What follows belongs to an exercise in optimizing a design on an open flow for small area; a production flow would make more cautious choices.
At most, simulation tests tie the RTL to the original design; equivalence was not proved.
Some runs may be left out. An edit can pass the tests and still lose a function that they never use.
No functional check of the RTL was part of runs 2 to 6.
Power and IR drop assume default switching activity.

$ cat design/flow/design.v
`timescale 1ns/1ns
module TX(input clk, input rst, input in, input run, input [3:0]rate, input tx_request, output [51:0]out, output valid, output ready, output reg [1:0]cr, output reg [1:0]mod);
reg [3:0]rate_reg;
wire run1, run2, run3, run4;
wire x_scrambled;
wire [1:0]x_encoded, x_matched;
wire [17:0]x0_interleaved, x1_interleaved;
wire [3:0]new_rate_reg;
assign new_rate_reg = (tx_request == 1'b1) ? rate : rate_reg;
scrambler tx_scrambler(.x(in), .initialState(7'd127), .run(run), .clk(clk), .reset(rst), .x_scrambled(x_scrambled), .valid(run1), .rdy(ready));
encoder tx_encoder(.clk(clk), .rst(rst), .x(x_scrambled), .run(run1), .x_encoded(x_encoded), .valid(run2));
cr_matcher tx_cr_matcher(.rst(rst), .clk(clk), .cr(cr), .x(x_encoded), .run(run2), .valid(run3), .x_matched(x_matched));
interleaver tx_interleaver(.clk(clk), .rst(rst), .run(run3), .x(x_matched), .mod(mod), .valid(run4), .x0_interleaved(x0_interleaved), .x1_interleaved(x1_interleaved));
mapper_pi tx_mapper_pi(.clk(clk), .rst(rst), .mod(mod), .x0(x0_interleaved), .x1(x1_interleaved), .run(run4), .valid_tx(valid), .x_out_tx(out));
always @ (*) begin
	if(rate_reg == 4'b1101) begin  
		cr = 2'b00 ;
		mod = 2'b00 ;
	end
	else if(rate_reg == 4'b1111) begin  
		cr = 2'b10 ;
		mod = 2'b00 ;
	end
	else if(rate_reg == 4'b0101) begin  
		cr = 2'b00 ;
		mod = 2'b01 ;
	end
	else if(rate_reg == 4'b0111) begin  
		cr = 2'b10 ;
		mod = 2'b01 ;
	end
	else if(rate_reg == 4'b1001) begin  
		cr = 2'b00 ;
		mod = 2'b10 ;
	end
	else if(rate_reg == 4'b1011) begin  
		cr = 2'b10 ;
		mod = 2'b10 ;
	end
	else if(rate_reg == 4'b0001) begin  
		cr = 2'b01 ;
		mod = 2'b11 ;
	end
	else begin  
		cr = 2'b10 ;
		mod = 2'b11 ;
	end
end
always @ (posedge clk, negedge rst) begin
	if(~rst) begin
		rate_reg <= 4'd0;
	end
	else begin
		rate_reg <= new_rate_reg;
	end
end
endmodule
`timescale 1ns/1ns
module scrambler(input x, input [6:0] initialState, input run, 
		input clk, input reset, output reg x_scrambled
		, output reg valid, output rdy);
	parameter seed_init = 1'b0, ready = 1'b1;
	wire valid_run, internal_xor;
	reg [6:0] scramblerInitBits;
	reg State;
	assign rdy = State;  
	assign valid_run = run & rdy;  
	assign internal_xor = scramblerInitBits[6] ^ scramblerInitBits[3];
	always @(posedge clk, negedge reset) begin
		if(~reset) begin
			State <= 1'b0;  
			scramblerInitBits[6:0] <= 7'd0;
			x_scrambled <= 1'b0;
			valid <= 1'b0;
		end
		else begin
			valid <= valid_run;  
			if(State == seed_init) begin
				State <= ready;
				scramblerInitBits[6:0] <= initialState[6:0];
				x_scrambled <= x_scrambled;
			end
			else begin   
				State <= State;
				if(valid_run) begin
					scramblerInitBits[6:1] <= scramblerInitBits[5:0]; 
					scramblerInitBits[0] <= internal_xor;
					x_scrambled <= x ^ internal_xor;
				end
				else begin  
					scramblerInitBits[6:0] <= scramblerInitBits[6:0];
					x_scrambled <= x_scrambled;
				end
			end
		end
	end
endmodule
`timescale 1ns/1ns
module encoder(input clk, input rst, input x, input run, output [1:0]x_encoded, output valid);
reg [5:0]state;
assign valid = run;
assign x_encoded[1] = x ^ state[4] ^ state[3] ^ state[1] ^ state[0];
assign x_encoded[0] = x ^ state[5] ^ state[4] ^ state[3] ^ state[0];
always @ (posedge clk, negedge rst) begin
	if(~rst) begin
		state <= 6'd0;
	end
	else begin
		if(valid) begin
			state[4:0] <= state[5:1];
			state[5] <= x;
			end
		else begin  
			state[5:0] <= state[5:0]; 
		end
	end
end
endmodule
`timescale 1ns/1ns
module cr_matcher(input rst, input clk, input [1:0]cr, input [1:0]x, input run, output valid, output [1:0]x_matched);
parameter s0 = 2'b00, s1 = 2'b01, s2 = 2'b10, s3 = 2'b11;
reg [1:0]s;
reg r1, r2;
wire [1:0]c1;
wire c2;
wire [1:0]new_s;
assign c1 = (cr == 2'b00) ? 2'b00 : (s == s0) ? 2'b00 : (s == s1) ? 2'b00 : (s == s2) ? 2'b01 : 2'b10;
assign c2 = (cr != 2'b01) ? 1'b0 : ((s == s0) || (s == s1)) ? 1'b0 : 1'b1;
assign valid = ((cr == 2'b00) || (s != s1)) ? run : 1'b0;
assign x_matched[1] = (c1 == 2'b00) ? x[1] : (c1 == 2'b01) ? r1 : r2;
assign x_matched[0] = (c2 == 1'b0) ? x[0] : x[1];
assign new_s = (s == s3) ? s0 : (s == s0) ? s1 : (s == s1) ? s2 : ((s == s2) && ((cr == 2'b00)||(cr == 2'b01))) ? s3 : s0;
always @ (posedge clk, negedge rst) begin
	if(~rst) begin
		s <= 2'b00;
		r1 <= 1'b0;
		r2 <= 1'b0;
	end
	else begin
		if(run) begin
			s <= new_s;
			r1 <= x[1];
			r2 <= x[0];
		end
		else begin
			s <= s;
			r1 <= r1;
			r2 <= r2;
		end
	end
end
endmodule
`timescale 1ns/1ns
module interleaver(input clk, input rst, input run, input [1:0]x, input [1:0]mod, output valid, output [17:0]x0_interleaved, output [17:0]x1_interleaved);
parameter s0 = 4'd0,s1 = 4'd1,s2 = 4'd2,s3 = 4'd3,s4 = 4'd4,s5 = 4'd5,s6 = 4'd6,s7 = 4'd7,s8 = 4'd8;
reg [135:0]evens, odds;
reg [3:0]s;
wire [17:0]inter1_evens, inter1_odds, pre_x_even, pre_x_odd;
wire gozero, count_run;
reg [1:0]inter_mod_even, inter_mod_odd;
reg [3:0]new_s;
assign inter1_evens[17:0] = {evens[0], evens[8], evens[16], evens[24], evens[32], evens[40], evens[48], evens[56], evens[64], evens[72], evens[80], evens[88], evens[96], evens[104], evens[112], evens[120], evens[128], x[1]};
assign inter1_odds[17:0] = {odds[0], odds[8], odds[16], odds[24], odds[32], odds[40], odds[48], odds[56], odds[64], odds[72], odds[80], odds[88], odds[96], odds[104], odds[112], odds[120], odds[128], x[0]};
assign count_run = (s == s0) ? run : 1'b0;
assign valid = (s != s0) ? run : 1'b0;
always @ (*) begin
	if(s == s0) begin
		new_s = ((run == 1'b1) && (gozero == 1'b1)) ? s1 : s;
	end
	else if(s == s1) begin
		new_s = (run == 1'b1) ? s2 : s;
	end
	else if(s == s2) begin
		new_s = (run == 1'b1) ? s3 : s;
	end
	else if(s == s3) begin
		new_s = (run == 1'b1) ? s4 : s;
	end
	else if(s == s4) begin
		new_s = (run == 1'b1) ? s5 : s;
	end
	else if(s == s5) begin
		new_s = (run == 1'b1) ? s6 : s;
	end
	else if(s == s6) begin
		new_s = (run == 1'b1) ? s7 : s;
	end
	else if(s == s7) begin
		new_s = (run == 1'b1) ? s8 : s;
	end
	else begin
		new_s = (run == 1'b1) ? s0 : s;
	end
end
always @ (*) begin
	if((mod == 2'd0) || (mod == 2'd1)) begin
		inter_mod_even = 2'd0;
		inter_mod_odd = 2'd0;
	end
	else if(mod == 2'd2) begin
		inter_mod_even = 2'd0;
		inter_mod_odd = 2'd1;
	end
	else begin
		if((s == s0) || (s == s1)) begin
			inter_mod_even = 2'd0;
			inter_mod_odd = 2'd2;
		end
		else if(s == s2) begin
			inter_mod_even = 2'd3;
			inter_mod_odd = 2'd0;
		end
		else if(s == s3) begin
			inter_mod_even = 2'd2;
			inter_mod_odd = 2'd3;
		end
		else if(s == s4) begin
			inter_mod_even = 2'd0;
			inter_mod_odd = 2'd2;
		end
		else if(s == s5) begin
			inter_mod_even = 2'd3;
			inter_mod_odd = 2'd0;
		end
		else if(s == s6) begin
			inter_mod_even = 2'd2;
			inter_mod_odd = 2'd3;
		end
		else if(s == s7) begin
			inter_mod_even = 2'd0;
			inter_mod_odd = 2'd2;
		end
		else begin
			inter_mod_even = 2'd3;
			inter_mod_odd = 2'd0;
		end
	end
end
interleave2_even inter2_even(.inter_mod(inter_mod_even), .in(inter1_evens), .out(pre_x_even));
interleave2_odd inter2_odd(.inter_mod(inter_mod_odd), .in(inter1_odds), .out(pre_x_odd));
counter8 counter(.clk(clk), .rst(rst), .run(count_run), .mod(mod), .gozero(gozero));
regulator regulator_even(.x(pre_x_even), .mod(mod), .x_regulated(x0_interleaved));
regulator regulator_odd(.x(pre_x_odd), .mod(mod), .x_regulated(x1_interleaved));
always @ (posedge clk, negedge rst) begin
	if(~rst) begin
		s <= 4'd0;
		evens <= 136'd0;
		odds <= 136'd0;
	end
	else begin
		s <= new_s;
		if(run == 1'b1) begin
			evens <= {x[1], evens[135:1]};
			odds <= {x[0], odds[135:1]};
		end
		else begin
			evens <= evens;
			odds <= odds;
		end
	end
end
endmodule
`timescale 1ns/1ns
module interleave2_even(input [1:0]inter_mod, input [17:0]in, output reg [17:0]out);
always @ (*) begin
	if(inter_mod == 2'd3) begin  
		out[5:0] = {in[3], in[5], in[4], in[0], in[2], in[1]};
		out[11:6] = {in[9], in[11], in[10], in[6], in[8], in[7]};
		out[17:12] = {in[15], in[17], in[16], in[12], in[14], in[13]};
	end
	else if(inter_mod == 2'd2) begin  
		out[5:0] = {in[4], in[3], in[5], in[1], in[0], in[2]};
		out[11:6] = {in[10], in[9], in[11], in[7], in[6], in[8]};
		out[17:12] = {in[16], in[15], in[17], in[13], in[12], in[14]};
	end
	else begin  
		out[5:0] = {in[5], in[4], in[3], in[2], in[1], in[0]};
		out[11:6] = {in[11], in[10], in[9], in[8], in[7], in[6]};
		out[17:12] = {in[17], in[16], in[15], in[14], in[13], in[12]};
	end
end
endmodule
`timescale 1ns/1ns
module interleave2_odd(input [1:0]inter_mod, input [17:0]in, output reg [17:0]out);
always @ (*) begin
	if(inter_mod == 2'd3) begin  
		out[5:0] = {in[3], in[5], in[4], in[0], in[2], in[1]};
		out[11:6] = {in[9], in[11], in[10], in[6], in[8], in[7]};
		out[17:12] = {in[15], in[17], in[16], in[12], in[14], in[13]};
	end
	else if(inter_mod == 2'd2) begin  
		out[5:0] = {in[4], in[3], in[5], in[1], in[0], in[2]};
		out[11:6] = {in[10], in[9], in[11], in[7], in[6], in[8]};
		out[17:12] = {in[16], in[15], in[17], in[13], in[12], in[14]};
	end
	else if(inter_mod == 2'd1) begin  
		out[5:0] = {in[4], in[5], in[2], in[3], in[0], in[1]};
		out[11:6] = {in[10], in[11], in[8], in[9], in[6], in[7]};
		out[17:12] = {in[17], in[16], in[15], in[14], in[13], in[12]};  
	end
	else begin  
		out[5:0] = {in[5], in[4], in[3], in[2], in[1], in[0]};
		out[11:6] = {in[11], in[10], in[9], in[8], in[7], in[6]};
		out[17:12] = {in[17], in[16], in[15], in[14], in[13], in[12]};
	end
end
endmodule
`timescale 1ns/1ns
module counter8(input clk, input rst, input run, input [1:0]mod, output gozero);
reg [7:0]count;
wire [7:0]count_end;
assign count_end = (mod == 2'd0) ? 8'd15 : (mod == 2'd1) ? 8'd39 : (mod == 2'd2) ? 8'd87 : 8'd135;
assign gozero = (count == count_end)? 1'b1 : 1'b0;
always @(posedge clk, negedge rst) begin
	if(~rst) begin
		count <= 8'd0;
	end
	else if((run == 1'b1) && (gozero == 1'b1)) begin
		count <= 8'd0;
	end
	else if((run == 1'b1) && (gozero == 1'b0)) begin
		count <= count + 1'b1;
	end
	else begin
		count <= count;
	end
end
endmodule
`timescale 1ns/1ns
module regulator(input [17:0]x, input [1:0]mod, output [17:0]x_regulated);
assign x_regulated = (mod == 2'd0) ? {x[17:3],x[0],x[1],x[2]} : (mod == 2'd1) ? {x[17:6],x[0],x[1],x[2],x[3],x[4],x[5]} : (mod == 2'd2)? {x[17:12],x[0],x[1],x[2],x[3],x[4],x[5],x[6],x[7],x[8],x[9],x[10],x[11]} : {x[0],x[1],x[2],x[3],x[4],x[5],x[6],x[7],x[8],x[9],x[10],x[11],x[12],x[13],x[14],x[15],x[16],x[17]};
endmodule
`timescale 1ns/1ns
module mapper_pi(input clk, input rst, input [1:0]mod, input [17:0]x0, input [17:0]x1, input run, output reg valid_tx, output[51:0]x_out_tx);  
reg [47:0]out_flop;
reg [2:0]s;
wire [47:0]x_out;
wire scram_run, pilot_type;
wire [1:0]useless;
reg [5:0]subc0, subc1, subc2, subc3, subc4, subc5;
assign scram_run = (s == 3'd0) ? run : 1'b0;
assign x_out_tx[51:48] = (s == 3'd0)?{pilot_type, 3'b001}:(s == 3'd1)? 4'd0:(s == 3'd2)?{pilot_type, 3'b001}:(s == 3'd3)? 4'd0:(s == 3'd4)?{pilot_type, 3'b001}:(s == 3'd5)? 4'd0:(s == 3'd6)?{(~pilot_type), 3'b001} : 4'd0;
assign x_out_tx[47:0] = out_flop;
always @ (*) begin
	if(mod == 2'd0) begin  
		subc0 = {5'd0, x0[0]};
		subc1 = {5'd0, x0[1]};
		subc2 = {5'd0, x0[2]};
		subc3 = {5'd0, x1[0]};
		subc4 = {5'd0, x1[1]};
		subc5 = {5'd0, x1[2]};
	end
	else if(mod == 2'd1) begin  
		subc0 = {4'd0, x0[1:0]};
		subc1 = {4'd0, x0[3:2]};
		subc2 = {4'd0, x0[5:4]};
		subc3 = {4'd0, x1[1:0]};
		subc4 = {4'd0, x1[3:2]};
		subc5 = {4'd0, x1[5:4]};
	end
	else if(mod == 2'd2) begin  
		subc0 = {2'd0, x0[3:0]};
		subc1 = {2'd0, x0[7:4]};
		subc2 = {2'd0, x0[11:8]};
		subc3 = {2'd0, x1[3:0]};
		subc4 = {2'd0, x1[7:4]};
		subc5 = {2'd0, x1[11:8]};
	end
	else begin  
		subc0 = x0[5:0];
		subc1 = x0[11:6];
		subc2 = x0[17:12];
		subc3 = x1[5:0];
		subc4 = x1[11:6];
		subc5 = x1[17:12];
	end
end
mapper map0(.x(subc0), .mod(mod), .x_mapped(x_out[7:0]));
mapper map1(.x(subc1), .mod(mod), .x_mapped(x_out[15:8]));
mapper map2(.x(subc2), .mod(mod), .x_mapped(x_out[23:16]));
mapper map3(.x(subc3), .mod(mod), .x_mapped(x_out[31:24]));
mapper map4(.x(subc4), .mod(mod), .x_mapped(x_out[39:32]));
mapper map5(.x(subc5), .mod(mod), .x_mapped(x_out[47:40]));
scrambler scram_pilot(.x(1'b0), .initialState(7'd127), .run(scram_run), .clk(clk), .reset(rst), .x_scrambled(pilot_type), .valid(useless[1]), .rdy(useless[0]));
always @ (posedge clk, negedge rst) begin
	if(~rst) begin
		s <= 3'd0;
		out_flop <= 48'd0;
		valid_tx <= 1'b0;
	end
	else begin
		valid_tx <= run;
		if(run) begin
			s <= s + 1'b1;
			out_flop <= x_out;
		end
		else begin
			s <= s;
			out_flop <= out_flop;
		end
	end
end
endmodule
`timescale 1ns/1ns
module mapper(input [5:0]x, input [1:0]mod, output reg [7:0]x_mapped);
always @ (*) begin
	if(mod == 2'd0) begin  
		x_mapped = (x[0] == 1'b1) ? 8'h10 : 8'h90;
	end
	else if(mod == 2'd1) begin  
		x_mapped[7:4] = (x[0] == 1'b1) ? 4'h1 : 4'h9;
		x_mapped[3:0] = (x[1] == 1'b1) ? 4'h1 : 4'h9;
	end
	else if(mod == 2'd2) begin  
		x_mapped[7:4] = (x[1:0] == 2'd0) ? 4'hb:(x[1:0] == 2'd1) ? 4'h3:(x[1:0] == 2'd2) ? 4'h9: 4'h1;
		x_mapped[3:0] = (x[3:2] == 2'd0) ? 4'hb:(x[3:2] == 2'd1) ? 4'h3:(x[3:2] == 2'd2) ? 4'h9: 4'h1;
	end
	else begin  
		x_mapped[7:4] = (x[2:0] == 3'd0) ? 4'hf:(x[2:0] == 3'd1) ? 4'h7:(x[2:0] == 3'd2) ? 4'h9:(x[2:0] == 3'd3) ? 4'h1:(x[2:0] == 3'd4) ? 4'hd:(x[2:0] == 3'd5) ? 4'h5:(x[2:0] == 3'd6) ? 4'hb:4'h3;
		x_mapped[3:0] = (x[5:3] == 3'd0) ? 4'hf:(x[5:3] == 3'd1) ? 4'h7:(x[5:3] == 3'd2) ? 4'h9:(x[5:3] == 3'd3) ? 4'h1:(x[5:3] == 3'd4) ? 4'hd:(x[5:3] == 3'd5) ? 4'h5:(x[5:3] == 3'd6) ? 4'hb:4'h3;
	end
end
endmodule
$ cat design/flow/run.sh
#!/bin/bash
# synth_recipe.tcl (not shown) runs the flow's synth.tcl, then flattens the netlist and writes it again
# the make line also repeats each setting of config.mk as NAME=value (left out here)
make -C /OpenROAD-flow-scripts/flow DESIGN_CONFIG=/design/flow/config.mk WORK_HOME=/design/flow/orfs CLKGATE_MAP_FILE= SYNTH_SCRIPT=/design/flow/synth_recipe.tcl finish
$ cat design/flow/config.mk
export PLATFORM = sky130hd
export DESIGN_NAME = TX
export DESIGN_NICKNAME = TX
export VERILOG_FILES = /design/flow/design.v
export SDC_FILE = /design/flow/constraint.sdc
export NUM_CORES = 8
export LEC_CHECK = 0
export CAP_MARGIN = 20
export CORE_MARGIN = 2
export CORE_UTILIZATION = 40
export SLEW_MARGIN = 20
$ cat design/flow/constraint.sdc
create_clock -name core_clock -period 8.0 [get_ports {clk}]
set_input_delay 1.6000 -clock core_clock [delete_from_list [all_inputs] [get_ports {clk}]]
set_output_delay 1.6000 -clock core_clock [all_outputs]
set_load 0.01 [all_outputs]
==> run_1/layer_met1.png <==
Bar = 50 um.
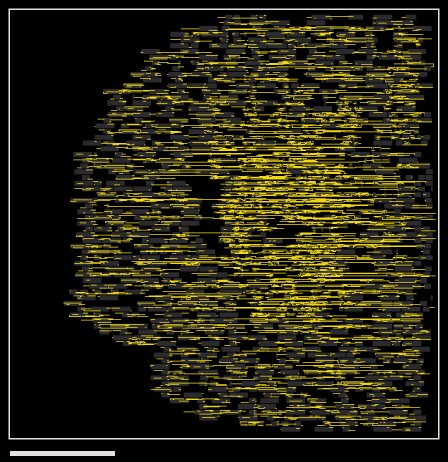
nets with wire on the layer: 1193
wire length on this layer: 15300 um
main direction: horizontal
share of all routed wire: 47%
longest straight run: 58.4 um

==> run_1/clock_tree.png <==
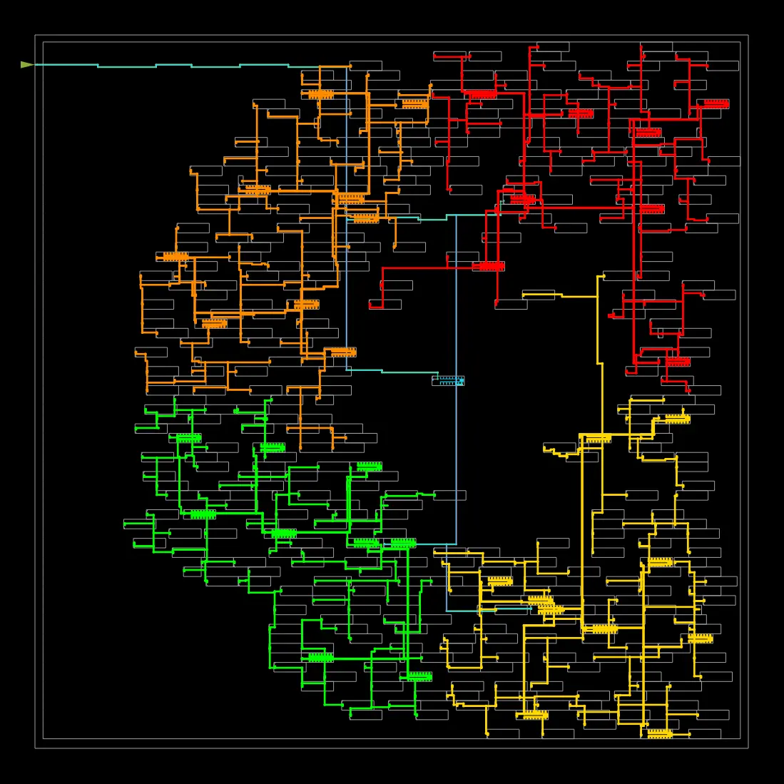
Sink Count: 358
H-tree levels: 2
seq_cells: 358
CTS root buffer: clkbuf_16

==> impl_metrics.csv, run 1 <==
group,metric,value,unit
run_status,outcome,"timing/DRC/antenna clean",
power,p_switching,0.00148,W
min_path,hold_depth,1,
route,postRouteAntennaNets,0,
worst_setup_path,cp_slowest_cell,"dfrtp_1",
timing,fmax,0.235,GHz
finish,diodes,0,
power,p_per_area,281,nW/um2
worst_setup_path,reg2reg_depth,9,
synthesis,synth-seq-cells,358,
finish,final_common_cell,"dfrtp_1",
clocking,cts_resized,0,
power,seq_power_share,42.5,%
synthesis,synth_area_leader_cell,"dfrtp_1",
finish,syn2layout_area_growth,13.7,%
finish,final-nonclk-buf-share,4.05,%
timing,fin_setup_tns,0,ns
finish,largest_cell_class,"registers",
worst_setup_path,path_depth,4,
worst_setup_path,path_cells,"inv_1 -> nand2_1 -> nor2_1 -> clkdlybuf4s50_1",
global_routing,use_met2,23.6,%
clocking,cts_setup_buffers,0,
synthesis,async_flop_share,100,%
place,dpl_worst_slack,4.34,ns
clocking,clk_pin_slew_worst_paths,0.07,ns
floorplanning,fp-row-count,73,
finish,layout-drive-gt1-share,27.0,%
synthesis,synth-seq-area-share,56.4,%
route,via_per_inst,5.41,
synthesis,synth_ff_type,"dfrtp_1",
timing,relSlewSlack,30.0,%
min_path,hold_start,"tx_mapper_pi.out_flop[31]$_DFFE_PN0P_",
worst_setup_path,reg2reg_slack,4.29,ns
global_routing,gr-usage-met1,23.2,%
worst_setup_path,cp-end-kind,"primary output",
synthesis,synth.top_cell.area_share,56.4,%
worst_setup_path,cp_data_required_time,6.40,ns
power,p_int,0.00359,W
clocking,cts_buffers,37,
synthesis,yosysMostFrequentCell,"dfrtp_1",
finish,n_fill_cell,3588,
place,globalplace.congestion,0.900,
place,port_buffers,64,
worst_setup_path,crit_start,"rate_reg[2]$_DFFE_PN0P_",
synthesis,synth_common_cells,"dfrtp_1 (358), mux2_2 (252), nand2_1 (96), nor2_1 (57), o21ai_0 (39)",
clocking,cts_tree,"done",
timing,final_hold_viol_count,0,
finish,clock_buffers,55,
worst_setup_path,path_delay_family,"flip-flops",
floorplanning,taps,525,
floorplanning,die_y,203,um
==> run_1/logic_types.png <==
Bar = 50 um.
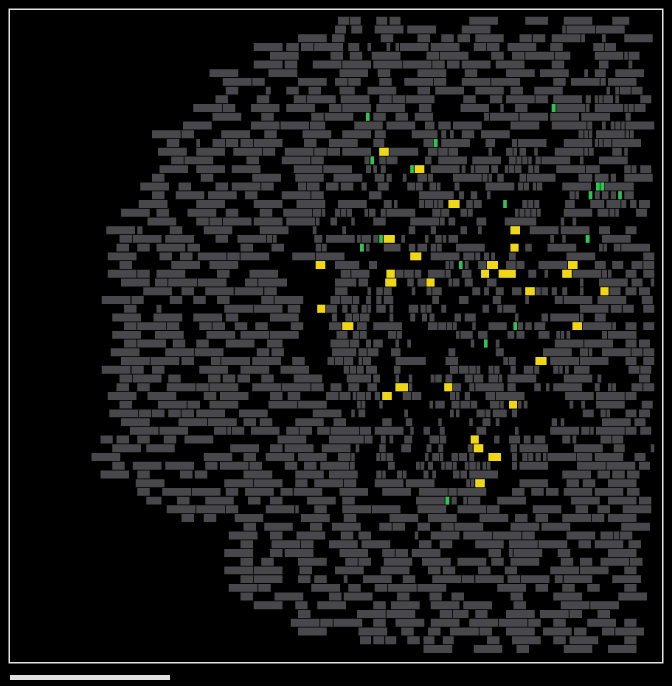
legend:
  inverters:
    colour: green
    cells: 17
  AND-OR and OR-AND gates:
    colour: yellow
    cells: 30

==> run_1/layer_met3.png <==
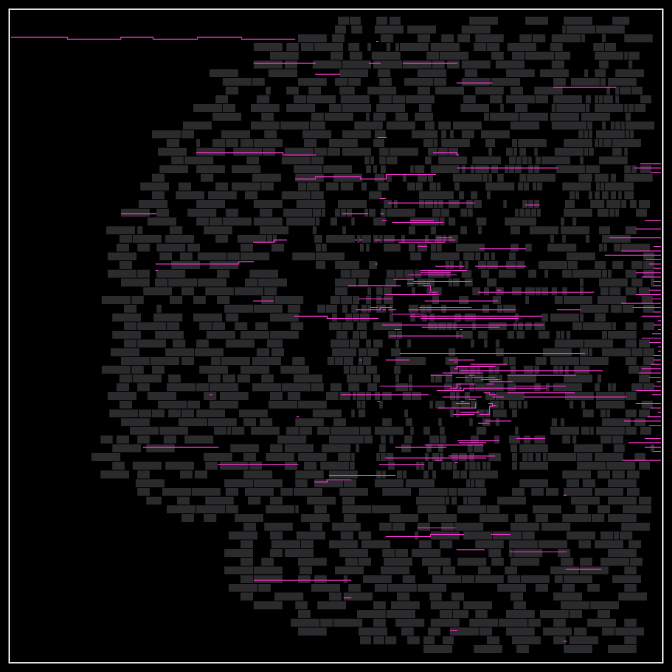
longest straight run: 57.5 um
main direction: horizontal
share of all routed wire: 6.2%

run 1: stage by stage:
step                      hold slack (ns)  cell area [um2]  power [W]  instances
final                               0.477            18100    0.00507       1829
after detailed placement            0.464            16800    0.00335       1763
after CTS                           0.481            18100    0.00513       1829
after global placement              0.456            16800    0.00334       1763
after floorplan                     0.443            15900    0.00291       1253
after global routing                0.498            18100    0.00534       1829
run 1: power groups by stage:
stage | registers, W | logic (W) | clock network (W)
finish | 0.00215 | 0.00116 | 0.00176
global route | 0.00218 | 0.00127 | 0.00189
detailed placement | 0.00218 | 0.00116 | 0
floorplan | 0.00214 | 0.000772 | 0
global placement | 0.00218 | 0.00116 | 0
CTS | 0.00215 | 0.00116 | 0.00181
run 1: kinds of logic (layout without fill, tap and decap cells):
logic type	count (synthesis)	count (layout)	synth area share (%)
buffers and inverters	104	155	3.43
other	2	3	0.0473
XOR/XNOR	20	20	1.28
AO/OA/AOI/OAI	221	221	9.93
flip-flops	358	358	56.4
AND/OR/NAND/NOR	244	244	7.52
adder cells (fa/ha/maj)	8	8	0.614
multiplexers	295	295	20.8
run 1: metal layers:
layer	vias to the layer above	wire (um)
met5	-	0
met4	0	994
met3	65	1990
met2	280	14000
met1	4998	15300
li1	4558	-
==> run_1/placement_by_type.png <==
Bar = 50 um.
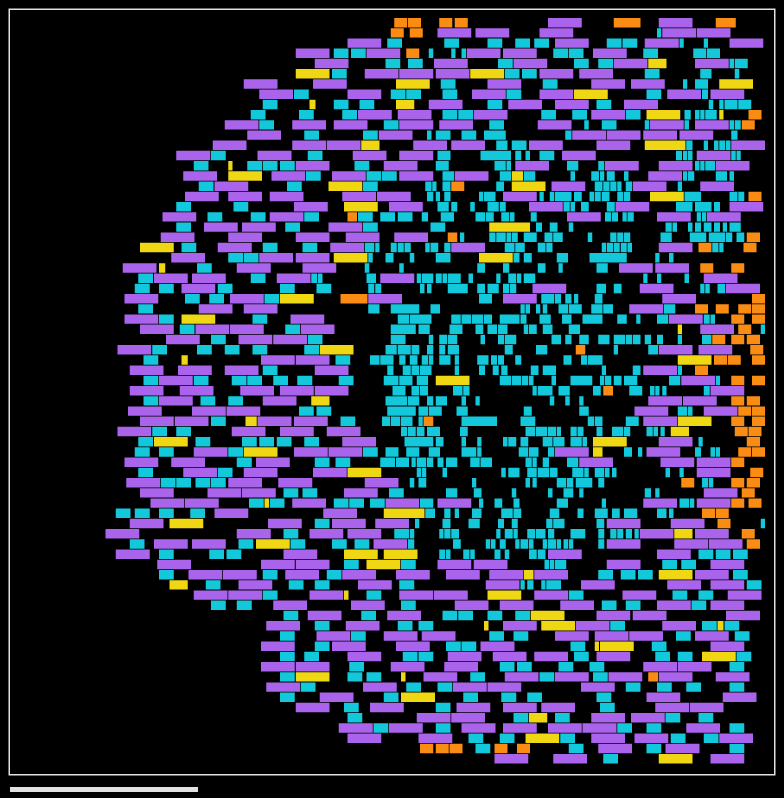

--- run 2 (changed files replaced; the others as in run 1) ---
==> design/flow/design.v <==
`timescale 1ns/1ns
module TX(input clk, input rst, input in, input run, input [3:0]rate, input tx_request, output [51:0]out, output valid, output ready, output [1:0]cr, output [1:0]mod);
reg m1, m0, c1;
assign mod = {m1, m0};
assign cr = {c1, ~c1 & m1 & m0};
always @(posedge clk, negedge rst) begin
	if(~rst) begin
		m1 <= 1'b1; m0 <= 1'b1; c1 <= 1'b1;
	end
	else if(tx_request) begin
		m1 <= ~(rate[2] & rate[0]);
		m0 <= ~(rate[3] & rate[0]);
		c1 <= rate[1] | ~rate[0];
	end
end
reg st;               
reg [6:0] sc;         
reg [6:0] d;          
reg v1;
wire vr = run & st;
wire fb = sc[6] ^ sc[3];
assign ready = st;
always @(posedge clk, negedge rst) begin
	if(~rst) begin
		st <= 1'b0;
		sc <= 7'h7f;
		d <= 7'd0;
		v1 <= 1'b0;
	end
	else begin
		st <= 1'b1;
		v1 <= vr;
		if(vr) begin
			sc <= {sc[5:0], fb};
			d <= {d[5:0], in ^ fb};
		end
	end
end
wire ea = d[0] ^ d[2] ^ d[3] ^ d[5] ^ d[6];
wire eb = d[0] ^ d[1] ^ d[2] ^ d[3] ^ d[6];
reg [1:0] ps;
reg r1, r2;
wire cr_half = ~c1 & ~cr[0];
wire v3 = v1 & (cr_half | ps != 2'd1);
wire xa = (cr_half | ps[1] == 1'b0) ? ea : (ps == 2'd2) ? r1 : r2;
wire xb = (cr[0] & ps[1]) ? ea : eb;
always @(posedge clk, negedge rst) begin
	if(~rst) begin
		ps <= 2'd0;
	end
	else if(v1) begin
		ps <= (ps == 2'd3) ? 2'd0 : (ps == 2'd2) ? ((~c1) ? 2'd3 : 2'd0) : ps + 2'd1;
	end
end
always @(posedge clk) begin
	if(v1) begin
		r1 <= ea;
		r2 <= eb;
	end
end
reg [136:0] ev, od;
always @(posedge clk) begin
	if(v3) begin
		ev <= {xa, ev[136:90], (mod == 2'd2) ? xa : ev[89], ev[88:42], (mod == 2'd1) ? xa : ev[41], ev[40:18], (mod == 2'd0) ? xa : ev[17], ev[16:1]};
		od <= {xb, od[136:90], (mod == 2'd2) ? xb : od[89], od[88:42], (mod == 2'd1) ? xb : od[41], od[40:18], (mod == 2'd0) ? xb : od[17], od[16:1]};
	end
end
reg [4:0] g;
reg [2:0] w;
reg vt;
wire [4:0] glast = (mod == 2'd0) ? 5'd2 : (mod == 2'd1) ? 5'd5 : (mod == 2'd2) ? 5'd11 : 5'd17;
wire oph = (g == glast);
always @(posedge clk, negedge rst) begin
	if(~rst) begin
		g <= 5'd0;
		w <= 3'd0;
		vt <= 1'b0;
	end
	else begin
		vt <= v3 & oph;
		if(v3) begin
			w <= w + 3'd1;
			if(w == 3'd7) g <= oph ? 5'd0 : g + 5'd1;
		end
	end
end
assign valid = vt;
reg [6:0] pl;
always @(posedge clk, negedge rst) begin
	if(~rst) pl <= 7'h7f;
	else if(v3 & oph & (w == 3'd0)) pl <= {pl[5:0], pl[6] ^ pl[3]};
end
wire [17:0] E, F;
genvar k;
generate for(k = 0; k < 18; k = k + 1) begin : taps
	assign E[k] = ev[8*k];
	assign F[k] = od[8*k];
end endgenerate
wire [2:0] j = w - 3'd1;
wire [1:0] j3 = (j == 3'd0 || j == 3'd3 || j == 3'd6) ? 2'd0 : (j == 3'd1 || j == 3'd4 || j == 3'd7) ? 2'd1 : 2'd2;
reg [17:0] x0, x1;
integer b;
always @(*) begin
	x0 = E;
	x1 = F;
	if(mod == 2'd3) begin
		for(b = 0; b < 6; b = b + 1) begin
			case(j3)
				2'd0: begin x0[3*b+2 -: 3] = E[3*b+2 -: 3]; x1[3*b+2 -: 3] = {F[3*b], F[3*b+2], F[3*b+1]}; end
				2'd1: begin x0[3*b+2 -: 3] = {E[3*b+1], E[3*b], E[3*b+2]}; x1[3*b+2 -: 3] = F[3*b+2 -: 3]; end
				default: begin x0[3*b+2 -: 3] = {E[3*b], E[3*b+2], E[3*b+1]}; x1[3*b+2 -: 3] = {F[3*b+1], F[3*b], F[3*b+2]}; end
			endcase
		end
	end
	else if(mod == 2'd2) begin
		for(b = 0; b < 6; b = b + 1)
			x1[2*b+1 -: 2] = {F[2*b], F[2*b+1]};
	end
end
function [7:0] map(input [5:0] x, input [1:0] m);
	case(m)
		2'd0: map = {~x[0], 3'b001, 4'b0000};
		2'd1: map = {~x[0], 3'b001, ~x[1], 3'b001};
		2'd2: map = {~x[0], 1'b0, ~x[1], 1'b1, ~x[2], 1'b0, ~x[3], 1'b1};
		default: map = {~x[0], ~x[1], ~(x[1] ^ x[2]), 1'b1, ~x[3], ~x[4], ~(x[4] ^ x[5]), 1'b1};
	endcase
endfunction
wire [5:0] s0 = (mod == 2'd0) ? {5'd0, x0[0]} : (mod == 2'd1) ? {4'd0, x0[1:0]} : (mod == 2'd2) ? {2'd0, x0[3:0]} : x0[5:0];
wire [5:0] s1 = (mod == 2'd0) ? {5'd0, x0[1]} : (mod == 2'd1) ? {4'd0, x0[3:2]} : (mod == 2'd2) ? {2'd0, x0[7:4]} : x0[11:6];
wire [5:0] s2 = (mod == 2'd0) ? {5'd0, x0[2]} : (mod == 2'd1) ? {4'd0, x0[5:4]} : (mod == 2'd2) ? {2'd0, x0[11:8]} : x0[17:12];
wire [5:0] s3 = (mod == 2'd0) ? {5'd0, x1[0]} : (mod == 2'd1) ? {4'd0, x1[1:0]} : (mod == 2'd2) ? {2'd0, x1[3:0]} : x1[5:0];
wire [5:0] s4 = (mod == 2'd0) ? {5'd0, x1[1]} : (mod == 2'd1) ? {4'd0, x1[3:2]} : (mod == 2'd2) ? {2'd0, x1[7:4]} : x1[11:6];
wire [5:0] s5 = (mod == 2'd0) ? {5'd0, x1[2]} : (mod == 2'd1) ? {4'd0, x1[5:4]} : (mod == 2'd2) ? {2'd0, x1[11:8]} : x1[17:12];
assign out[47:0] = {map(s5, mod), map(s4, mod), map(s3, mod), map(s2, mod), map(s1, mod), map(s0, mod)};
wire pt = pl[0] ^ (w[2] & w[1]);
assign out[51:48] = {~w[0] & pt, 2'b00, ~w[0]};
endmodule
==> run_2/placement_by_type.png <==
Bar = 50 um.
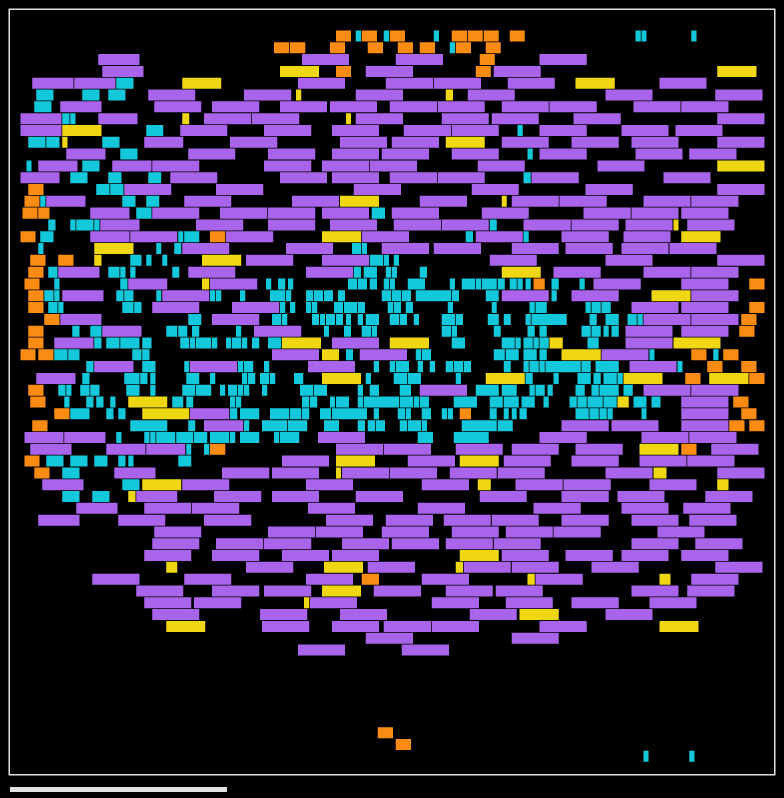
legend:
  clock drivers and dummy loads:
    colour: yellow
    cells: 56
  flops:
    colour: purple
    cells: 313
  other buffers and delay cells:
    colour: orange
    cells: 62
  combinational and other logic:
    colour: cyan
    cells: 367

==> run_2/layer_met1.png <==
Bar = 50 um.
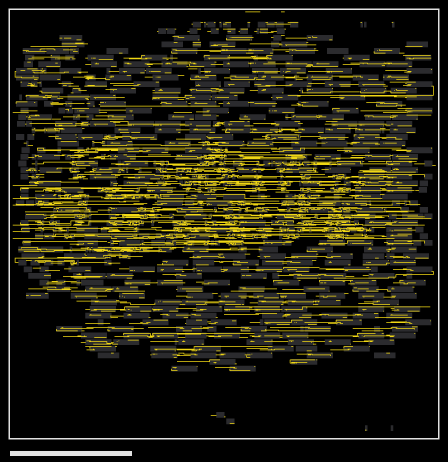
final wirelength: 21800 um
Via Count: 6095
met1 Usage GRT: 22.1%

==> run_2/layer_met3.png <==
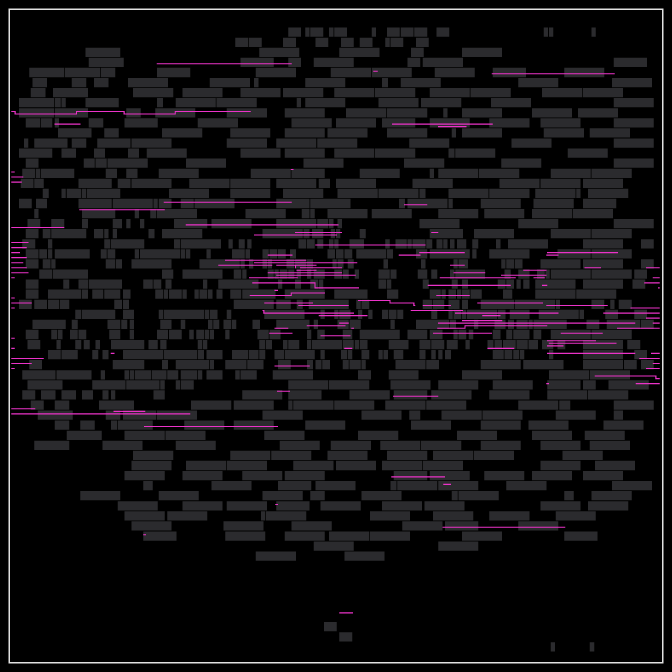
GR Util met3: 2.86%

==> run_2/clock_tree.png <==
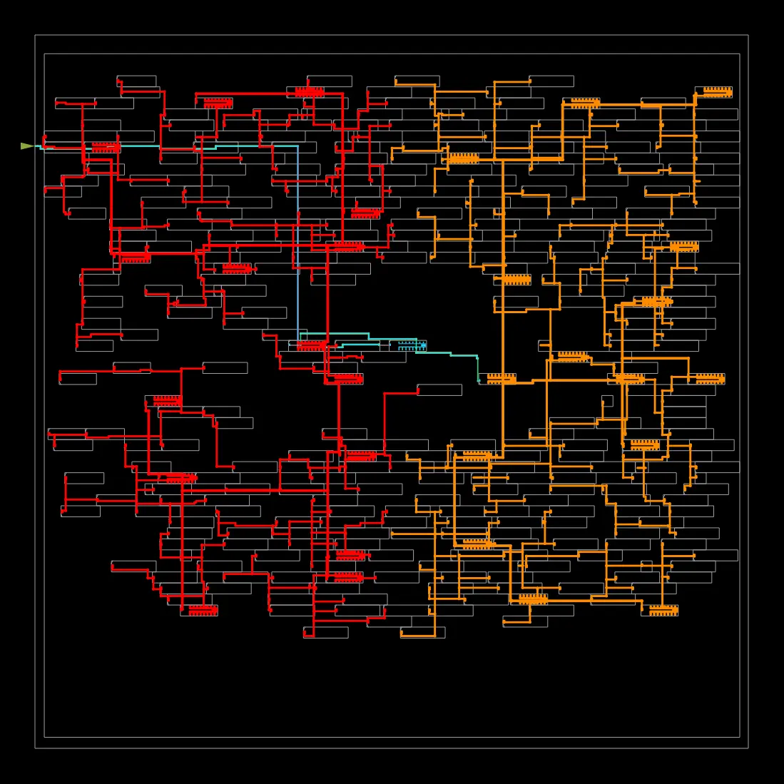
seq_cells: 313
H-tree levels: 1

==> impl_metrics.csv, run 2 <==
group,metric,value,unit
clocking,clk_pin_slew_worst_paths,0.06,ns
worst_setup_path,reg2reg_slack,4.31,ns
finish,final_common_cell,"edfxtp_1",
finish,diodes,0,
synthesis,synthXorXnorAreaFrac,1.77,%
finish,multi_input_area,2300,um2
timing,final_hold_viol_count,0,
route,via_per_inst,5.16,
synthesis,synth-seq-area-share,78.0,%
place,placed_cell_area,12700,um2
worst_setup_path,cp_slowest_cell,"xnor2_2",
route,top_layer_used,"met4",
clocking,cts_setup_buffers,0,
global_routing,use_met2,19.3,%
timing,fin_setup_tns,0,ns
finish,fin_cells,1182,
min_path,hold_start,"ev[2]$_DFFE_PP_",
min_path,hold_depth,0,
synthesis,synth_fa_ha_area_share,0.846,%
floorplanning,fp-row-count,62,
clocking,cts_resized,0,
synthesis,synth_top_family_by_area,"compound AO/OA/AOI/OAI gates",
power,seq_power_share,40.2,%
finish,layout-drive-gt1-share,14.0,%
power,pg_clk,0.00140,W
synthesis,synth.top_cell.area_share,70.0,%
worst_setup_path,reg2reg_depth,5,
worst_setup_path,cp-end-kind,"primary output",
finish,final-nonclk-buf-share,4.48,%
floorplanning,taps,384,
clocking,cts_buffers,31,
place,placedCellCount,1126,
synthesis,synth_common_cells,"edfxtp_1 (276), nand2_1 (60), nor2_1 (39), o21ai_0 (38), inv_1 (22)",
finish,clock_buffers,32,
route,wl_met3,1390,um
synthesis,synth_mux_area_share,4.07,%
worst_setup_path,path_cells,"inv_1 -> ha_1 -> xnor2_2 -> mux2i_4 -> buf_4 -> o22ai_1 -> or3_1 -> xnor2_1 -> o22ai_1 -> clkdlybuf4s50_1",
place,globalplace.congestion,0.804,
synthesis,async_flop_share,11.8,%
route,m1WireLength,10500,um
synthesis,synth_area_leader_cell,"edfxtp_1",
finish,largest_cell_class,"registers",
synthesis,synthSimpleGateAreaFrac,5.04,%
place,port_buffers,58,
power,pg_comb,0.00174,W
synthesis,synth-compound-area-share,7.44,%
power,p_switching,0.00170,W
finish,syn2layout_area_growth,16.0,%
clocking,cts_tree,"done",
worst_setup_path,path_delay_family,"buffers and inverters",
finish,multi_input_area_share,16.8,%
finish,final_cell_mix,"edfxtp_1 (276), nand2_1 (60), clkdlybuf4s50_1 (58), nor2_1 (39), o21ai_0 (38)",
run_status,outcome,"timing/DRC/antenna clean",
route,postRouteAntennaNets,0,
[run 2: worst reg2reg max path, cell delays in order (launching register included)]
cell     delay, ns
dfstp_2       0.85
and2_1        0.56
nor2_1        0.13
o21ai_1       0.68
inv_8         0.46
buf_4         0.58
[run 2: through the flow]
stage | util, % | hold slack (ns) | total power, W | setup WS (ns)
2_1_floorplan | - | 0.400 | 0.00328 | 0.755
3_3_place_gp | 44.0 | 0.401 | 0.00384 | 2.66
3_5_place_dp | 44.0 | 0.405 | 0.00387 | 2.56
4_1_cts | 47.4 | 0.416 | 0.00529 | 1.94
5_1_grt | 47.4 | 0.420 | 0.00553 | 1.69
6_report | 47.4 | 0.412 | 0.00526 | 1.91
[run 2: worst max-delay path by stage]
stage / startpoint / end / cells past startpoint
final: w[0]$_DFFE_PN0P_ / out[29] / 10
after global routing: w[0]$_DFFE_PN0P_ / out[41] / 10
after CTS: w[0]$_DFFE_PN0P_ / out[17] / 9
after detailed placement: w[0]$_DFFE_PN0P_ / out[29] / 10
after global placement: w[0]$_DFFE_PN0P_ / out[29] / 10
after floorplan: m0$_DFFE_PN1P_ / g[0]$_DFFE_PN0P_ / 8
==> run_2/logic_types.png <==
Bar = 50 um.
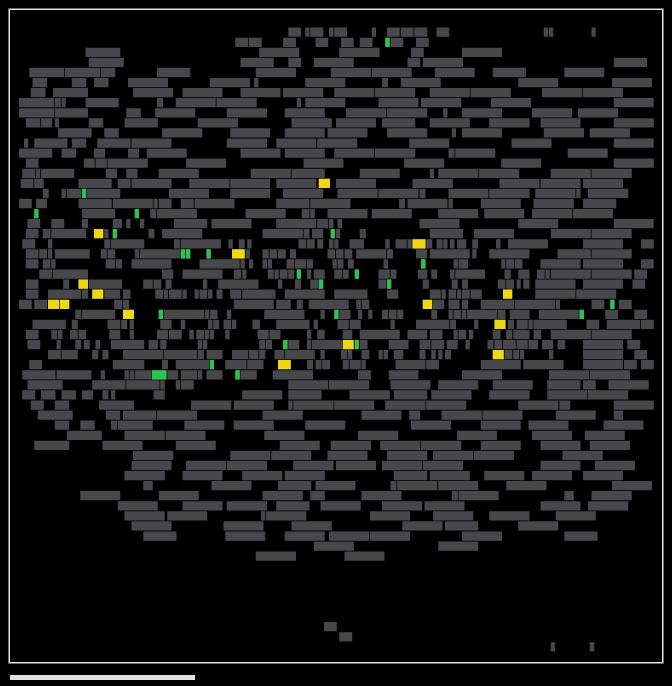

--- run 3 (diff from run 2) ---
--- a/design/flow/config.mk
+++ b/design/flow/config.mk
@@ -8,4 +8,5 @@
 export CAP_MARGIN = 20
 export CORE_MARGIN = 2
 export CORE_UTILIZATION = 40
+export CTS_BUF_LIST = sky130_fd_sc_hd__clkbuf_4
 export SLEW_MARGIN = 20
==> run_3/logic_types.png <==
Bar = 50 um.
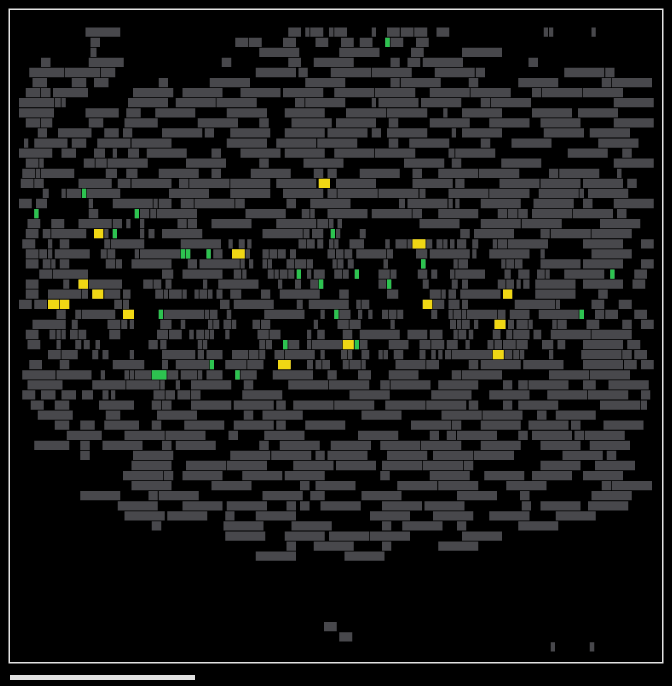
legend:
  AND-OR and OR-AND gates:
    colour: yellow
    cells: 15
  inverters:
    colour: green
    cells: 23

==> run_3/layer_met1.png <==
Bar = 50 um.
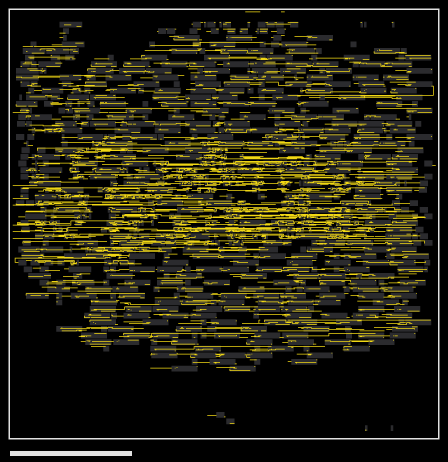
wire length on this layer: 10700 um
main direction: horizontal
share of all routed wire: 48%
nets with wire on the layer: 777

==> run_3/layer_met3.png <==
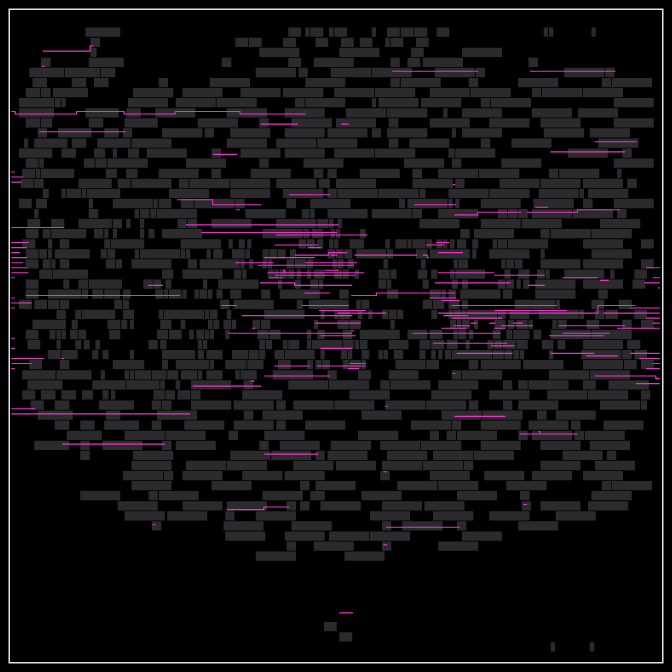
wire length on this layer: 1580 um
share of all routed wire: 7.0%

==> run_3/placement_by_type.png <==
Bar = 50 um.
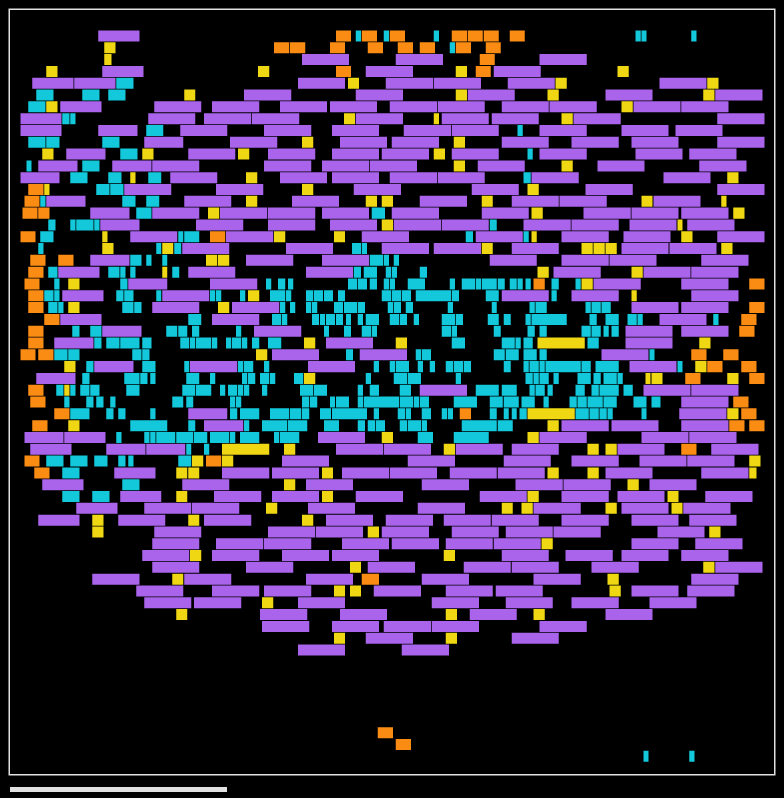
area of the core: 28900 um2
Post-Layout Inst Area: 13700 um2
num rows: 62

==> impl_metrics.csv, run 3 <==
group,metric,value,unit
worst_setup_path,path_delay_family,"buffers and inverters",
power,combinationalPowerShare,33.5,%
synthesis,synthSimpleGateAreaFrac,5.04,%
worst_setup_path,reg2reg_slack,4.31,ns
finish,final_common_cell,"edfxtp_1",
timing,whs,0.388,ns
route,via_per_inst,5.10,
timing,final_hold_viol_count,0,
synthesis,synth_mux_area_share,4.07,%
place,dpl_worst_slack,2.56,ns
clocking,cts_tree,"done",
route,vias,6406,
timing,worst_slack,1.85,ns
clocking,cts_setup_buffers,0,
clocking,cts_max_level,3,
synthesis,synth_area_leader_cell,"edfxtp_1",
synthesis,synth.top_cell.area_share,70.0,%
power,p_switching,0.00171,W
timing,relSlewSlack,29.1,%
timing,fmax,0.163,GHz
global_routing,gr-usage-met1,21.9,%
synthesis,async_flop_share,11.8,%
worst_setup_path,path_cells,"inv_1 -> ha_1 -> xnor2_2 -> mux2i_4 -> buf_4 -> o22ai_1 -> or3_1 -> xnor2_1 -> o22ai_1 -> clkdlybuf4s50_1",
worst_setup_path,cp-end-kind,"primary output",
synthesis,synth-seq-cells,313,
clocking,cts_sinks,313,
worst_setup_path,cp_data_required_time,6.40,ns
finish,layout-drive-gt1-share,21.1,%
synthesis,synth-compound-area-share,7.44,%
synthesis,synth_common_cells,"edfxtp_1 (276), nand2_1 (60), nor2_1 (39), o21ai_0 (38), inv_1 (22)",
route,totalWireLength,22400,um
worst_setup_path,cp_slowest_cell,"xnor2_2",
synthesis,yosysMostFrequentCell,"edfxtp_1",
route,top_layer_used,"met4",
clocking,cts_resized,0,
finish,diodes,0,
place,port_buffers,58,
finish,syn2layout_area_growth,16.0,%
global_routing,grt_util_met3,4.26,%
floorplanning,die_y,176,um
route,m1WireLength,10700,um
power,p_seq,0.00211,W
run_status,outcome,"timing/DRC/antenna clean",
synthesis,synth_top_family_by_area,"compound AO/OA/AOI/OAI gates",
clocking,cts_buffers,77,
route,postRouteAntennaNets,0,
power,pg_clk,0.00136,W
clocking,clk_pin_slew_worst_paths,0.08,ns
route,wl_met3,1580,um
route,wl_met2,9660,um
## run 3: cell types whose count changed in the layout (fill, tap and decap cells not counted), sizes merged
cell and delta:
clkinvlp -4, clkbuf +83, clkinv -4
## run 3: area by class of cell
class	instances	area [um2]
Tap cell	384	480
Multi-Input combinational cell	344	2300
Timing Repair Buffer	62	614
Inverter	23	93.8
Clock buffer	115	863
Clock inverter	16	141
Fill cell	2520	15200
Sequential cell	313	9240
## run 3: through the flow
stage          power, W  utilization (%)  std cells  cell area, um2
4_1_cts         0.00526             47.4       1257           13700
2_1_floorplan   0.00328                -        719           11900
3_3_place_gp    0.00384             44.0       1126           12700
3_5_place_dp    0.00387             44.0       1126           12700
5_1_grt         0.00551             47.5       1257           13700
6_report        0.00521             47.5       1257           13700
## run 3: worst paths after layout
check,from,to,cells past startpoint
max,w[0]$_DFFE_PN0P_,out[29],10
min,ev[91]$_DFFE_PP_,ev[90]$_DFFE_PP_,0
max reg2reg,m1$_DFFE_PN1P_,ev[11]$_DFFE_PP_,5
min reg2reg,ev[91]$_DFFE_PP_,ev[90]$_DFFE_PP_,0
max in group asynchronous,rst,pl[2]$_DFFE_PN1P_,2
min in group asynchronous,rst,d[6]$_DFFE_PN0P_,2
==> run_3/clock_tree.png <==
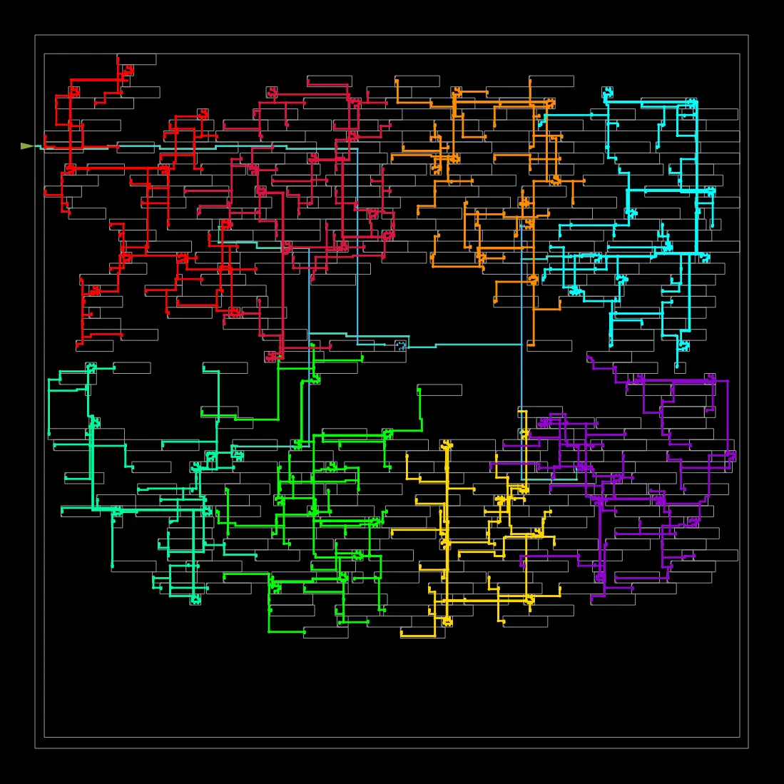

--- run 4 (diff from run 3) ---
--- a/design/flow/config.mk
+++ b/design/flow/config.mk
@@ -7,6 +7,7 @@
 export LEC_CHECK = 0
 export CAP_MARGIN = 20
 export CORE_MARGIN = 2
-export CORE_UTILIZATION = 40
-export CTS_BUF_LIST = sky130_fd_sc_hd__clkbuf_4
+export CORE_UTILIZATION = 70
+export CTS_BUF_LIST = sky130_fd_sc_hd__clkbuf_8
+export PLACE_DENSITY = 0.8
 export SLEW_MARGIN = 20
==> run_4/clock_tree.png <==
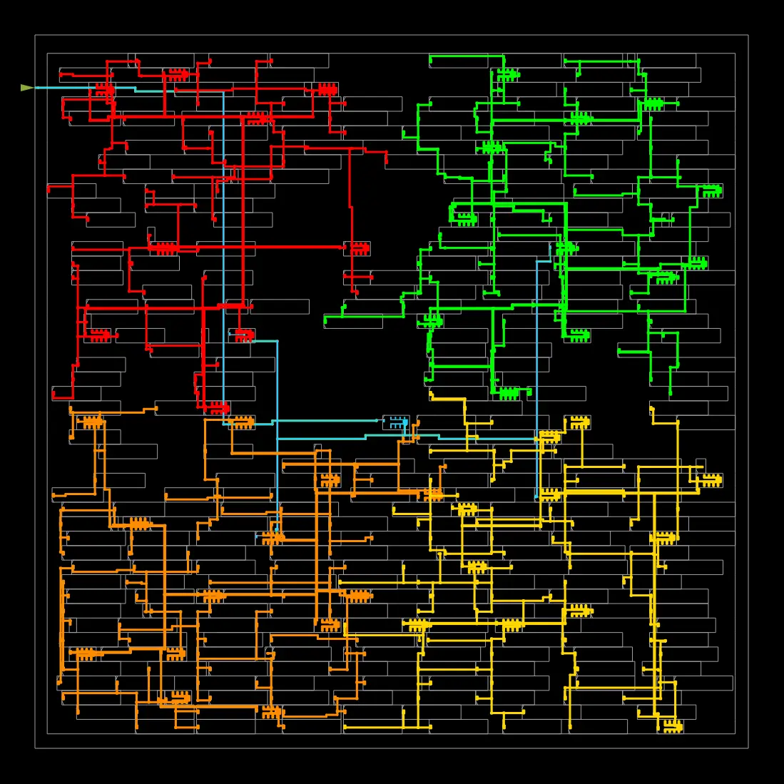
CTS root buffer: clkbuf_8
CTS buffer count: 46
H-tree levels: 2
Sink Count: 313

==> run_4/layer_met1.png <==
Bar = 50 um.
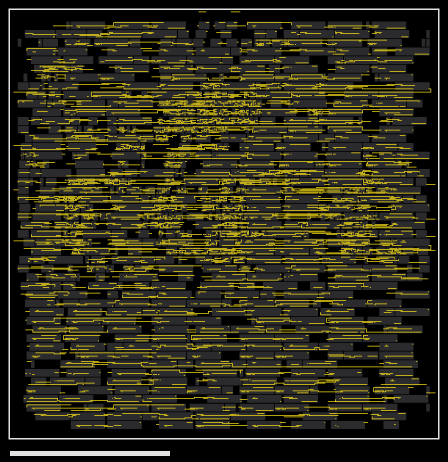
longest straight run: 56.1 um
nets with wire on the layer: 749
main direction: horizontal
share of all routed wire: 41%
wire length on this layer: 8860 um

==> impl_metrics.csv, run 4 <==
group,metric,value,unit
run_status,outcome,"timing/DRC/antenna clean",
worst_setup_path,path_cells,"inv_1 -> ha_1 -> xnor2_2 -> mux2i_4 -> mux2i_1 -> xor2_1 -> a21oi_1 -> a211oi_1 -> clkdlybuf4s50_1",
synthesis,synth-compound-area-share,7.44,%
timing,fmax,0.164,GHz
finish,diodes,0,
place,placed_cell_area,12500,um2
clocking,cts_setup_buffers,0,
power,p_switching,0.00167,W
power,power-top-group,"registers",
worst_setup_path,path_delay_family,"XOR/XNOR gates",
finish,multi_input_area_share,17.3,%
finish,clk_share,6.07,%
finish,n_all_buffers,63,
floorplanning,die_y,134,um
timing,fin_setup_tns,0,ns
global_routing,gr-usage-met1,35.3,%
synthesis,synth-seq-cells,313,
synthesis,synth_ff_type,"edfxtp_1",
finish,syn2layout_area_growth,12.7,%
route,totalWireLength,21400,um
min_path,hold_end,"ev[83]$_DFFE_PP_",
min_path,hold_depth,0,
finish,seq_share,69.3,%
route,wl_met3,2170,um
finish,seq_area,9240,um2
clocking,cts_tree,"done",
synthesis,async_flop_share,11.8,%
route,m1WireLength,8860,um
route,vias,6386,
route,postRouteAntennaNets,0,
synthesis,synth_common_cells,"edfxtp_1 (276), nand2_1 (60), nor2_1 (39), o21ai_0 (38), inv_1 (22)",
finish,n_fill_cell,818,
finish,largest_cell_class,"registers",
finish,final_common_cell,"edfxtp_1",
synthesis,synth_area_leader_cell,"edfxtp_1",
global_routing,use_met2,35.3,%
power,pg_clk,0.00114,W
finish,nNonClkInverters,23,
synthesis,synth-seq-area-share,78.0,%
synthesis,synthXorXnorAreaFrac,1.77,%
synthesis,synth_top_family_by_area,"compound AO/OA/AOI/OAI gates",
min_path,hold_start,"ev[84]$_DFFE_PP_",
place,globalplace.congestion,0.859,
floorplanning,core-area,16500,um2
route,wl_met2,9470,um
worst_setup_path,reg2reg_slack,3.51,ns
power,seq_power_share,42.2,%
route,top_layer_used,"met4",
finish,final_area,13300,um2
power,p_int,0.00334,W
route,via_per_inst,6.14,
worst_setup_path,cp-end-kind,"primary output",
timing,final_hold_viol_count,0,
finish,multi_input_area,2300,um2
global_routing,grt_util_met3,6.39,%
worst_setup_path,cp_slowest_cell,"xnor2_2",
timing,relSlewSlack,29.3,%
finish,final_cell_mix,"edfxtp_1 (276), nand2_1 (60), clkdlybuf4s50_1 (58), clkbuf_8 (48), inv_1 (40)",
synthesis,yosysMostFrequentCell,"edfxtp_1",
power,pg_comb,0.00175,W
==> run_4/layer_met3.png <==
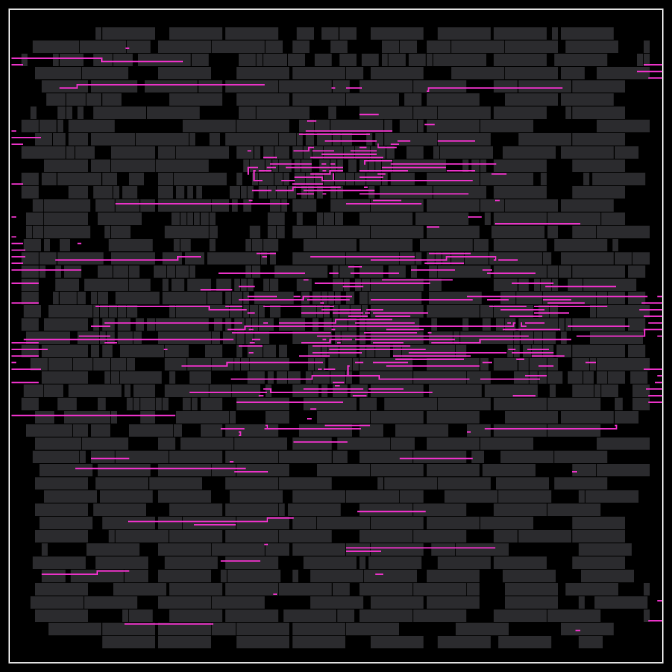
wire length on this layer: 2170 um
nets with wire on the layer: 135

==> run_4/logic_types.png <==
Bar = 50 um.
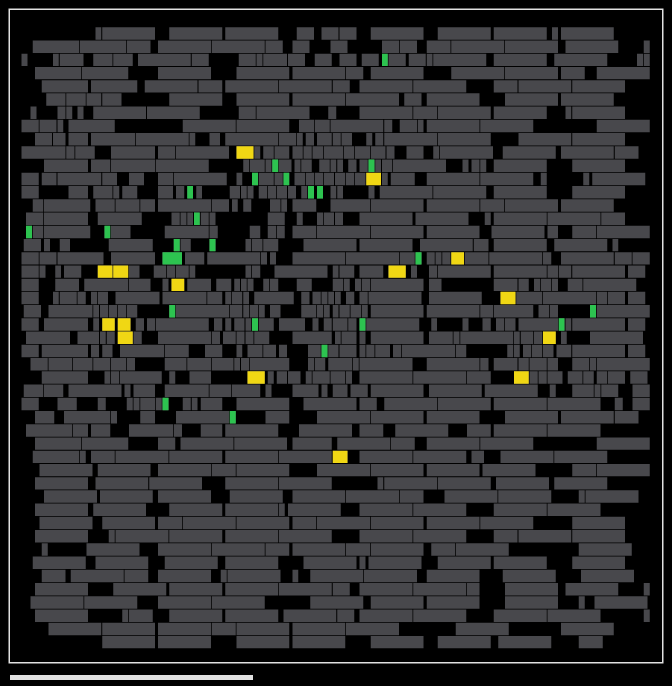
legend:
  AND-OR and OR-AND gates:
    colour: yellow
    cells: 15
  inverters:
    colour: green
    cells: 23

==> run 4: worst max path at each step <==
stage                      from               end  cells after the start
4_1_cts        w[0]$_DFFE_PN0P_           out[17]                      9
5_1_grt        w[0]$_DFFE_PN0P_           out[17]                      9
6_report       w[0]$_DFFE_PN0P_           out[17]                      9
3_3_place_gp   w[0]$_DFFE_PN0P_           out[17]                      9
3_5_place_dp   w[0]$_DFFE_PN0P_           out[17]                      9
2_1_floorplan    m0$_DFFE_PN1P_  g[0]$_DFFE_PN0P_                      8
==> run 4: through the flow <==
| step | util [%] | cells | total power, W | hold WS, ns | setup WS (ns) |
|---|---|---|---|---|---|
| after floorplan | - | 719 | 0.00328 | 0.400 | 0.755 |
| after global placement | 75.8 | 963 | 0.00377 | 0.400 | 2.80 |
| after detailed placement | 75.8 | 963 | 0.00385 | 0.405 | 2.54 |
| after CTS | 80.7 | 1040 | 0.00501 | 0.413 | 1.88 |
| after global routing | 80.7 | 1040 | 0.00524 | 0.414 | 1.71 |
| final | 80.7 | 1040 | 0.00501 | 0.411 | 1.89 |
==> run_4/placement_by_type.png <==
Bar = 50 um.
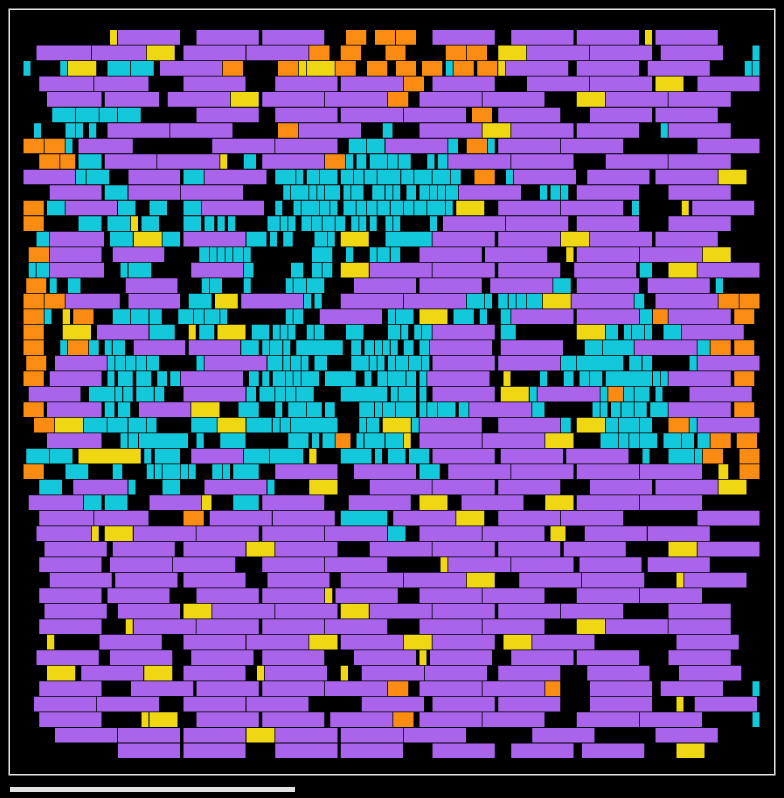

--- run 5 (diff from run 4) ---
--- a/design/flow/config.mk
+++ b/design/flow/config.mk
@@ -9,5 +9,7 @@
 export CORE_MARGIN = 2
 export CORE_UTILIZATION = 70
 export CTS_BUF_LIST = sky130_fd_sc_hd__clkbuf_8
+export CTS_CLUSTER_DIAMETER = 60
+export CTS_CLUSTER_SIZE = 20
 export PLACE_DENSITY = 0.8
 export SLEW_MARGIN = 20
==> run_5/placement_by_type.png <==
Bar = 50 um.
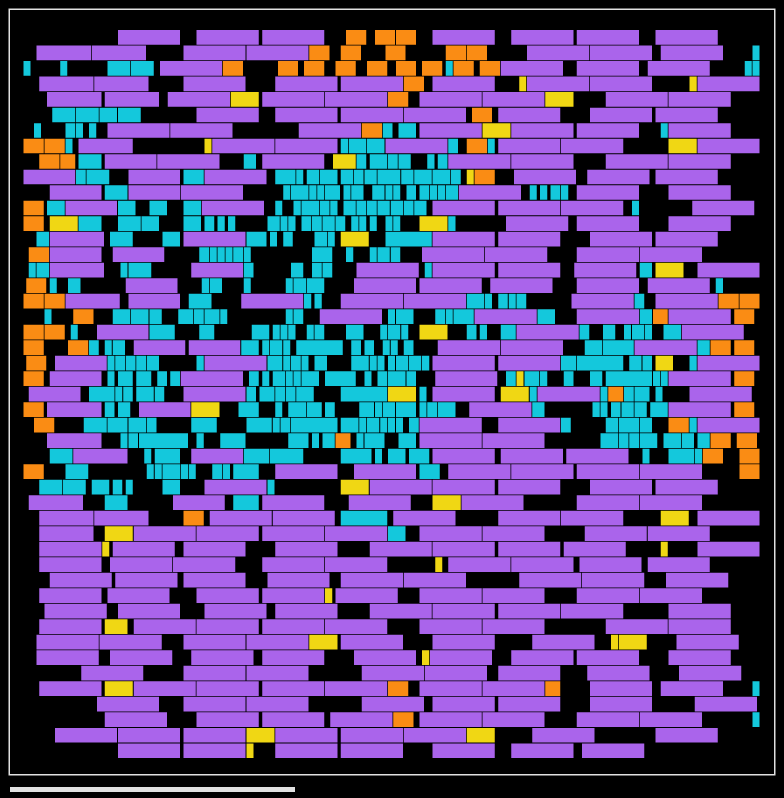
legend:
  flops:
    colour: purple
    cells: 313
  other buffers and delay cells:
    colour: orange
    cells: 63
  clock drivers and dummy loads:
    colour: yellow
    cells: 36
  combinational and other logic:
    colour: cyan
    cells: 367

==> run_5/layer_met1.png <==
Bar = 50 um.
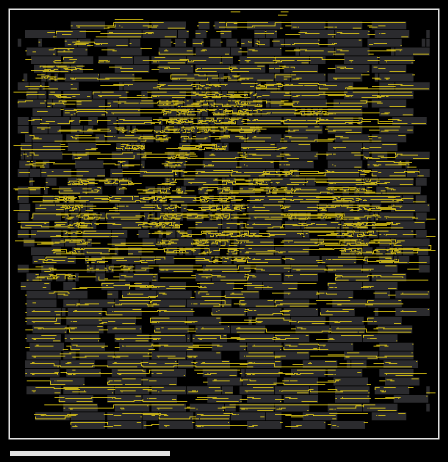
Via Count: 6212
final wirelength: 20800 um

==> impl_metrics.csv, run 5 <==
group,metric,value,unit
run_status,outcome,"timing/DRC/antenna clean",
synthesis,synth_ff_type,"edfxtp_1",
power,p_per_area,356,nW/um2
synthesis,synth_fa_ha_area_share,0.846,%
synthesis,synthSimpleGateAreaFrac,5.04,%
clocking,cts_setup_buffers,0,
power,power-top-group,"registers",
synthesis,yosysMostFrequentCell,"edfxtp_1",
clocking,cts_resized,0,
synthesis,synth-seq-cells,313,
route,drtIter0Drc,762,
floorplanning,die_y,134,um
worst_setup_path,path_cells,"inv_1 -> ha_1 -> xnor2_2 -> mux2i_4 -> mux2i_1 -> xor2_1 -> a21oi_1 -> a211oi_1 -> clkdlybuf4s50_1",
power,p_switching,0.00158,W
finish,fin_cells,999,
clocking,clockRootBuffer,"clkbuf_8",
route,top_layer_used,"met4",
route,postRouteAntennaNets,0,
synthesis,synthXorXnorAreaFrac,1.77,%
clocking,cts_tree,"done",
place,globalplace.congestion,0.859,
synthesis,async_flop_share,11.8,%
route,wl_met3,2050,um
timing,fmax,0.163,GHz
worst_setup_path,cp-end-kind,"primary output",
power,p_seq,0.00211,W
finish,final_area,12900,um2
synthesis,synth_area_leader_cell,"edfxtp_1",
finish,diodes,0,
clocking,cts_sinks,313,
power,combinationalPowerShare,38.2,%
global_routing,grt_util_met3,4.46,%
finish,final_cell_mix,"edfxtp_1 (276), nand2_1 (60), clkdlybuf4s50_1 (58), nor2_1 (39), o21ai_0 (38)",
finish,final_common_cell,"edfxtp_1",
power,pg_clk,0.000722,W
synthesis,synth-compound-area-share,7.44,%
timing,whs,0.420,ns
global_routing,use_met2,35.4,%
power,pg_comb,0.00175,W
finish,fin_util,78.0,%
timing,fin_setup_tns,0,ns
worst_setup_path,cp_data_required_time,6.40,ns
synthesis,yosysWarnings,1,
power,seq_power_share,46.0,%
route,wl_met2,9380,um
finish,syn2layout_area_growth,8.94,%
place,placed_cell_area,12500,um2
power,power.total,0.00459,W
synthesis,synth.top_cell.area_share,70.0,%
floorplanning,fp-row-count,47,
synthesis,synth_mux_area_share,4.07,%
synthesis,synth_common_cells,"edfxtp_1 (276), nand2_1 (60), nor2_1 (39), o21ai_0 (38), inv_1 (22)",
synthesis,synth-seq-area-share,78.0,%
place,dpl_worst_slack,2.54,ns
route,m1WireLength,8700,um
route,via_per_inst,6.22,
place,placedCellCount,963,
place,port_buffers,58,
synthesis,synth_top_family_by_area,"compound AO/OA/AOI/OAI gates",
==> run_5/clock_tree.png <==
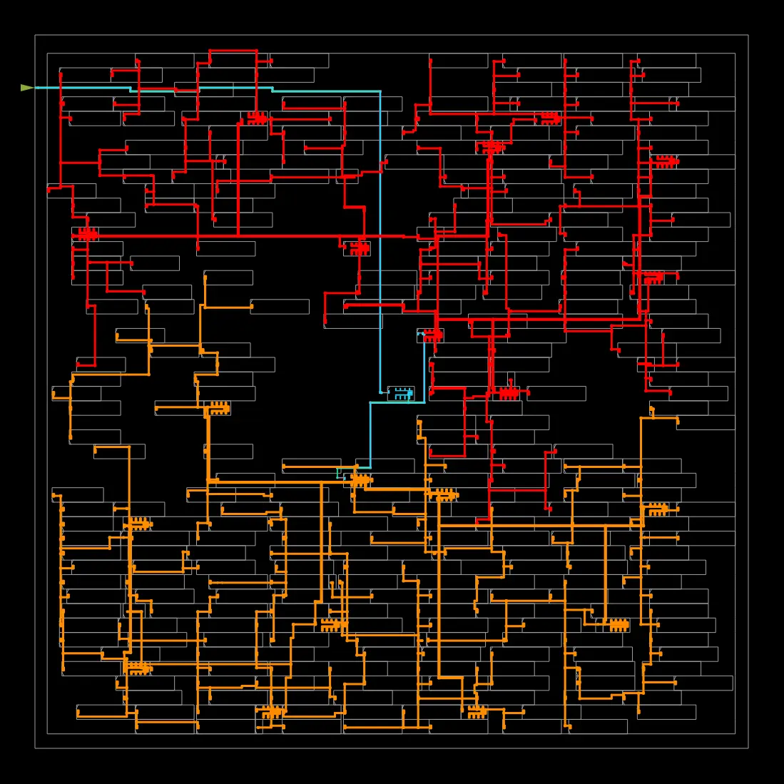
CTS buffer count: 20
H-tree levels: 1

==> run_5/layer_met3.png <==
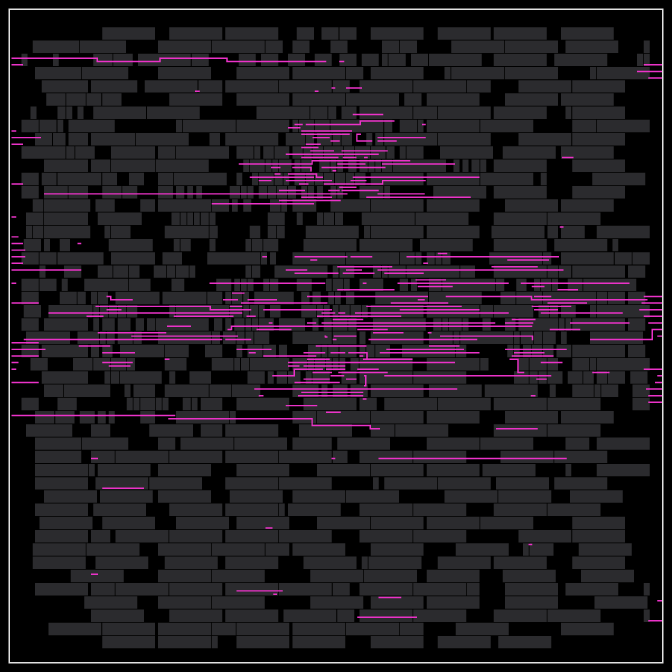
longest straight run: 62.1 um
nets with wire on the layer: 138

## run 5: cell counts after synthesis
Identical to the previous run, type by type.
## run 5: worst paths after layout
kind,start,endpoint,slack [ns],cells past startpoint
worst min-delay path,od[14]$_DFFE_PP_,od[13]$_DFFE_PP_,0.42,0
max in group asynchronous,rst,pl[0]$_DFFE_PN1P_,6.18,2
min in group asynchronous,rst,st$_DFF_PN0_,1.47,2
worst max-delay path,w[0]$_DFFE_PN0P_,out[17],1.85,9
worst min register to register,od[14]$_DFFE_PP_,od[13]$_DFFE_PP_,0.42,0
worst max register to register,m0$_DFFE_PN1P_,od[133]$_DFFE_PP_,3.52,6
## run 5: layout make-up
type	instances	area, um2
Timing Repair Buffer	63	618
Inverter	23	93.8
Clock inverter	15	76.3
Tap cell	220	275
Multi-Input combinational cell	344	2300
Clock buffer	21	289
Fill cell	891	3630
Sequential cell	313	9240
## run 5: cells by family after synthesis
kind of cell,Yosys count
muxes,36
adders and majority gates,8
AOI/OAI and AO/OA,136
buffers and inverters,62
and+or+nand+nor,132
other,2
xor gates and xnor gates,23
DFF,313
==> run_5/logic_types.png <==
Bar = 50 um.
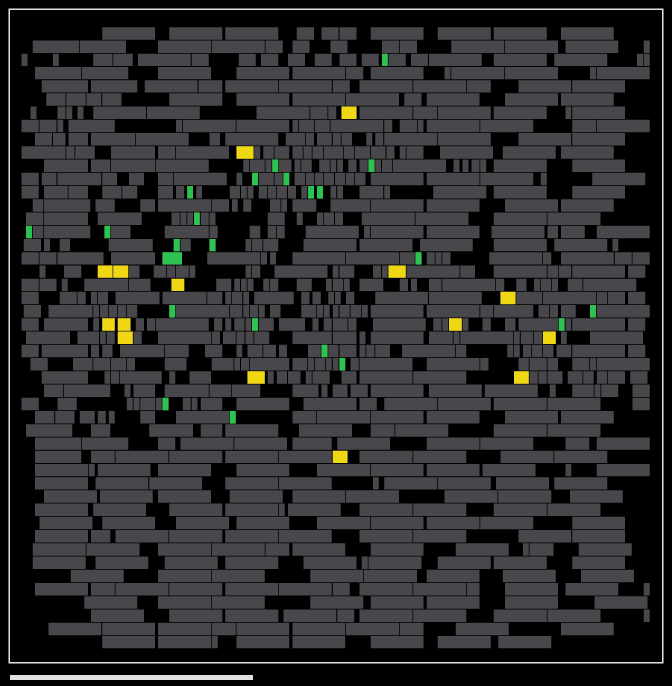

--- run 6 (diff from run 5) ---
--- a/design/flow/config.mk
+++ b/design/flow/config.mk
@@ -8,8 +8,8 @@
 export CAP_MARGIN = 20
 export CORE_MARGIN = 2
 export CORE_UTILIZATION = 70
-export CTS_BUF_LIST = sky130_fd_sc_hd__clkbuf_8
-export CTS_CLUSTER_DIAMETER = 60
-export CTS_CLUSTER_SIZE = 20
+export CTS_BUF_LIST = sky130_fd_sc_hd__clkbuf_16
+export CTS_CLUSTER_DIAMETER = 80
+export CTS_CLUSTER_SIZE = 30
 export PLACE_DENSITY = 0.8
 export SLEW_MARGIN = 20
==> run_6/logic_types.png <==
Bar = 50 um.
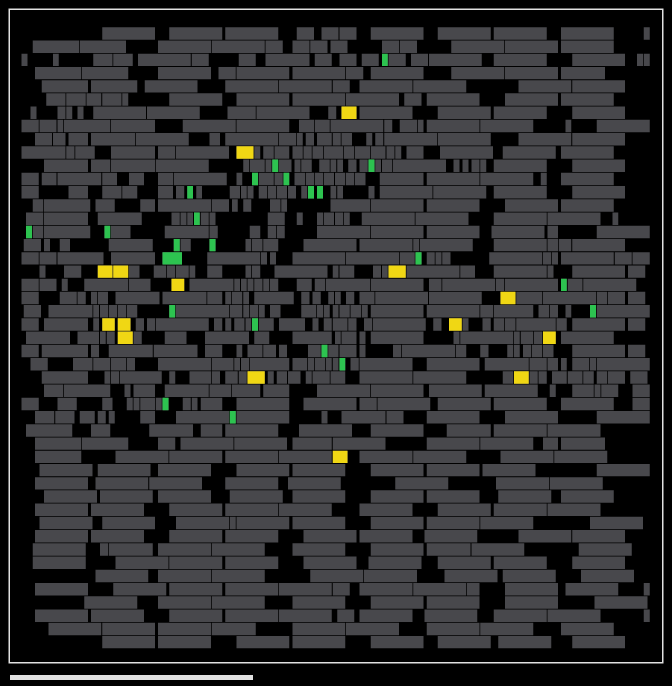
legend:
  AND-OR and OR-AND gates:
    colour: yellow
    cells: 15
  inverters:
    colour: green
    cells: 23

==> run_6/clock_tree.png <==
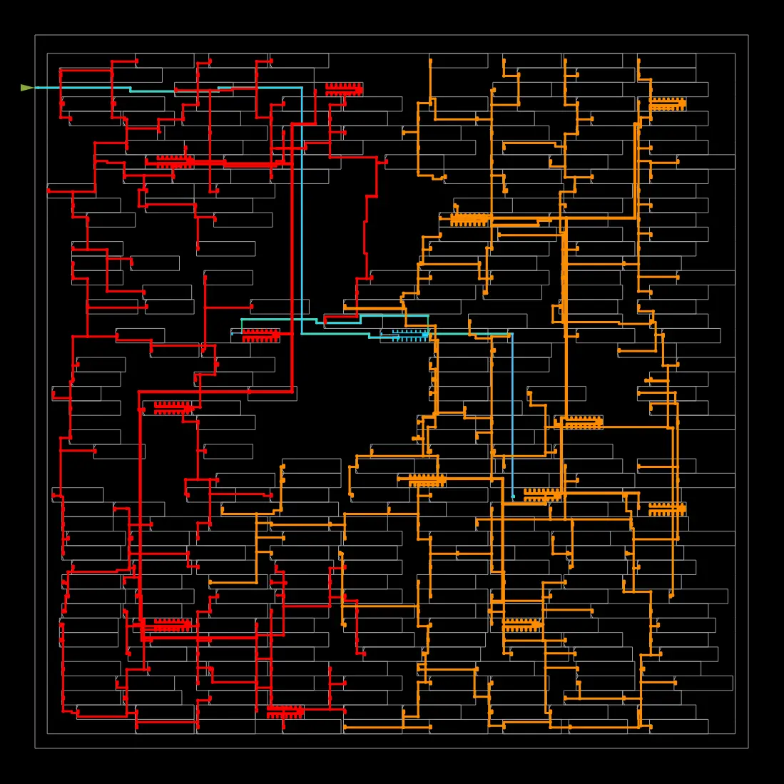
CTS root buffer: clkbuf_16
CTS buffer count: 14

==> impl_metrics.csv, run 6 <==
group,metric,value,unit
clocking,clk_pin_slew_worst_paths,0.10,ns
timing,whs,0.419,ns
clocking,cts_setup_buffers,0,
synthesis,synth_mux_area_share,4.07,%
timing,fmax,0.164,GHz
worst_setup_path,cp_slowest_cell,"xnor2_2",
clocking,cts_resized,0,
timing,worst_slack,1.92,ns
route,via_per_inst,6.41,
floorplanning,die_y,134,um
power,p_switching,0.00160,W
synthesis,async_flop_share,11.8,%
timing,fin_setup_tns,0,ns
floorplanning,fp-row-count,47,
finish,final_cell_mix,"edfxtp_1 (276), nand2_1 (60), clkdlybuf4s50_1 (58), nor2_1 (39), o21ai_0 (38)",
run_status,outcome,"timing/DRC/antenna clean",
power,combinationalPowerShare,37.9,%
synthesis,synth_common_cells,"edfxtp_1 (276), nand2_1 (60), nor2_1 (39), o21ai_0 (38), inv_1 (22)",
synthesis,synthXorXnorAreaFrac,1.77,%
floorplanning,core-area,16500,um2
power,p_int,0.00310,W
route,wl_met3,2220,um
clocking,cts_max_level,1,
synthesis,synthSimpleGateAreaFrac,5.04,%
place,port_buffers,58,
==> run_6/placement_by_type.png <==
Bar = 50 um.
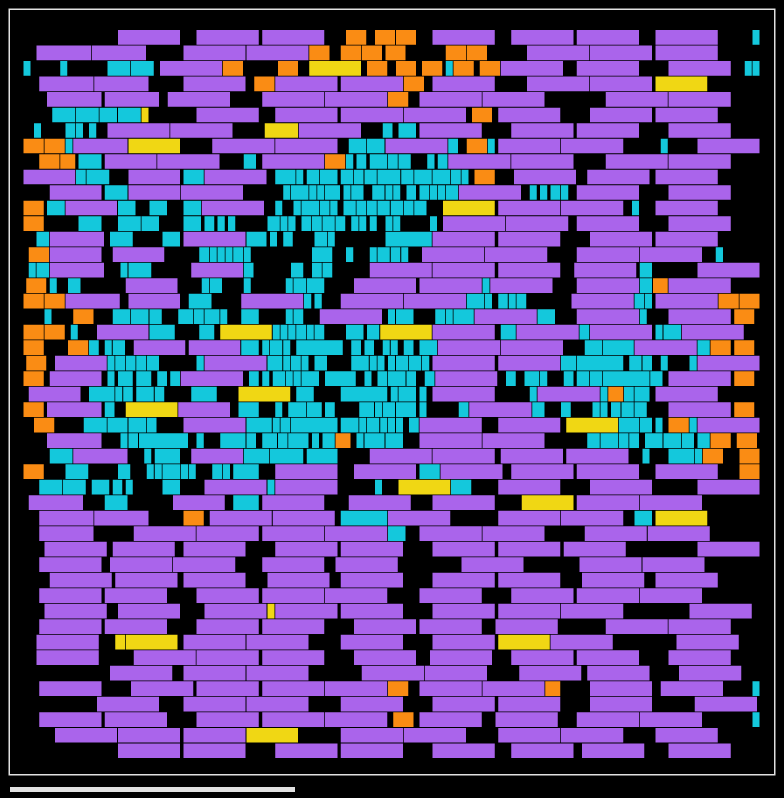
legend:
  combinational and other logic:
    colour: cyan
    cells: 367
  flops:
    colour: purple
    cells: 313
  clock drivers and dummy loads:
    colour: yellow
    cells: 19
  other buffers and delay cells:
    colour: orange
    cells: 63

==> run_6/layer_met1.png <==
Bar = 50 um.
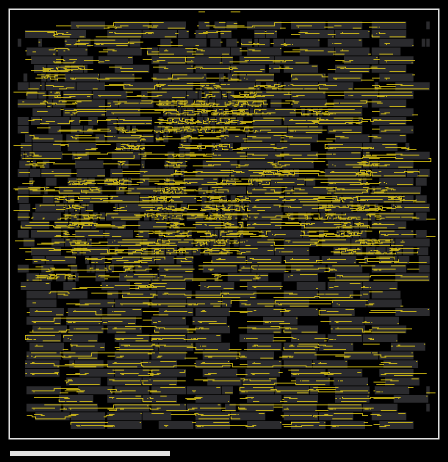
wire length on this layer: 8500 um
longest straight run: 45.5 um

## run 6: path summary, 6_finish.rpt
path | startpoint | endpoint | slack, ns | cells past startpoint
worst max-delay path | w[0]$_DFFE_PN0P_ | out[17] | 1.92 | 9
worst min-delay path | ev[39]$_DFFE_PP_ | ev[38]$_DFFE_PP_ | 0.42 | 0
worst max register to register | m0$_DFFE_PN1P_ | od[130]$_DFFE_PP_ | 3.51 | 6
worst min register to register | ev[39]$_DFFE_PP_ | ev[38]$_DFFE_PP_ | 0.42 | 0
max in group asynchronous | rst | pl[0]$_DFFE_PN1P_ | 6.14 | 2
min in group asynchronous | rst | d[3]$_DFFE_PN0P_ | 1.51 | 2
## run 6: cell type report
type	instances	area share (%)
clock inverters	4	0.223
well taps	220	2.13
clock buffers	15	2.90
flip-flops and latches	313	71.4
repair buffers	63	4.78
inverters	23	0.726
multi-input cells	344	17.8
## run 6: power groups by stage
stage,registers [W],clock network (W),logic (W)
finish,0.00212,0.000804,0.00178
global route,0.00213,0.000870,0.00188
CTS,0.00211,0.000826,0.00173
detailed placement,0.00214,0,0.00171
global placement,0.00213,0,0.00164
floorplan,0.00213,0,0.00115
==> run_6/layer_met3.png <==
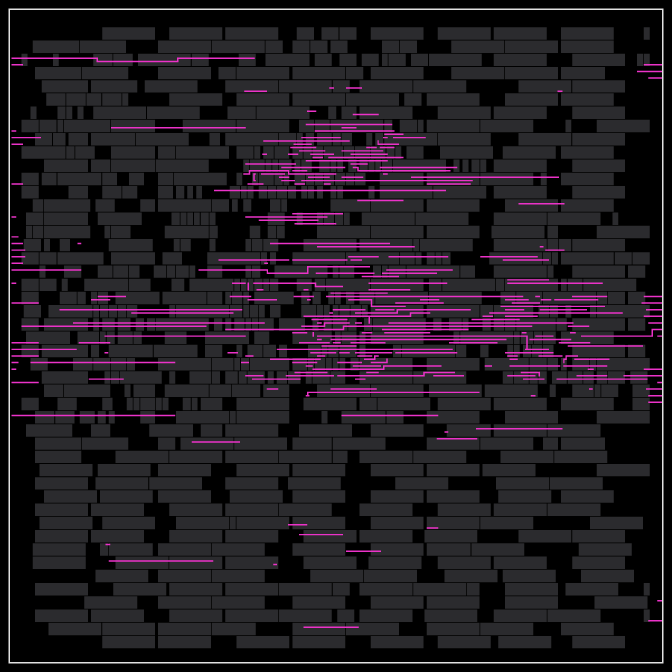

--- run 7 (changed files replaced; the others as in run 6) ---
==> design/flow/design.v <==
`timescale 1ns/1ns
module TX(input clk, input rst, input in, input run, input [3:0]rate, input tx_request, output [51:0]out, output valid, output ready, output [1:0]cr, output [1:0]mod);
reg m1, m0, c1;
assign mod = {m1, m0};
assign cr = {c1, ~c1 & m1 & m0};
wire m3 = m1 & m0;
wire m2 = m1 & ~m0;
wire nz = m1 | m0;
wire cr_half = ~c1 & ~cr[0];
always @(posedge clk, negedge rst) begin
	if(~rst) begin
		m1 <= 1'b1; m0 <= 1'b1; c1 <= 1'b1;
	end
	else if(tx_request) begin
		m1 <= ~(rate[2] & rate[0]);
		m0 <= ~(rate[3] & rate[0]);
		c1 <= rate[1] | ~rate[0];
	end
end
reg st;               
reg [6:0] sc;         
reg [6:0] d;          
reg [1:0] q;          
reg v1;               
reg en, enb;          
wire vr = run & st;
wire fb = sc[6] ^ sc[3];
wire en_n = vr & (cr_half | q != 2'd1);
assign ready = st;
always @(posedge clk, negedge rst) begin
	if(~rst) begin
		st <= 1'b0;
		sc <= 7'h7f;
		d <= 7'd0;
		q <= 2'd0;
		v1 <= 1'b0;
		en <= 1'b0;
		enb <= 1'b1;
	end
	else begin
		st <= 1'b1;
		v1 <= vr;
		en <= en_n;
		enb <= ~en_n;
		if(vr) begin
			sc <= {sc[5:0], fb};
			d <= {d[5:0], in ^ fb};
			q <= (q == 2'd3 || (q == 2'd2 && c1)) ? 2'd0 : q + 2'd1;
		end
	end
end
wire ea = d[0] ^ d[2] ^ d[3] ^ d[5] ^ d[6];
wire eb = d[0] ^ d[1] ^ d[2] ^ d[3] ^ d[6];
reg r1, r2;
wire qa = q[0] ^ q[1];
wire xa = (cr_half | qa) ? ea : (q[0] | c1) ? r1 : r2;
wire xb = (cr[0] & ~qa) ? ea : eb;
always @(posedge clk) begin
	if(v1) begin
		r1 <= ea;
		r2 <= eb;
	end
end
reg [136:0] ev, od;
wire [136:0] evn, odn;
genvar p;
generate for(p = 0; p < 137; p = p + 1) begin : chain
	if(p == 136) begin
		assign evn[p] = xa;
		assign odn[p] = xb;
	end
	else if(p == 0) begin
		assign evn[p] = m1 ? ev[1] : m0 ? ev[17] : ev[41];
		assign odn[p] = m1 ? od[1] : m0 ? od[17] : od[41];
	end
	else if(p == 48) begin
		assign evn[p] = m1 ? ev[49] : m0 ? ev[65] : ev[89];
		assign odn[p] = m1 ? od[49] : m0 ? od[65] : od[89];
	end
	else if(p == 96) begin
		assign evn[p] = m1 ? ev[97] : m0 ? ev[113] : xa;
		assign odn[p] = m1 ? od[97] : m0 ? od[113] : xb;
	end
	else if(p == 24 || p == 72) begin
		assign evn[p] = m1 ? ev[p+1] : ev[p+17];
		assign odn[p] = m1 ? od[p+1] : od[p+17];
	end
	else if(p == 120) begin
		assign evn[p] = m1 ? ev[p+1] : xa;
		assign odn[p] = m1 ? od[p+1] : xb;
	end
	else if(p == 128) begin
		assign evn[p] = m0 ? ev[p+1] : xa;
		assign odn[p] = m0 ? od[p+1] : xb;
	end
	else if(p == 8 || p == 32 || p == 56 || p == 80 || p == 104) begin
		assign evn[p] = m0 ? ev[p+1] : ev[p+9];
		assign odn[p] = m0 ? od[p+1] : od[p+9];
	end
	else begin
		assign evn[p] = ev[p+1];
		assign odn[p] = od[p+1];
	end
end endgenerate
always @(posedge clk) begin
	ev <= ({137{en}} & evn) | ({137{enb}} & ev);
	od <= ({137{en}} & odn) | ({137{enb}} & od);
end
reg [4:0] g;
reg [2:0] w;
reg vt;
wire [4:0] glast = (mod == 2'd0) ? 5'd2 : (mod == 2'd1) ? 5'd5 : (mod == 2'd2) ? 5'd11 : 5'd17;
wire oph = (g == glast);
always @(posedge clk, negedge rst) begin
	if(~rst) begin
		g <= 5'd0;
		w <= 3'd0;
		vt <= 1'b0;
	end
	else begin
		vt <= en & oph;
		if(en) begin
			w <= w + 3'd1;
			if(w == 3'd7) g <= oph ? 5'd0 : g + 5'd1;
		end
	end
end
assign valid = vt;
reg [6:0] pl;
always @(posedge clk, negedge rst) begin
	if(~rst) pl <= 7'h7f;
	else if(en & oph & (w == 3'd0)) pl <= {pl[5:0], pl[6] ^ pl[3]};
end
wire J0 = (w == 3'd1) | (w == 3'd4) | (w == 3'd7);
wire J1 = (w == 3'd2) | (w == 3'd5) | (w == 3'd0);
wire J2 = (w == 3'd3) | (w == 3'd6);
wire [2:0] se0 = {m3 & J1, m3 & J2, ~m3 | J0};
wire [2:0] se2 = {m3 & J1, m3 & J2, m3 & J0};
wire [2:0] so0 = {m3 & J2, m3 ? J0 : m2, m3 ? J1 : ~m2};
wire [2:0] so1 = {m3 ? J2 : m2, m3 & J0, m3 & J1};
wire [2:0] so2 = {m3 & J2, m3 & J0, m3 & J1};
function [7:0] sub(input [5:0] t, input [2:0] s0, input [2:0] s1, input [2:0] s2, input m3, input m1, input nz);
	reg n0, n1, n2, n3, n4, n5;
	begin
		n0 = ~(s0[0] & t[0] | s0[1] & t[1] | s0[2] & t[2]);
		n1 = ~(s1[0] & t[1] | s1[1] & t[2] | s1[2] & t[0]);
		n2 = ~(s2[0] & t[2] | s2[1] & t[0] | s2[2] & t[1]);
		n3 = ~(s0[0] & t[3] | s0[1] & t[4] | s0[2] & t[5]);
		n4 = ~(s1[0] & t[4] | s1[1] & t[5] | s1[2] & t[3]);
		n5 = ~(s2[0] & t[5] | s2[1] & t[3] | s2[2] & t[4]);
		sub = {n0, m3 & n1, m1 & ~(n1 ^ n2), 1'b1, nz & n3, m3 & n4, m1 & ~(n4 ^ n5), nz};
	end
endfunction
genvar k;
generate for(k = 0; k < 3; k = k + 1) begin : subc
	wire [5:0] te = {ev[48*k+40], ev[48*k+32], ev[48*k+24], ev[48*k+16], ev[48*k+8], ev[48*k]};
	wire [5:0] to = {od[48*k+40], od[48*k+32], od[48*k+24], od[48*k+16], od[48*k+8], od[48*k]};
	assign out[8*k+7 -: 8] = sub(te, se0, se0, se2, m3, m1, nz);
	assign out[8*k+31 -: 8] = sub(to, so0, so1, so2, m3, m1, nz);
end endgenerate
wire pt = pl[0] ^ (w[2] & w[1]);
assign out[51:48] = {~w[0] & pt, 2'b00, ~w[0]};
endmodule
==> design/flow/config.mk <==
export PLATFORM = sky130hd
export DESIGN_NAME = TX
export DESIGN_NICKNAME = TX
export VERILOG_FILES = /design/flow/design.v
export SDC_FILE = /design/flow/constraint.sdc
export NUM_CORES = 8
export LEC_CHECK = 0
export CAP_MARGIN = 20
export CORE_MARGIN = 2
export CORE_UTILIZATION = 70
export CTS_BUF_LIST = sky130_fd_sc_hd__clkbuf_8
export CTS_CLUSTER_DIAMETER = 50
export CTS_CLUSTER_SIZE = 16
export PLACE_DENSITY = 0.8
export SLEW_MARGIN = 20
==> run_7/layer_met3.png <==
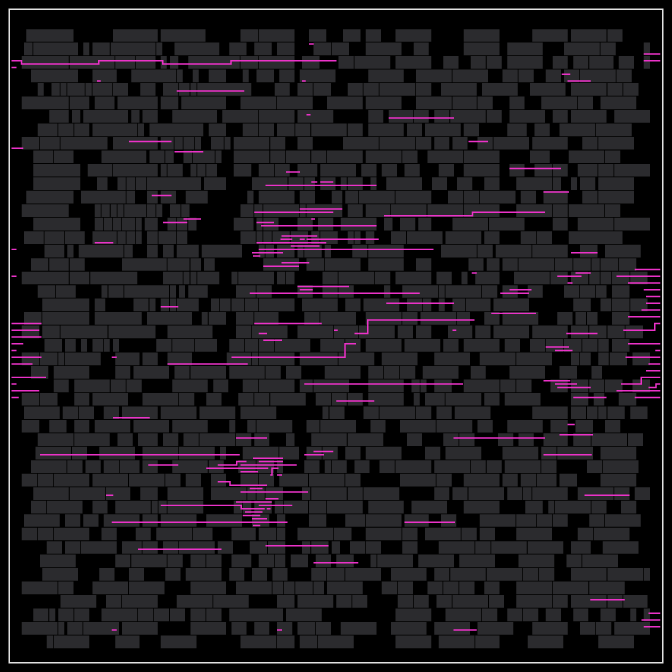
nets with wire on the layer: 96
main direction: horizontal
wire length on this layer: 1090 um
share of all routed wire: 5.0%
longest straight run: 40.0 um

==> run_7/logic_types.png <==
Bar = 50 um.
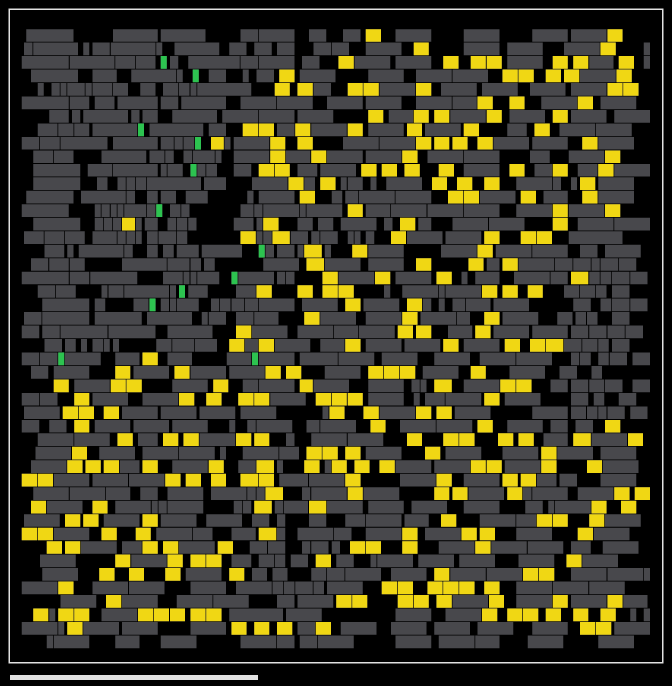
multi-input combinational area share: 35.6%
commonest non-fill, non-tap cell in the layout: dfxtp_1

==> run_7/placement_by_type.png <==
Bar = 50 um.
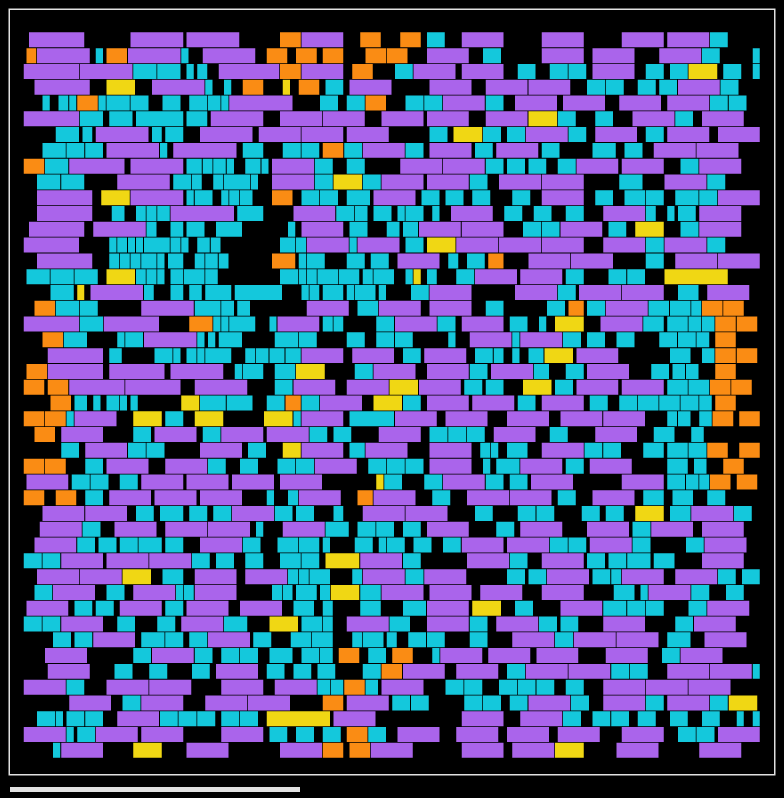
legend:
  combinational and other logic:
    colour: cyan
    cells: 554
  flops:
    colour: purple
    cells: 315
  other buffers and delay cells:
    colour: orange
    cells: 64
  clock drivers and dummy loads:
    colour: yellow
    cells: 35

==> run_7/clock_tree.png <==
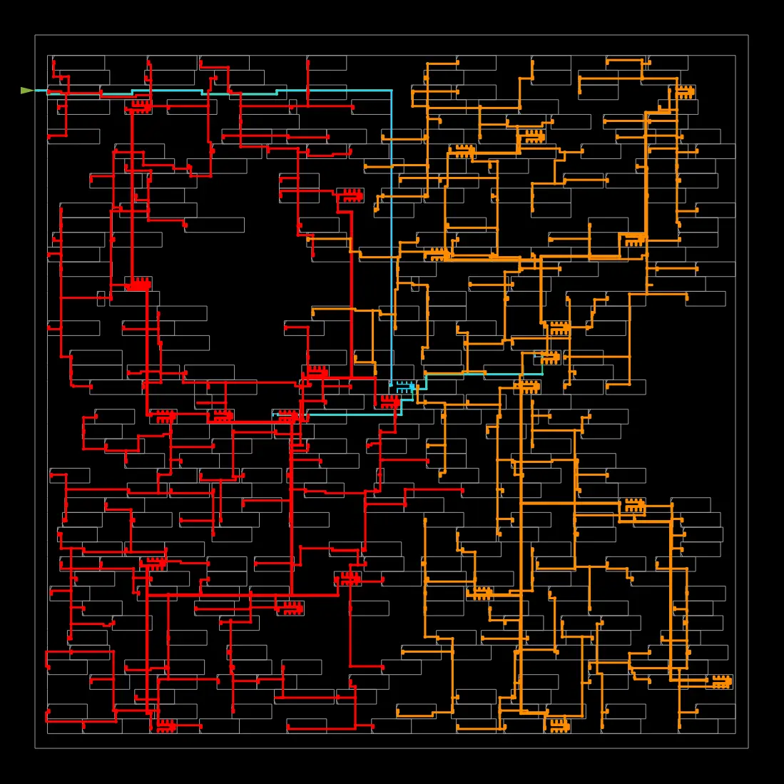
CTS root buffer: clkbuf_8
Sink Count: 315
seq_cells: 315
CTS buffer count: 25

==> impl_metrics.csv, run 7 <==
group,metric,value,unit
run_status,outcome,"timing/DRC/antenna clean",
finish,clk_share,3.78,%
floorplanning,core-area,15900,um2
worst_setup_path,cp_data_required_time,6.40,ns
synthesis,synth_mux_area_share,3.97,%
route,vias,7685,
finish,final_cell_mix,"dfxtp_1 (274), a22o_1 (270), clkdlybuf4s50_1 (57), mux2_2 (32), nand2_1 (28)",
clocking,clk_pin_slew_worst_paths,0.10,ns
floorplanning,taps,216,
power,seq_power_share,54.2,%
timing,whs,0.477,ns
min_path,hold_depth,1,
power,combinationalPowerShare,22.7,%
timing,fin_setup_tns,0,ns
synthesis,synth_fa_ha_area_share,1.10,%
timing,fmax,0.163,GHz
finish,final-nonclk-buf-share,5.08,%
finish,clock_buffers,26,
clocking,cts_resized,0,
finish,seq_area,6550,um2
finish,multi_input_area,4390,um2
finish,final_area,12400,um2
power,power.total,0.00374,W
power,p_int,0.00256,W
synthesis,yosysMostFrequentCell,"dfxtp_1",
finish,layout-drive-gt1-share,9.92,%
finish,n_all_buffers,64,
finish,largest_cell_class,"registers",
worst_setup_path,path_cells,"nand2_1 -> a21oi_1 -> buf_4 -> a21o_1 -> a221o_1 -> a21oi_1 -> clkdlybuf4s50_1",
place,placed_cell_area,11900,um2
finish,fin_cells,1184,
floorplanning,fp-row-count,46,
finish,nNonClkInverters,12,
power,p_per_area,303,nW/um2
synthesis,synth_ff_type,"dfxtp_1",
finish,fin_util,77.8,%
power,p_switching,0.00118,W
synthesis,synthXorXnorAreaFrac,1.89,%
synthesis,synth_common_cells,"dfxtp_1 (274), a22o_1 (270), clkbuf_1 (60), mux2_2 (32), nand2_1 (28)",
place,dpl_worst_slack,2.07,ns
finish,seq_share,53.0,%
worst_setup_path,reg2reg_depth,5,
clocking,cts_tree,"done",
place,globalplace.congestion,0.808,
synthesis,async_flop_share,12.4,%
synthesis,synth_area_leader_cell,"dfxtp_1",
floorplanning,die_y,132,um
finish,n_fill_cell,1037,
synthesis,synth-seq-area-share,57.4,%
worst_setup_path,cp_slowest_cell,"dfstp_2",
run 7: path summary, 6_finish.rpt:
path                               endpoint  slack [ns]
max                                 out[35]        1.85
min in group asynchronous  d[6]$_DFFE_PN0P_        1.12
min                          ev[57]$_DFF_P_        0.48
max in group asynchronous      en$_DFF_PN0_        6.31
min reg2reg                  ev[57]$_DFF_P_        0.48
max reg2reg                  ev[96]$_DFF_P_        4.78
run 7: critical path, delay by kind of cell (launching register included):
kind	cells	cell delay, ns
and+or+nand+nor	1	0.78
AOI/OAI and AO/OA	4	1.15
DFF	1	1.22
buffers and inverters	2	0.83
run 7: metal layers:
metal / GRT usage (%) / wire length, um / part of all wire (%)
met5: 0 / 0 / 0
met2: 40.6 / 10300 / 47
met4: 8.15 / 573 / 2.6
met3: 3.20 / 1090 / 4.9
met1: 36.0 / 10100 / 46
run 7: power by group through the flow:
stage / clock, W / combinational (W) / sequential (W)
detailed placement: 0 / 0.000840 / 0.00205
finish: 0.000867 / 0.000849 / 0.00203
floorplan: 0 / 0.000657 / 0.00195
CTS: 0.000884 / 0.000844 / 0.00202
global placement: 0 / 0.000809 / 0.00204
global route: 0.000940 / 0.000924 / 0.00206
==> run_7/layer_met1.png <==
Bar = 50 um.
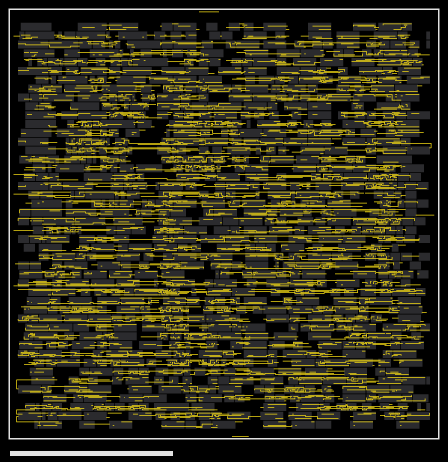

--- run 8 (diff from run 7) ---
--- a/design/flow/config.mk
+++ b/design/flow/config.mk
@@ -8,8 +8,8 @@
 export CAP_MARGIN = 20
 export CORE_MARGIN = 2
 export CORE_UTILIZATION = 70
-export CTS_BUF_LIST = sky130_fd_sc_hd__clkbuf_8
-export CTS_CLUSTER_DIAMETER = 50
-export CTS_CLUSTER_SIZE = 16
+export CTS_BUF_LIST = sky130_fd_sc_hd__clkbuf_16
+export CTS_CLUSTER_DIAMETER = 80
+export CTS_CLUSTER_SIZE = 30
 export PLACE_DENSITY = 0.8
 export SLEW_MARGIN = 20
==> run_8/layer_met1.png <==
Bar = 50 um.
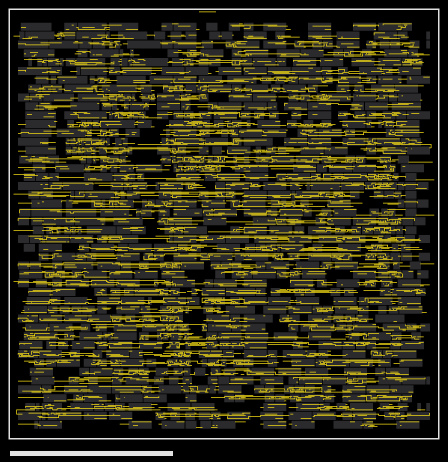
met1 Usage GRT: 36.2%
Via Count: 7641
final wirelength: 22300 um

==> run_8/layer_met3.png <==
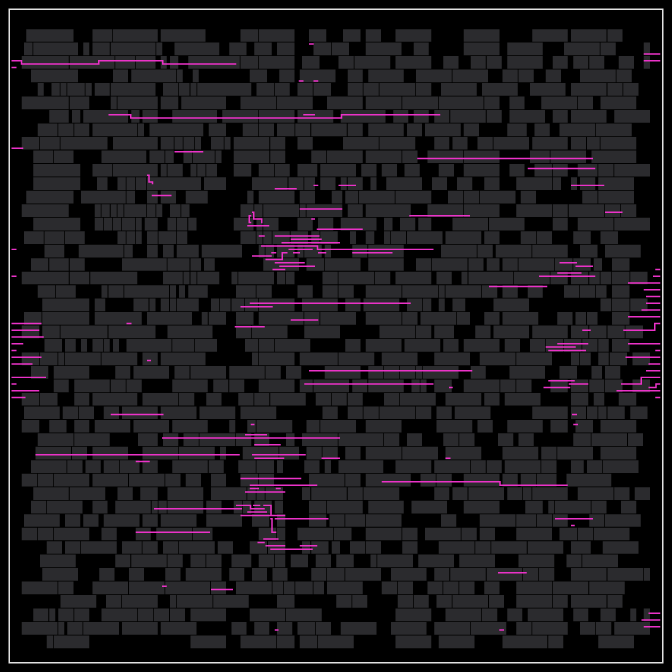
main direction: horizontal
longest straight run: 42.6 um

==> impl_metrics.csv, run 8 <==
group,metric,value,unit
worst_setup_path,reg2reg_depth,5,
clocking,cts_max_level,1,
timing,fmax,0.163,GHz
route,postRouteAntennaNets,0,
synthesis,synth-compound-area-share,26.6,%
global_routing,busiest_layer,"met2",
worst_setup_path,cp_data_required_time,6.40,ns
power,seq_power_share,54.7,%
power,p_int,0.00255,W
synthesis,synthXorXnorAreaFrac,1.89,%
worst_setup_path,reg2reg_from,"m1$_DFFE_PN1P_",
timing,relSlewSlack,30.8,%
min_path,hold_start,"ev[57]$_DFF_P_",
place,port_buffers,58,
place,placedCellCount,1149,
global_routing,grt_util_met3,2.74,%
worst_setup_path,endpoint,"out[9]",
clocking,cts_tree,"done",
synthesis,synth_ff_type,"dfxtp_1",
route,via_per_inst,6.54,
clocking,clk_pin_slew_worst_paths,0.10,ns
power,p_per_area,301,nW/um2
power,pg_clk,0.000825,W
place,globalplace.congestion,0.808,
synthesis,synth_area_leader_cell,"dfxtp_1",
floorplanning,fp-row-count,46,
synthesis,synth_top_family_by_area,"compound AO/OA/AOI/OAI gates",
worst_setup_path,path_cells,"nand2_1 -> nor2_4 -> a222oi_1 -> xnor2_1 -> and2_1 -> clkdlybuf4s50_1",
power,p_switching,0.00116,W
power,pg_comb,0.000855,W
power,p_seq,0.00203,W
global_routing,use_met2,41.4,%
power,power-top-group,"registers",
synthesis,synth_mux_area_share,3.97,%
synthesis,yosysWarnings,1,
route,top_layer_used,"met4",
route,wl_met2,10700,um
synthesis,synth.top_cell.area_share,48.1,%
clocking,cts_resized,0,
finish,fin_cells,1169,
synthesis,synth_fa_ha_area_share,1.10,%
clocking,cts_sinks,315,
finish,final_common_cell,"dfxtp_1",
timing,fin_setup_tns,0,ns
synthesis,synth_common_cells,"dfxtp_1 (274), a22o_1 (270), clkbuf_1 (60), mux2_2 (32), nand2_1 (28)",
power,combinationalPowerShare,23.0,%
synthesis,synth-seq-area-share,57.4,%
route,m1WireLength,10100,um
clocking,cts_setup_buffers,0,
run_status,outcome,"timing/DRC/antenna clean",
worst_setup_path,reg2reg_slack,4.78,ns
floorplanning,die_y,132,um
min_path,hold_end,"ev[57]$_DFF_P_",
finish,syn2layout_area_growth,7.97,%
synthesis,synthSimpleGateAreaFrac,4.60,%
finish,diodes,0,
synthesis,async_flop_share,12.4,%
==> run_8/clock_tree.png <==
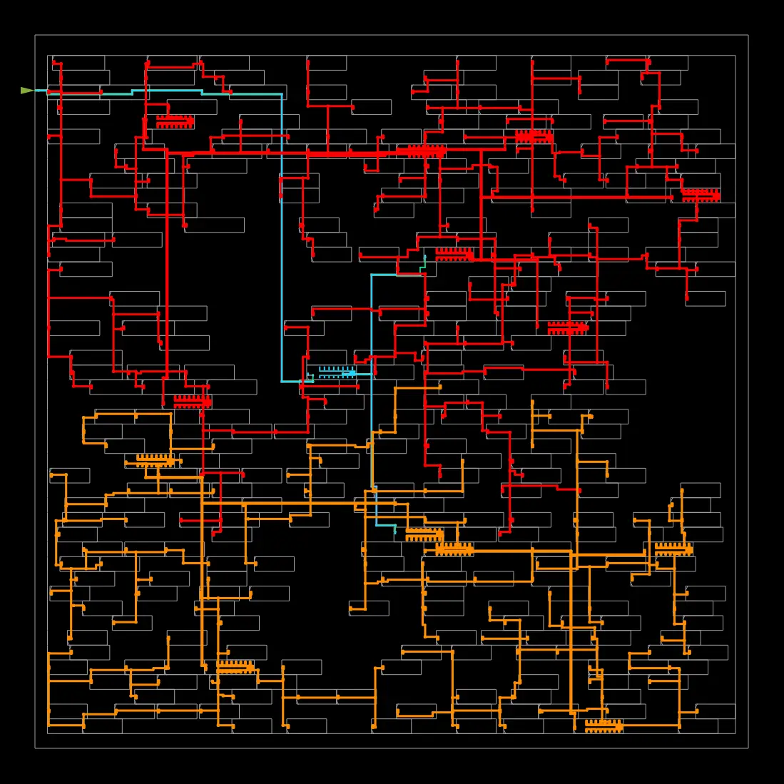
CTS root buffer: clkbuf_16
CTS buffer count: 14

==> run_8/logic_types.png <==
Bar = 50 um.
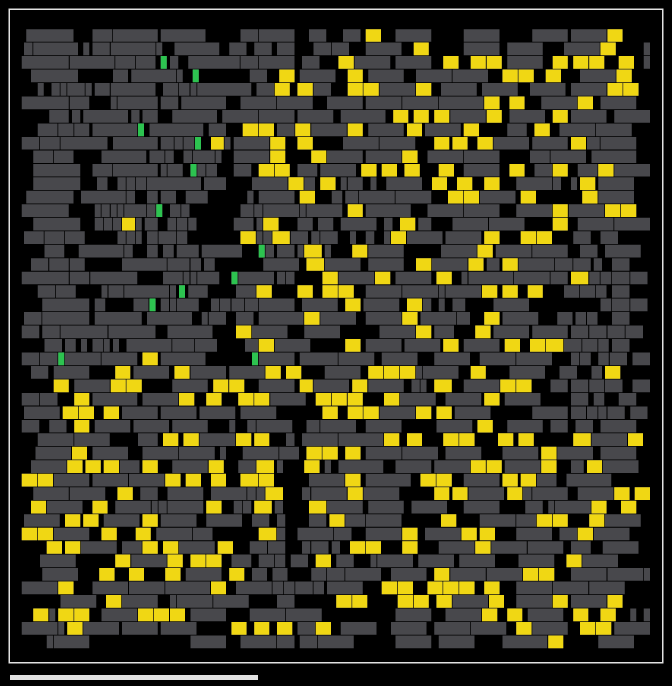
legend:
  AND-OR and OR-AND gates:
    colour: yellow
    cells: 286
    where: spread over the die
  inverters:
    colour: green
    cells: 12

==> run 8: critical path: cells and delay by family, from the launching register on <==
| kind | cells | cell delay (ns) |
|---|---|---|
| compound gates | 1 | 0.32 |
| xor+xnor | 1 | 0.20 |
| buf+inv | 1 | 0.53 |
| flops | 1 | 1.23 |
| simple gates | 3 | 1.71 |
==> run 8: stage by stage <==
| step | cell area [um2] | hold slack (ns) | total power (W) | util [%] | setup WS [ns] |
|---|---|---|---|---|---|
| after floorplan | 11400 | 0.433 | 0.00261 | - | 4.39 |
| after global placement | 11900 | 0.446 | 0.00285 | 74.8 | 2.26 |
| after detailed placement | 11900 | 0.451 | 0.00289 | 74.8 | 2.07 |
| after CTS | 12300 | 0.479 | 0.00372 | 77.4 | 1.51 |
| after global routing | 12300 | 0.495 | 0.00389 | 77.5 | 1.59 |
| final | 12300 | 0.476 | 0.00371 | 77.5 | 1.87 |
==> run 8: layout make-up <==
type / instances / area [um2]
clock inverter: 4 / 22.5
timing repair buffer: 64 / 628
multi-input combinational: 542 / 4390
sequential: 315 / 6550
inverter: 12 / 45.0
clock buffer: 16 / 400
tap: 216 / 270
fill: 1026 / 3570
==> run_8/placement_by_type.png <==
Bar = 50 um.
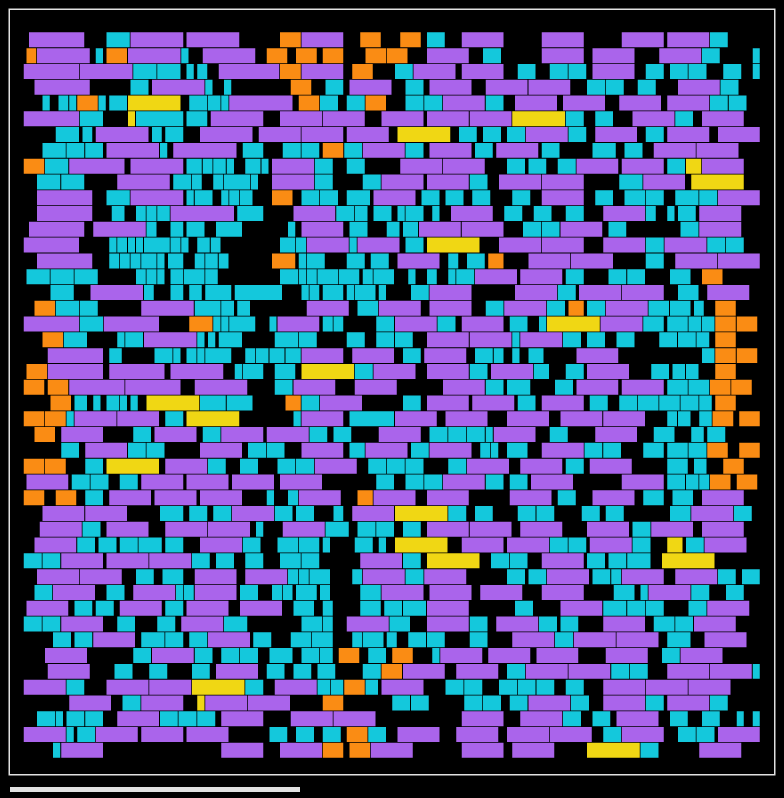

--- run 9 (diff from run 8) ---
==> design/flow/flow/run.sh (new file) <==
#!/bin/bash
# Standard ORFS layout with smaller port buffers and a leaner clock tree.
set -euo pipefail
export BUFFER_PORTS_ARGS="-buffer_cell sky130_fd_sc_hd__buf_1"
export CTS_ARGS="-sink_clustering_enable -repair_clock_nets -dont_use_dummy_load -buf_list sky130_fd_sc_hd__clkbuf_16 -sink_clustering_size 30 -sink_clustering_max_diameter 80"
bash standard.sh > standard.log 2>&1
==> design/flow/standard.sh (new file) <==
#!/bin/bash
# synth_recipe.tcl (not shown) runs the flow's synth.tcl, then flattens the netlist and writes it again
# the make line also repeats each setting of config.mk as NAME=value (left out here)
make -C /OpenROAD-flow-scripts/flow DESIGN_CONFIG=/design/flow/config.mk WORK_HOME=/design/flow/orfs CLKGATE_MAP_FILE= SYNTH_SCRIPT=/design/flow/synth_recipe.tcl "${@:-finish}"
removed: design/flow/run.sh
==> run_9/placement_by_type.png <==
Bar = 50 um.
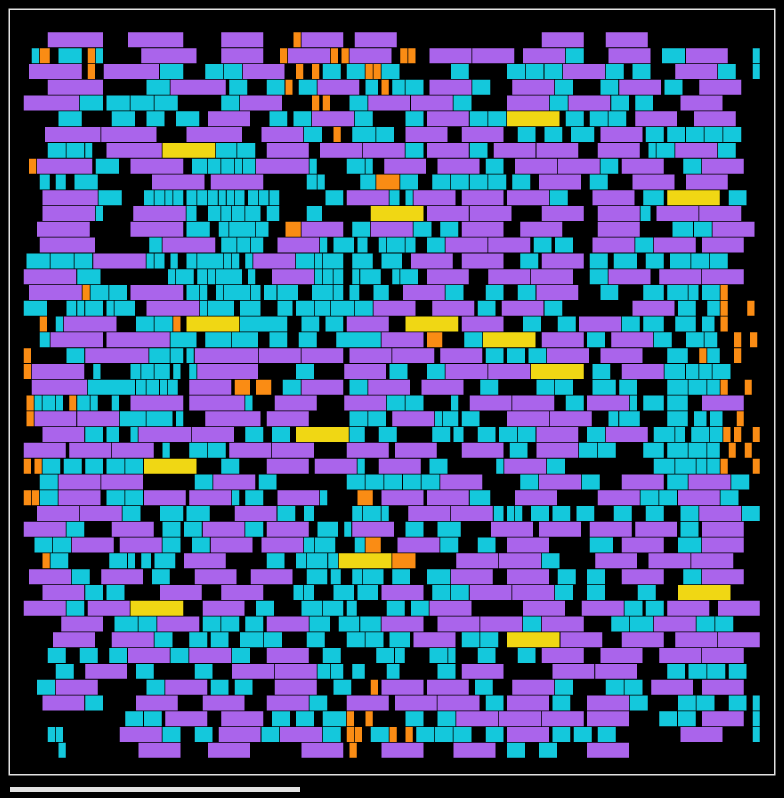
legend:
  flops:
    colour: purple
    cells: 315
  combinational and other logic:
    colour: cyan
    cells: 554
  other buffers and delay cells:
    colour: orange
    cells: 66
  clock drivers:
    colour: yellow
    cells: 14

==> run_9/layer_met1.png <==
Bar = 50 um.
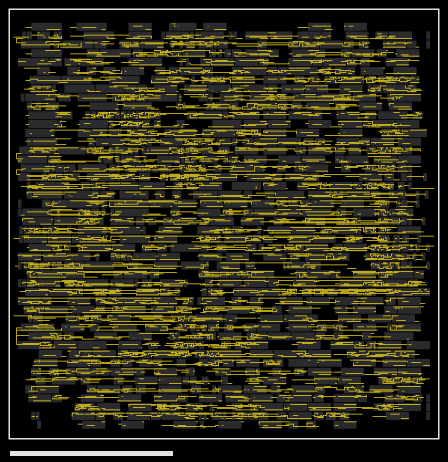
longest straight run: 43.7 um
wire length on this layer: 10000 um

==> run_9/clock_tree.png <==
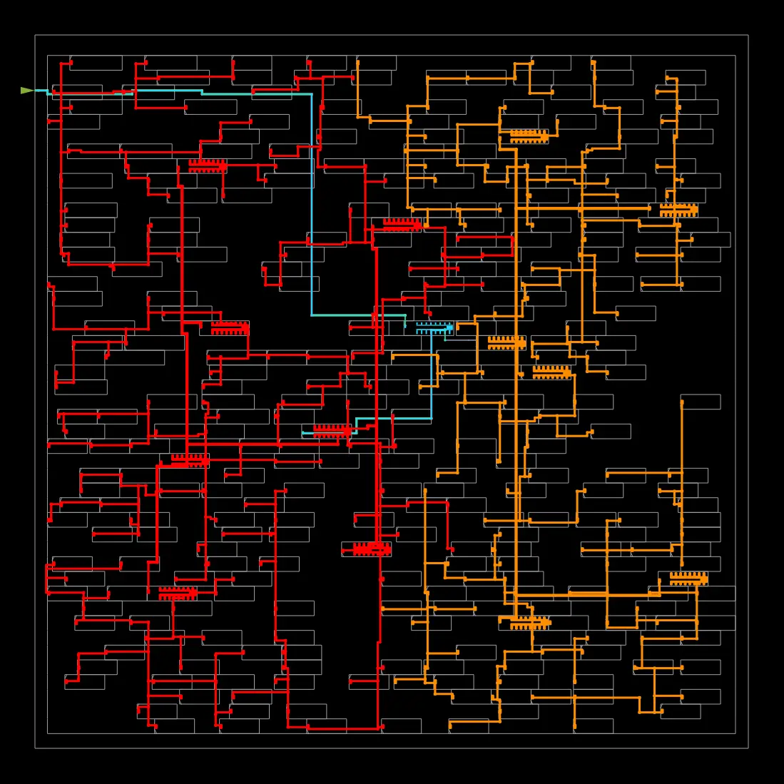

==> run_9/logic_types.png <==
Bar = 50 um.
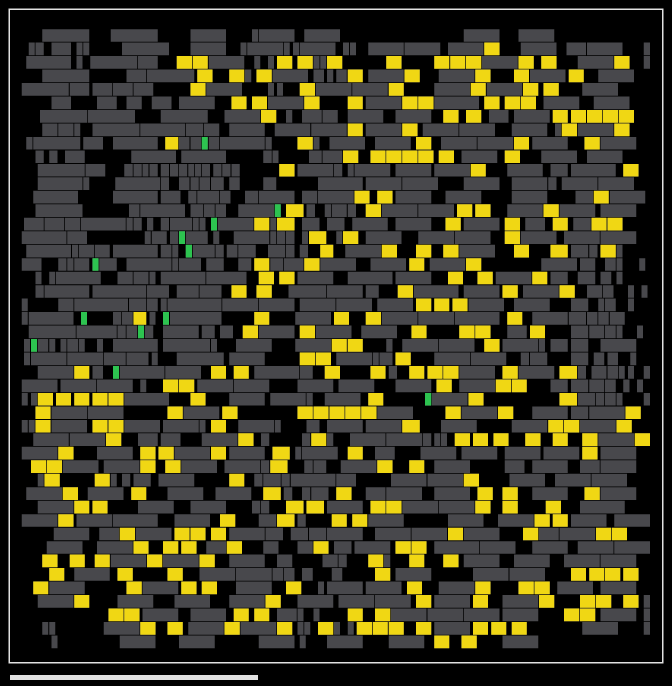
legend:
  inverters:
    colour: green
    cells: 12
    where: west
  AND-OR and OR-AND gates:
    colour: yellow
    cells: 286
    where: spread over the die

==> impl_metrics.csv, run 9 <==
group,metric,value,unit
synthesis,synth_area_leader_cell,"dfxtp_1",
global_routing,grt_util_met3,2.97,%
place,placed_cell_area,11500,um2
synthesis,synth-seq-area-share,57.4,%
place,globalplace.congestion,0.815,
synthesis,synth_top_family_by_area,"compound AO/OA/AOI/OAI gates",
route,drtIter0Drc,645,
clocking,cts_buffers,14,
global_routing,busiest_layer,"met2",
power,seq_power_share,56.5,%
clocking,cts_max_level,1,
synthesis,synthSimpleGateAreaFrac,4.60,%
worst_setup_path,cp_slowest_cell,"dfrtp_1",
min_path,hold_start,"ev[9]$_DFF_P_",
route,vias,7635,
clocking,clk_pin_slew_worst_paths,0.11,ns
floorplanning,die_y,132,um
clocking,clockRootBuffer,"clkbuf_16",
global_routing,gr-usage-met1,35.0,%
synthesis,synthXorXnorAreaFrac,1.89,%
power,p_per_area,300,nW/um2
timing,relSlewSlack,34.9,%
timing,fin_setup_tns,0,ns
run_status,outcome,"timing/DRC/antenna clean",
route,via_per_inst,6.55,
worst_setup_path,cp.buffers_inverters,3,
place,port_buffers,58,
worst_setup_path,reg2reg_depth,3,
clocking,cts_resized,0,
power,power-top-group,"registers",
finish,final_common_cell,"dfxtp_1",
finish,fin_util,74.9,%
worst_setup_path,crit_start,"w[0]$_DFFE_PN0P_",
finish,final_cell_mix,"dfxtp_1 (274), a22o_1 (270), buf_1 (57), mux2_2 (32), nand2_1 (28)",
floorplanning,core-area,15900,um2
route,totalWireLength,21800,um
timing,final_hold_viol_count,0,
synthesis,synth-seq-cells,315,
worst_setup_path,path_depth,9,
## run 9: layout make-up
cell class	instances	area, um2
Inverter	12	45.0
Sequential cell	315	6550
Multi-Input combinational cell	542	4390
Clock buffer	14	350
Fill cell	1079	3990
Tap cell	216	270
Timing Repair Buffer	66	287
## run 9: layer usage
layer / routed length [um] / up-vias
li1: - / 3598
met1: 10000 / 3774
met2: 10200 / 221
met3: 976 / 42
met4: 535 / 0
met5: 0 / -
## run 9: kinds of logic (layout without fill, tap and decap cells)
family | count (synthesis) | in the layout
buf+inv | 110 | 92
other cells | 2 | 9
flops | 315 | 315
mux | 40 | 40
compound gates | 359 | 359
fa+ha+maj | 10 | 10
simple gates | 101 | 101
xor+xnor | 23 | 23
## run 9: through the flow
| stage | total power, W | instances | setup slack, ns |
|---|---|---|---|
| floorplan | 0.00261 | 967 | 4.39 |
| global placement | 0.00278 | 1151 | 3.66 |
| detailed placement | 0.00282 | 1151 | 3.52 |
| CTS | 0.00357 | 1165 | 2.97 |
| global route | 0.00374 | 1165 | 3.06 |
| finish | 0.00357 | 1165 | 3.19 |
--- run 10 (diff from run 9) ---
==> design/flow/flow/run.sh (replaced) <==
#!/bin/bash
# Standard ORFS layout with smaller port buffers and a leaner clock tree.
set -euo pipefail
export BUFFER_PORTS_ARGS="-buffer_cell sky130_fd_sc_hd__buf_1"
export CTS_ARGS="-sink_clustering_enable -repair_clock_nets -dont_use_dummy_load -buf_list {sky130_fd_sc_hd__clkbuf_8 sky130_fd_sc_hd__clkbuf_16} -sink_clustering_size 30 -sink_clustering_max_diameter 80"
bash standard.sh > standard.log 2>&1
--- a/design/flow/config.mk
+++ b/design/flow/config.mk
@@ -8,8 +8,5 @@
 export CAP_MARGIN = 20
 export CORE_MARGIN = 2
 export CORE_UTILIZATION = 70
-export CTS_BUF_LIST = sky130_fd_sc_hd__clkbuf_16
-export CTS_CLUSTER_DIAMETER = 80
-export CTS_CLUSTER_SIZE = 30
 export PLACE_DENSITY = 0.8
 export SLEW_MARGIN = 20
==> run_10/layer_met3.png <==
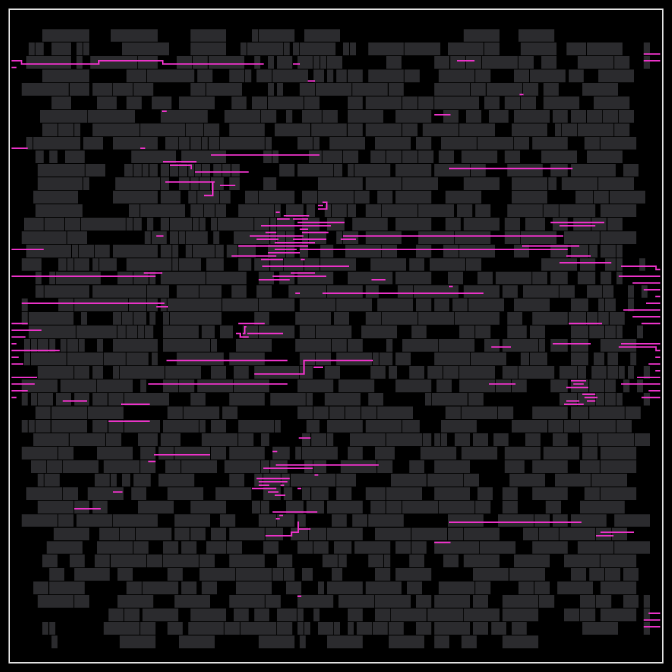
main direction: horizontal
longest straight run: 53.8 um
share of all routed wire: 4.5%

==> impl_metrics.csv, run 10 <==
group,metric,value,unit
place,port_buffers,58,
finish,fin_cells,1165,
clocking,cts_max_level,1,
global_routing,busiest_layer,"met2",
power,p_switching,0.00113,W
route,drtIter0Drc,645,
floorplanning,core-area,15900,um2
clocking,clk_pin_slew_worst_paths,0.11,ns
timing,worst_slack,3.19,ns
synthesis,synth_common_cells,"dfxtp_1 (274), a22o_1 (270), clkbuf_1 (60), mux2_2 (32), nand2_1 (28)",
power,pg_comb,0.000793,W
worst_setup_path,cp-end-kind,"primary output",
timing,relSlewSlack,34.9,%
power,p_per_area,300,nW/um2
timing,whs,0.478,ns
route,postRouteAntennaNets,0,
global_routing,gr-usage-met1,35.0,%
finish,clk_share,2.94,%
place,placed_cell_area,11500,um2
place,dpl_worst_slack,3.52,ns
route,top_layer_used,"met4",
place,globalplace.congestion,0.815,
synthesis,yosysMostFrequentCell,"dfxtp_1",
floorplanning,taps,216,
synthesis,synth-seq-area-share,57.4,%
finish,largest_cell_class,"registers",
clocking,cts_sinks,315,
route,totalWireLength,21800,um
finish,n_all_buffers,66,
power,seq_power_share,56.5,%
timing,fin_setup_tns,0,ns
route,wl_met3,976,um
route,m1WireLength,10000,um
finish,final_area,11900,um2
timing,final_hold_viol_count,0,
run_status,outcome,"timing/DRC/antenna clean",
power,p_int,0.00244,W
clocking,cts_resized,0,
finish,fin_util,74.9,%
floorplanning,fp-row-count,46,
synthesis,synth.top_cell.area_share,48.1,%
global_routing,use_met2,39.0,%
finish,diodes,0,
==> run 10: logic make-up (layout without fill, tap and decap cells) <==
logic type,after synthesis,after routing,synth area share (%)
AOI/OAI and AO/OA,359,359,26.6
DFF,315,315,57.4
buffers and inverters,110,92,4.42
and+or+nand+nor,101,101,4.60
muxes,40,40,3.97
xor gates and xnor gates,23,23,1.89
adders and majority gates,10,10,1.10
other,2,9,0.0659
==> run 10: critical path: stages (launching register included) <==
cell     delay (ns)
dfrtp_1        0.46
ha_1           0.25
ha_1           0.22
inv_1          0.29
a21oi_1        0.23
buf_4          0.26
a21o_1         0.26
a221o_1        0.33
a21oi_1        0.25
buf_1          0.19
==> run 10: path summary, 6_finish.rpt <==
path / from / endpoint / slack (ns) / depth (start not counted)
worst max-delay path: w[0]$_DFFE_PN0P_ / out[35] / 3.19 / 9
worst min-delay path: ev[9]$_DFF_P_ / ev[9]$_DFF_P_ / 0.48 / 1
worst max register to register: enb$_DFF_PN1_ / od[92]$_DFF_P_ / 4.88 / 3
worst min register to register: ev[9]$_DFF_P_ / ev[9]$_DFF_P_ / 0.48 / 1
max in group asynchronous: rst / en$_DFF_PN0_ / 6.08 / 1
min in group asynchronous: rst / st$_DFF_PN0_ / 1.22 / 1

## afterwards: timing with drivers on the ports
The results above use ideal ports. As a check the final layouts listed here were re-extracted and re-timed, cells and wires unchanged. Step 1 sets driving cells, clkbuf_16 on the clock port and buf_2 on the other inputs (assumed; they add their load-dependent delay and slew). Step 2 moves the port delays by t, midway between the first and last clock arrival at a register: inputs arrive t later, outputs are due t later. That takes back most of the time a late clock gives input paths. Three values: ideal, step 1, step 2; two values: the first two.
run	shift t [ns]	setup WS [ns]	worst hold slack (ns)	clock arrival spread, ns	worst register clock-pin slew, ns
run 1	0.573	3.747 / 3.694 / 4.267	0.477 / 0.477 / 0.477	0.020 / 0.020	0.07 / 0.07
run 2	0.585	1.911 / 1.865 / 2.450	0.412 / 0.412 / 0.412	0.011 / 0.010	0.07 / 0.07
run 3	0.685	1.850 / 1.812 / 2.497	0.388 / 0.388 / 0.388	0.039 / 0.038	0.08 / 0.08
run 4	0.584	1.891 / 1.849 / 2.433	0.411 / 0.411 / 0.411	0.022 / 0.022	0.07 / 0.07
run 5	0.575	1.852 / 1.813 / 2.388	0.420 / 0.420 / 0.420	0.019 / 0.019	0.12 / 0.12
run 6	0.538	1.917 / 1.873 / 2.411	0.419 / 0.419 / 0.419	0.019 / 0.019	0.12 / 0.12
run 7	0.581	1.850 / 1.811 / 2.391	0.477 / 0.477 / 0.477	0.021 / 0.021	0.10 / 0.10
run 8	0.532	1.875 / 1.833 / 2.364	0.476 / 0.476 / 0.476	0.015 / 0.015	0.11 / 0.11
run 9	0.520	3.192 / 3.149 / 3.669	0.478 / 0.478 / 0.478	0.028 / 0.028	0.11 / 0.11
run 10	0.520	3.192 / 3.149 / 3.669	0.478 / 0.478 / 0.478	0.028 / 0.028	0.11 / 0.11
After both steps setup and hold are still met in every run listed.
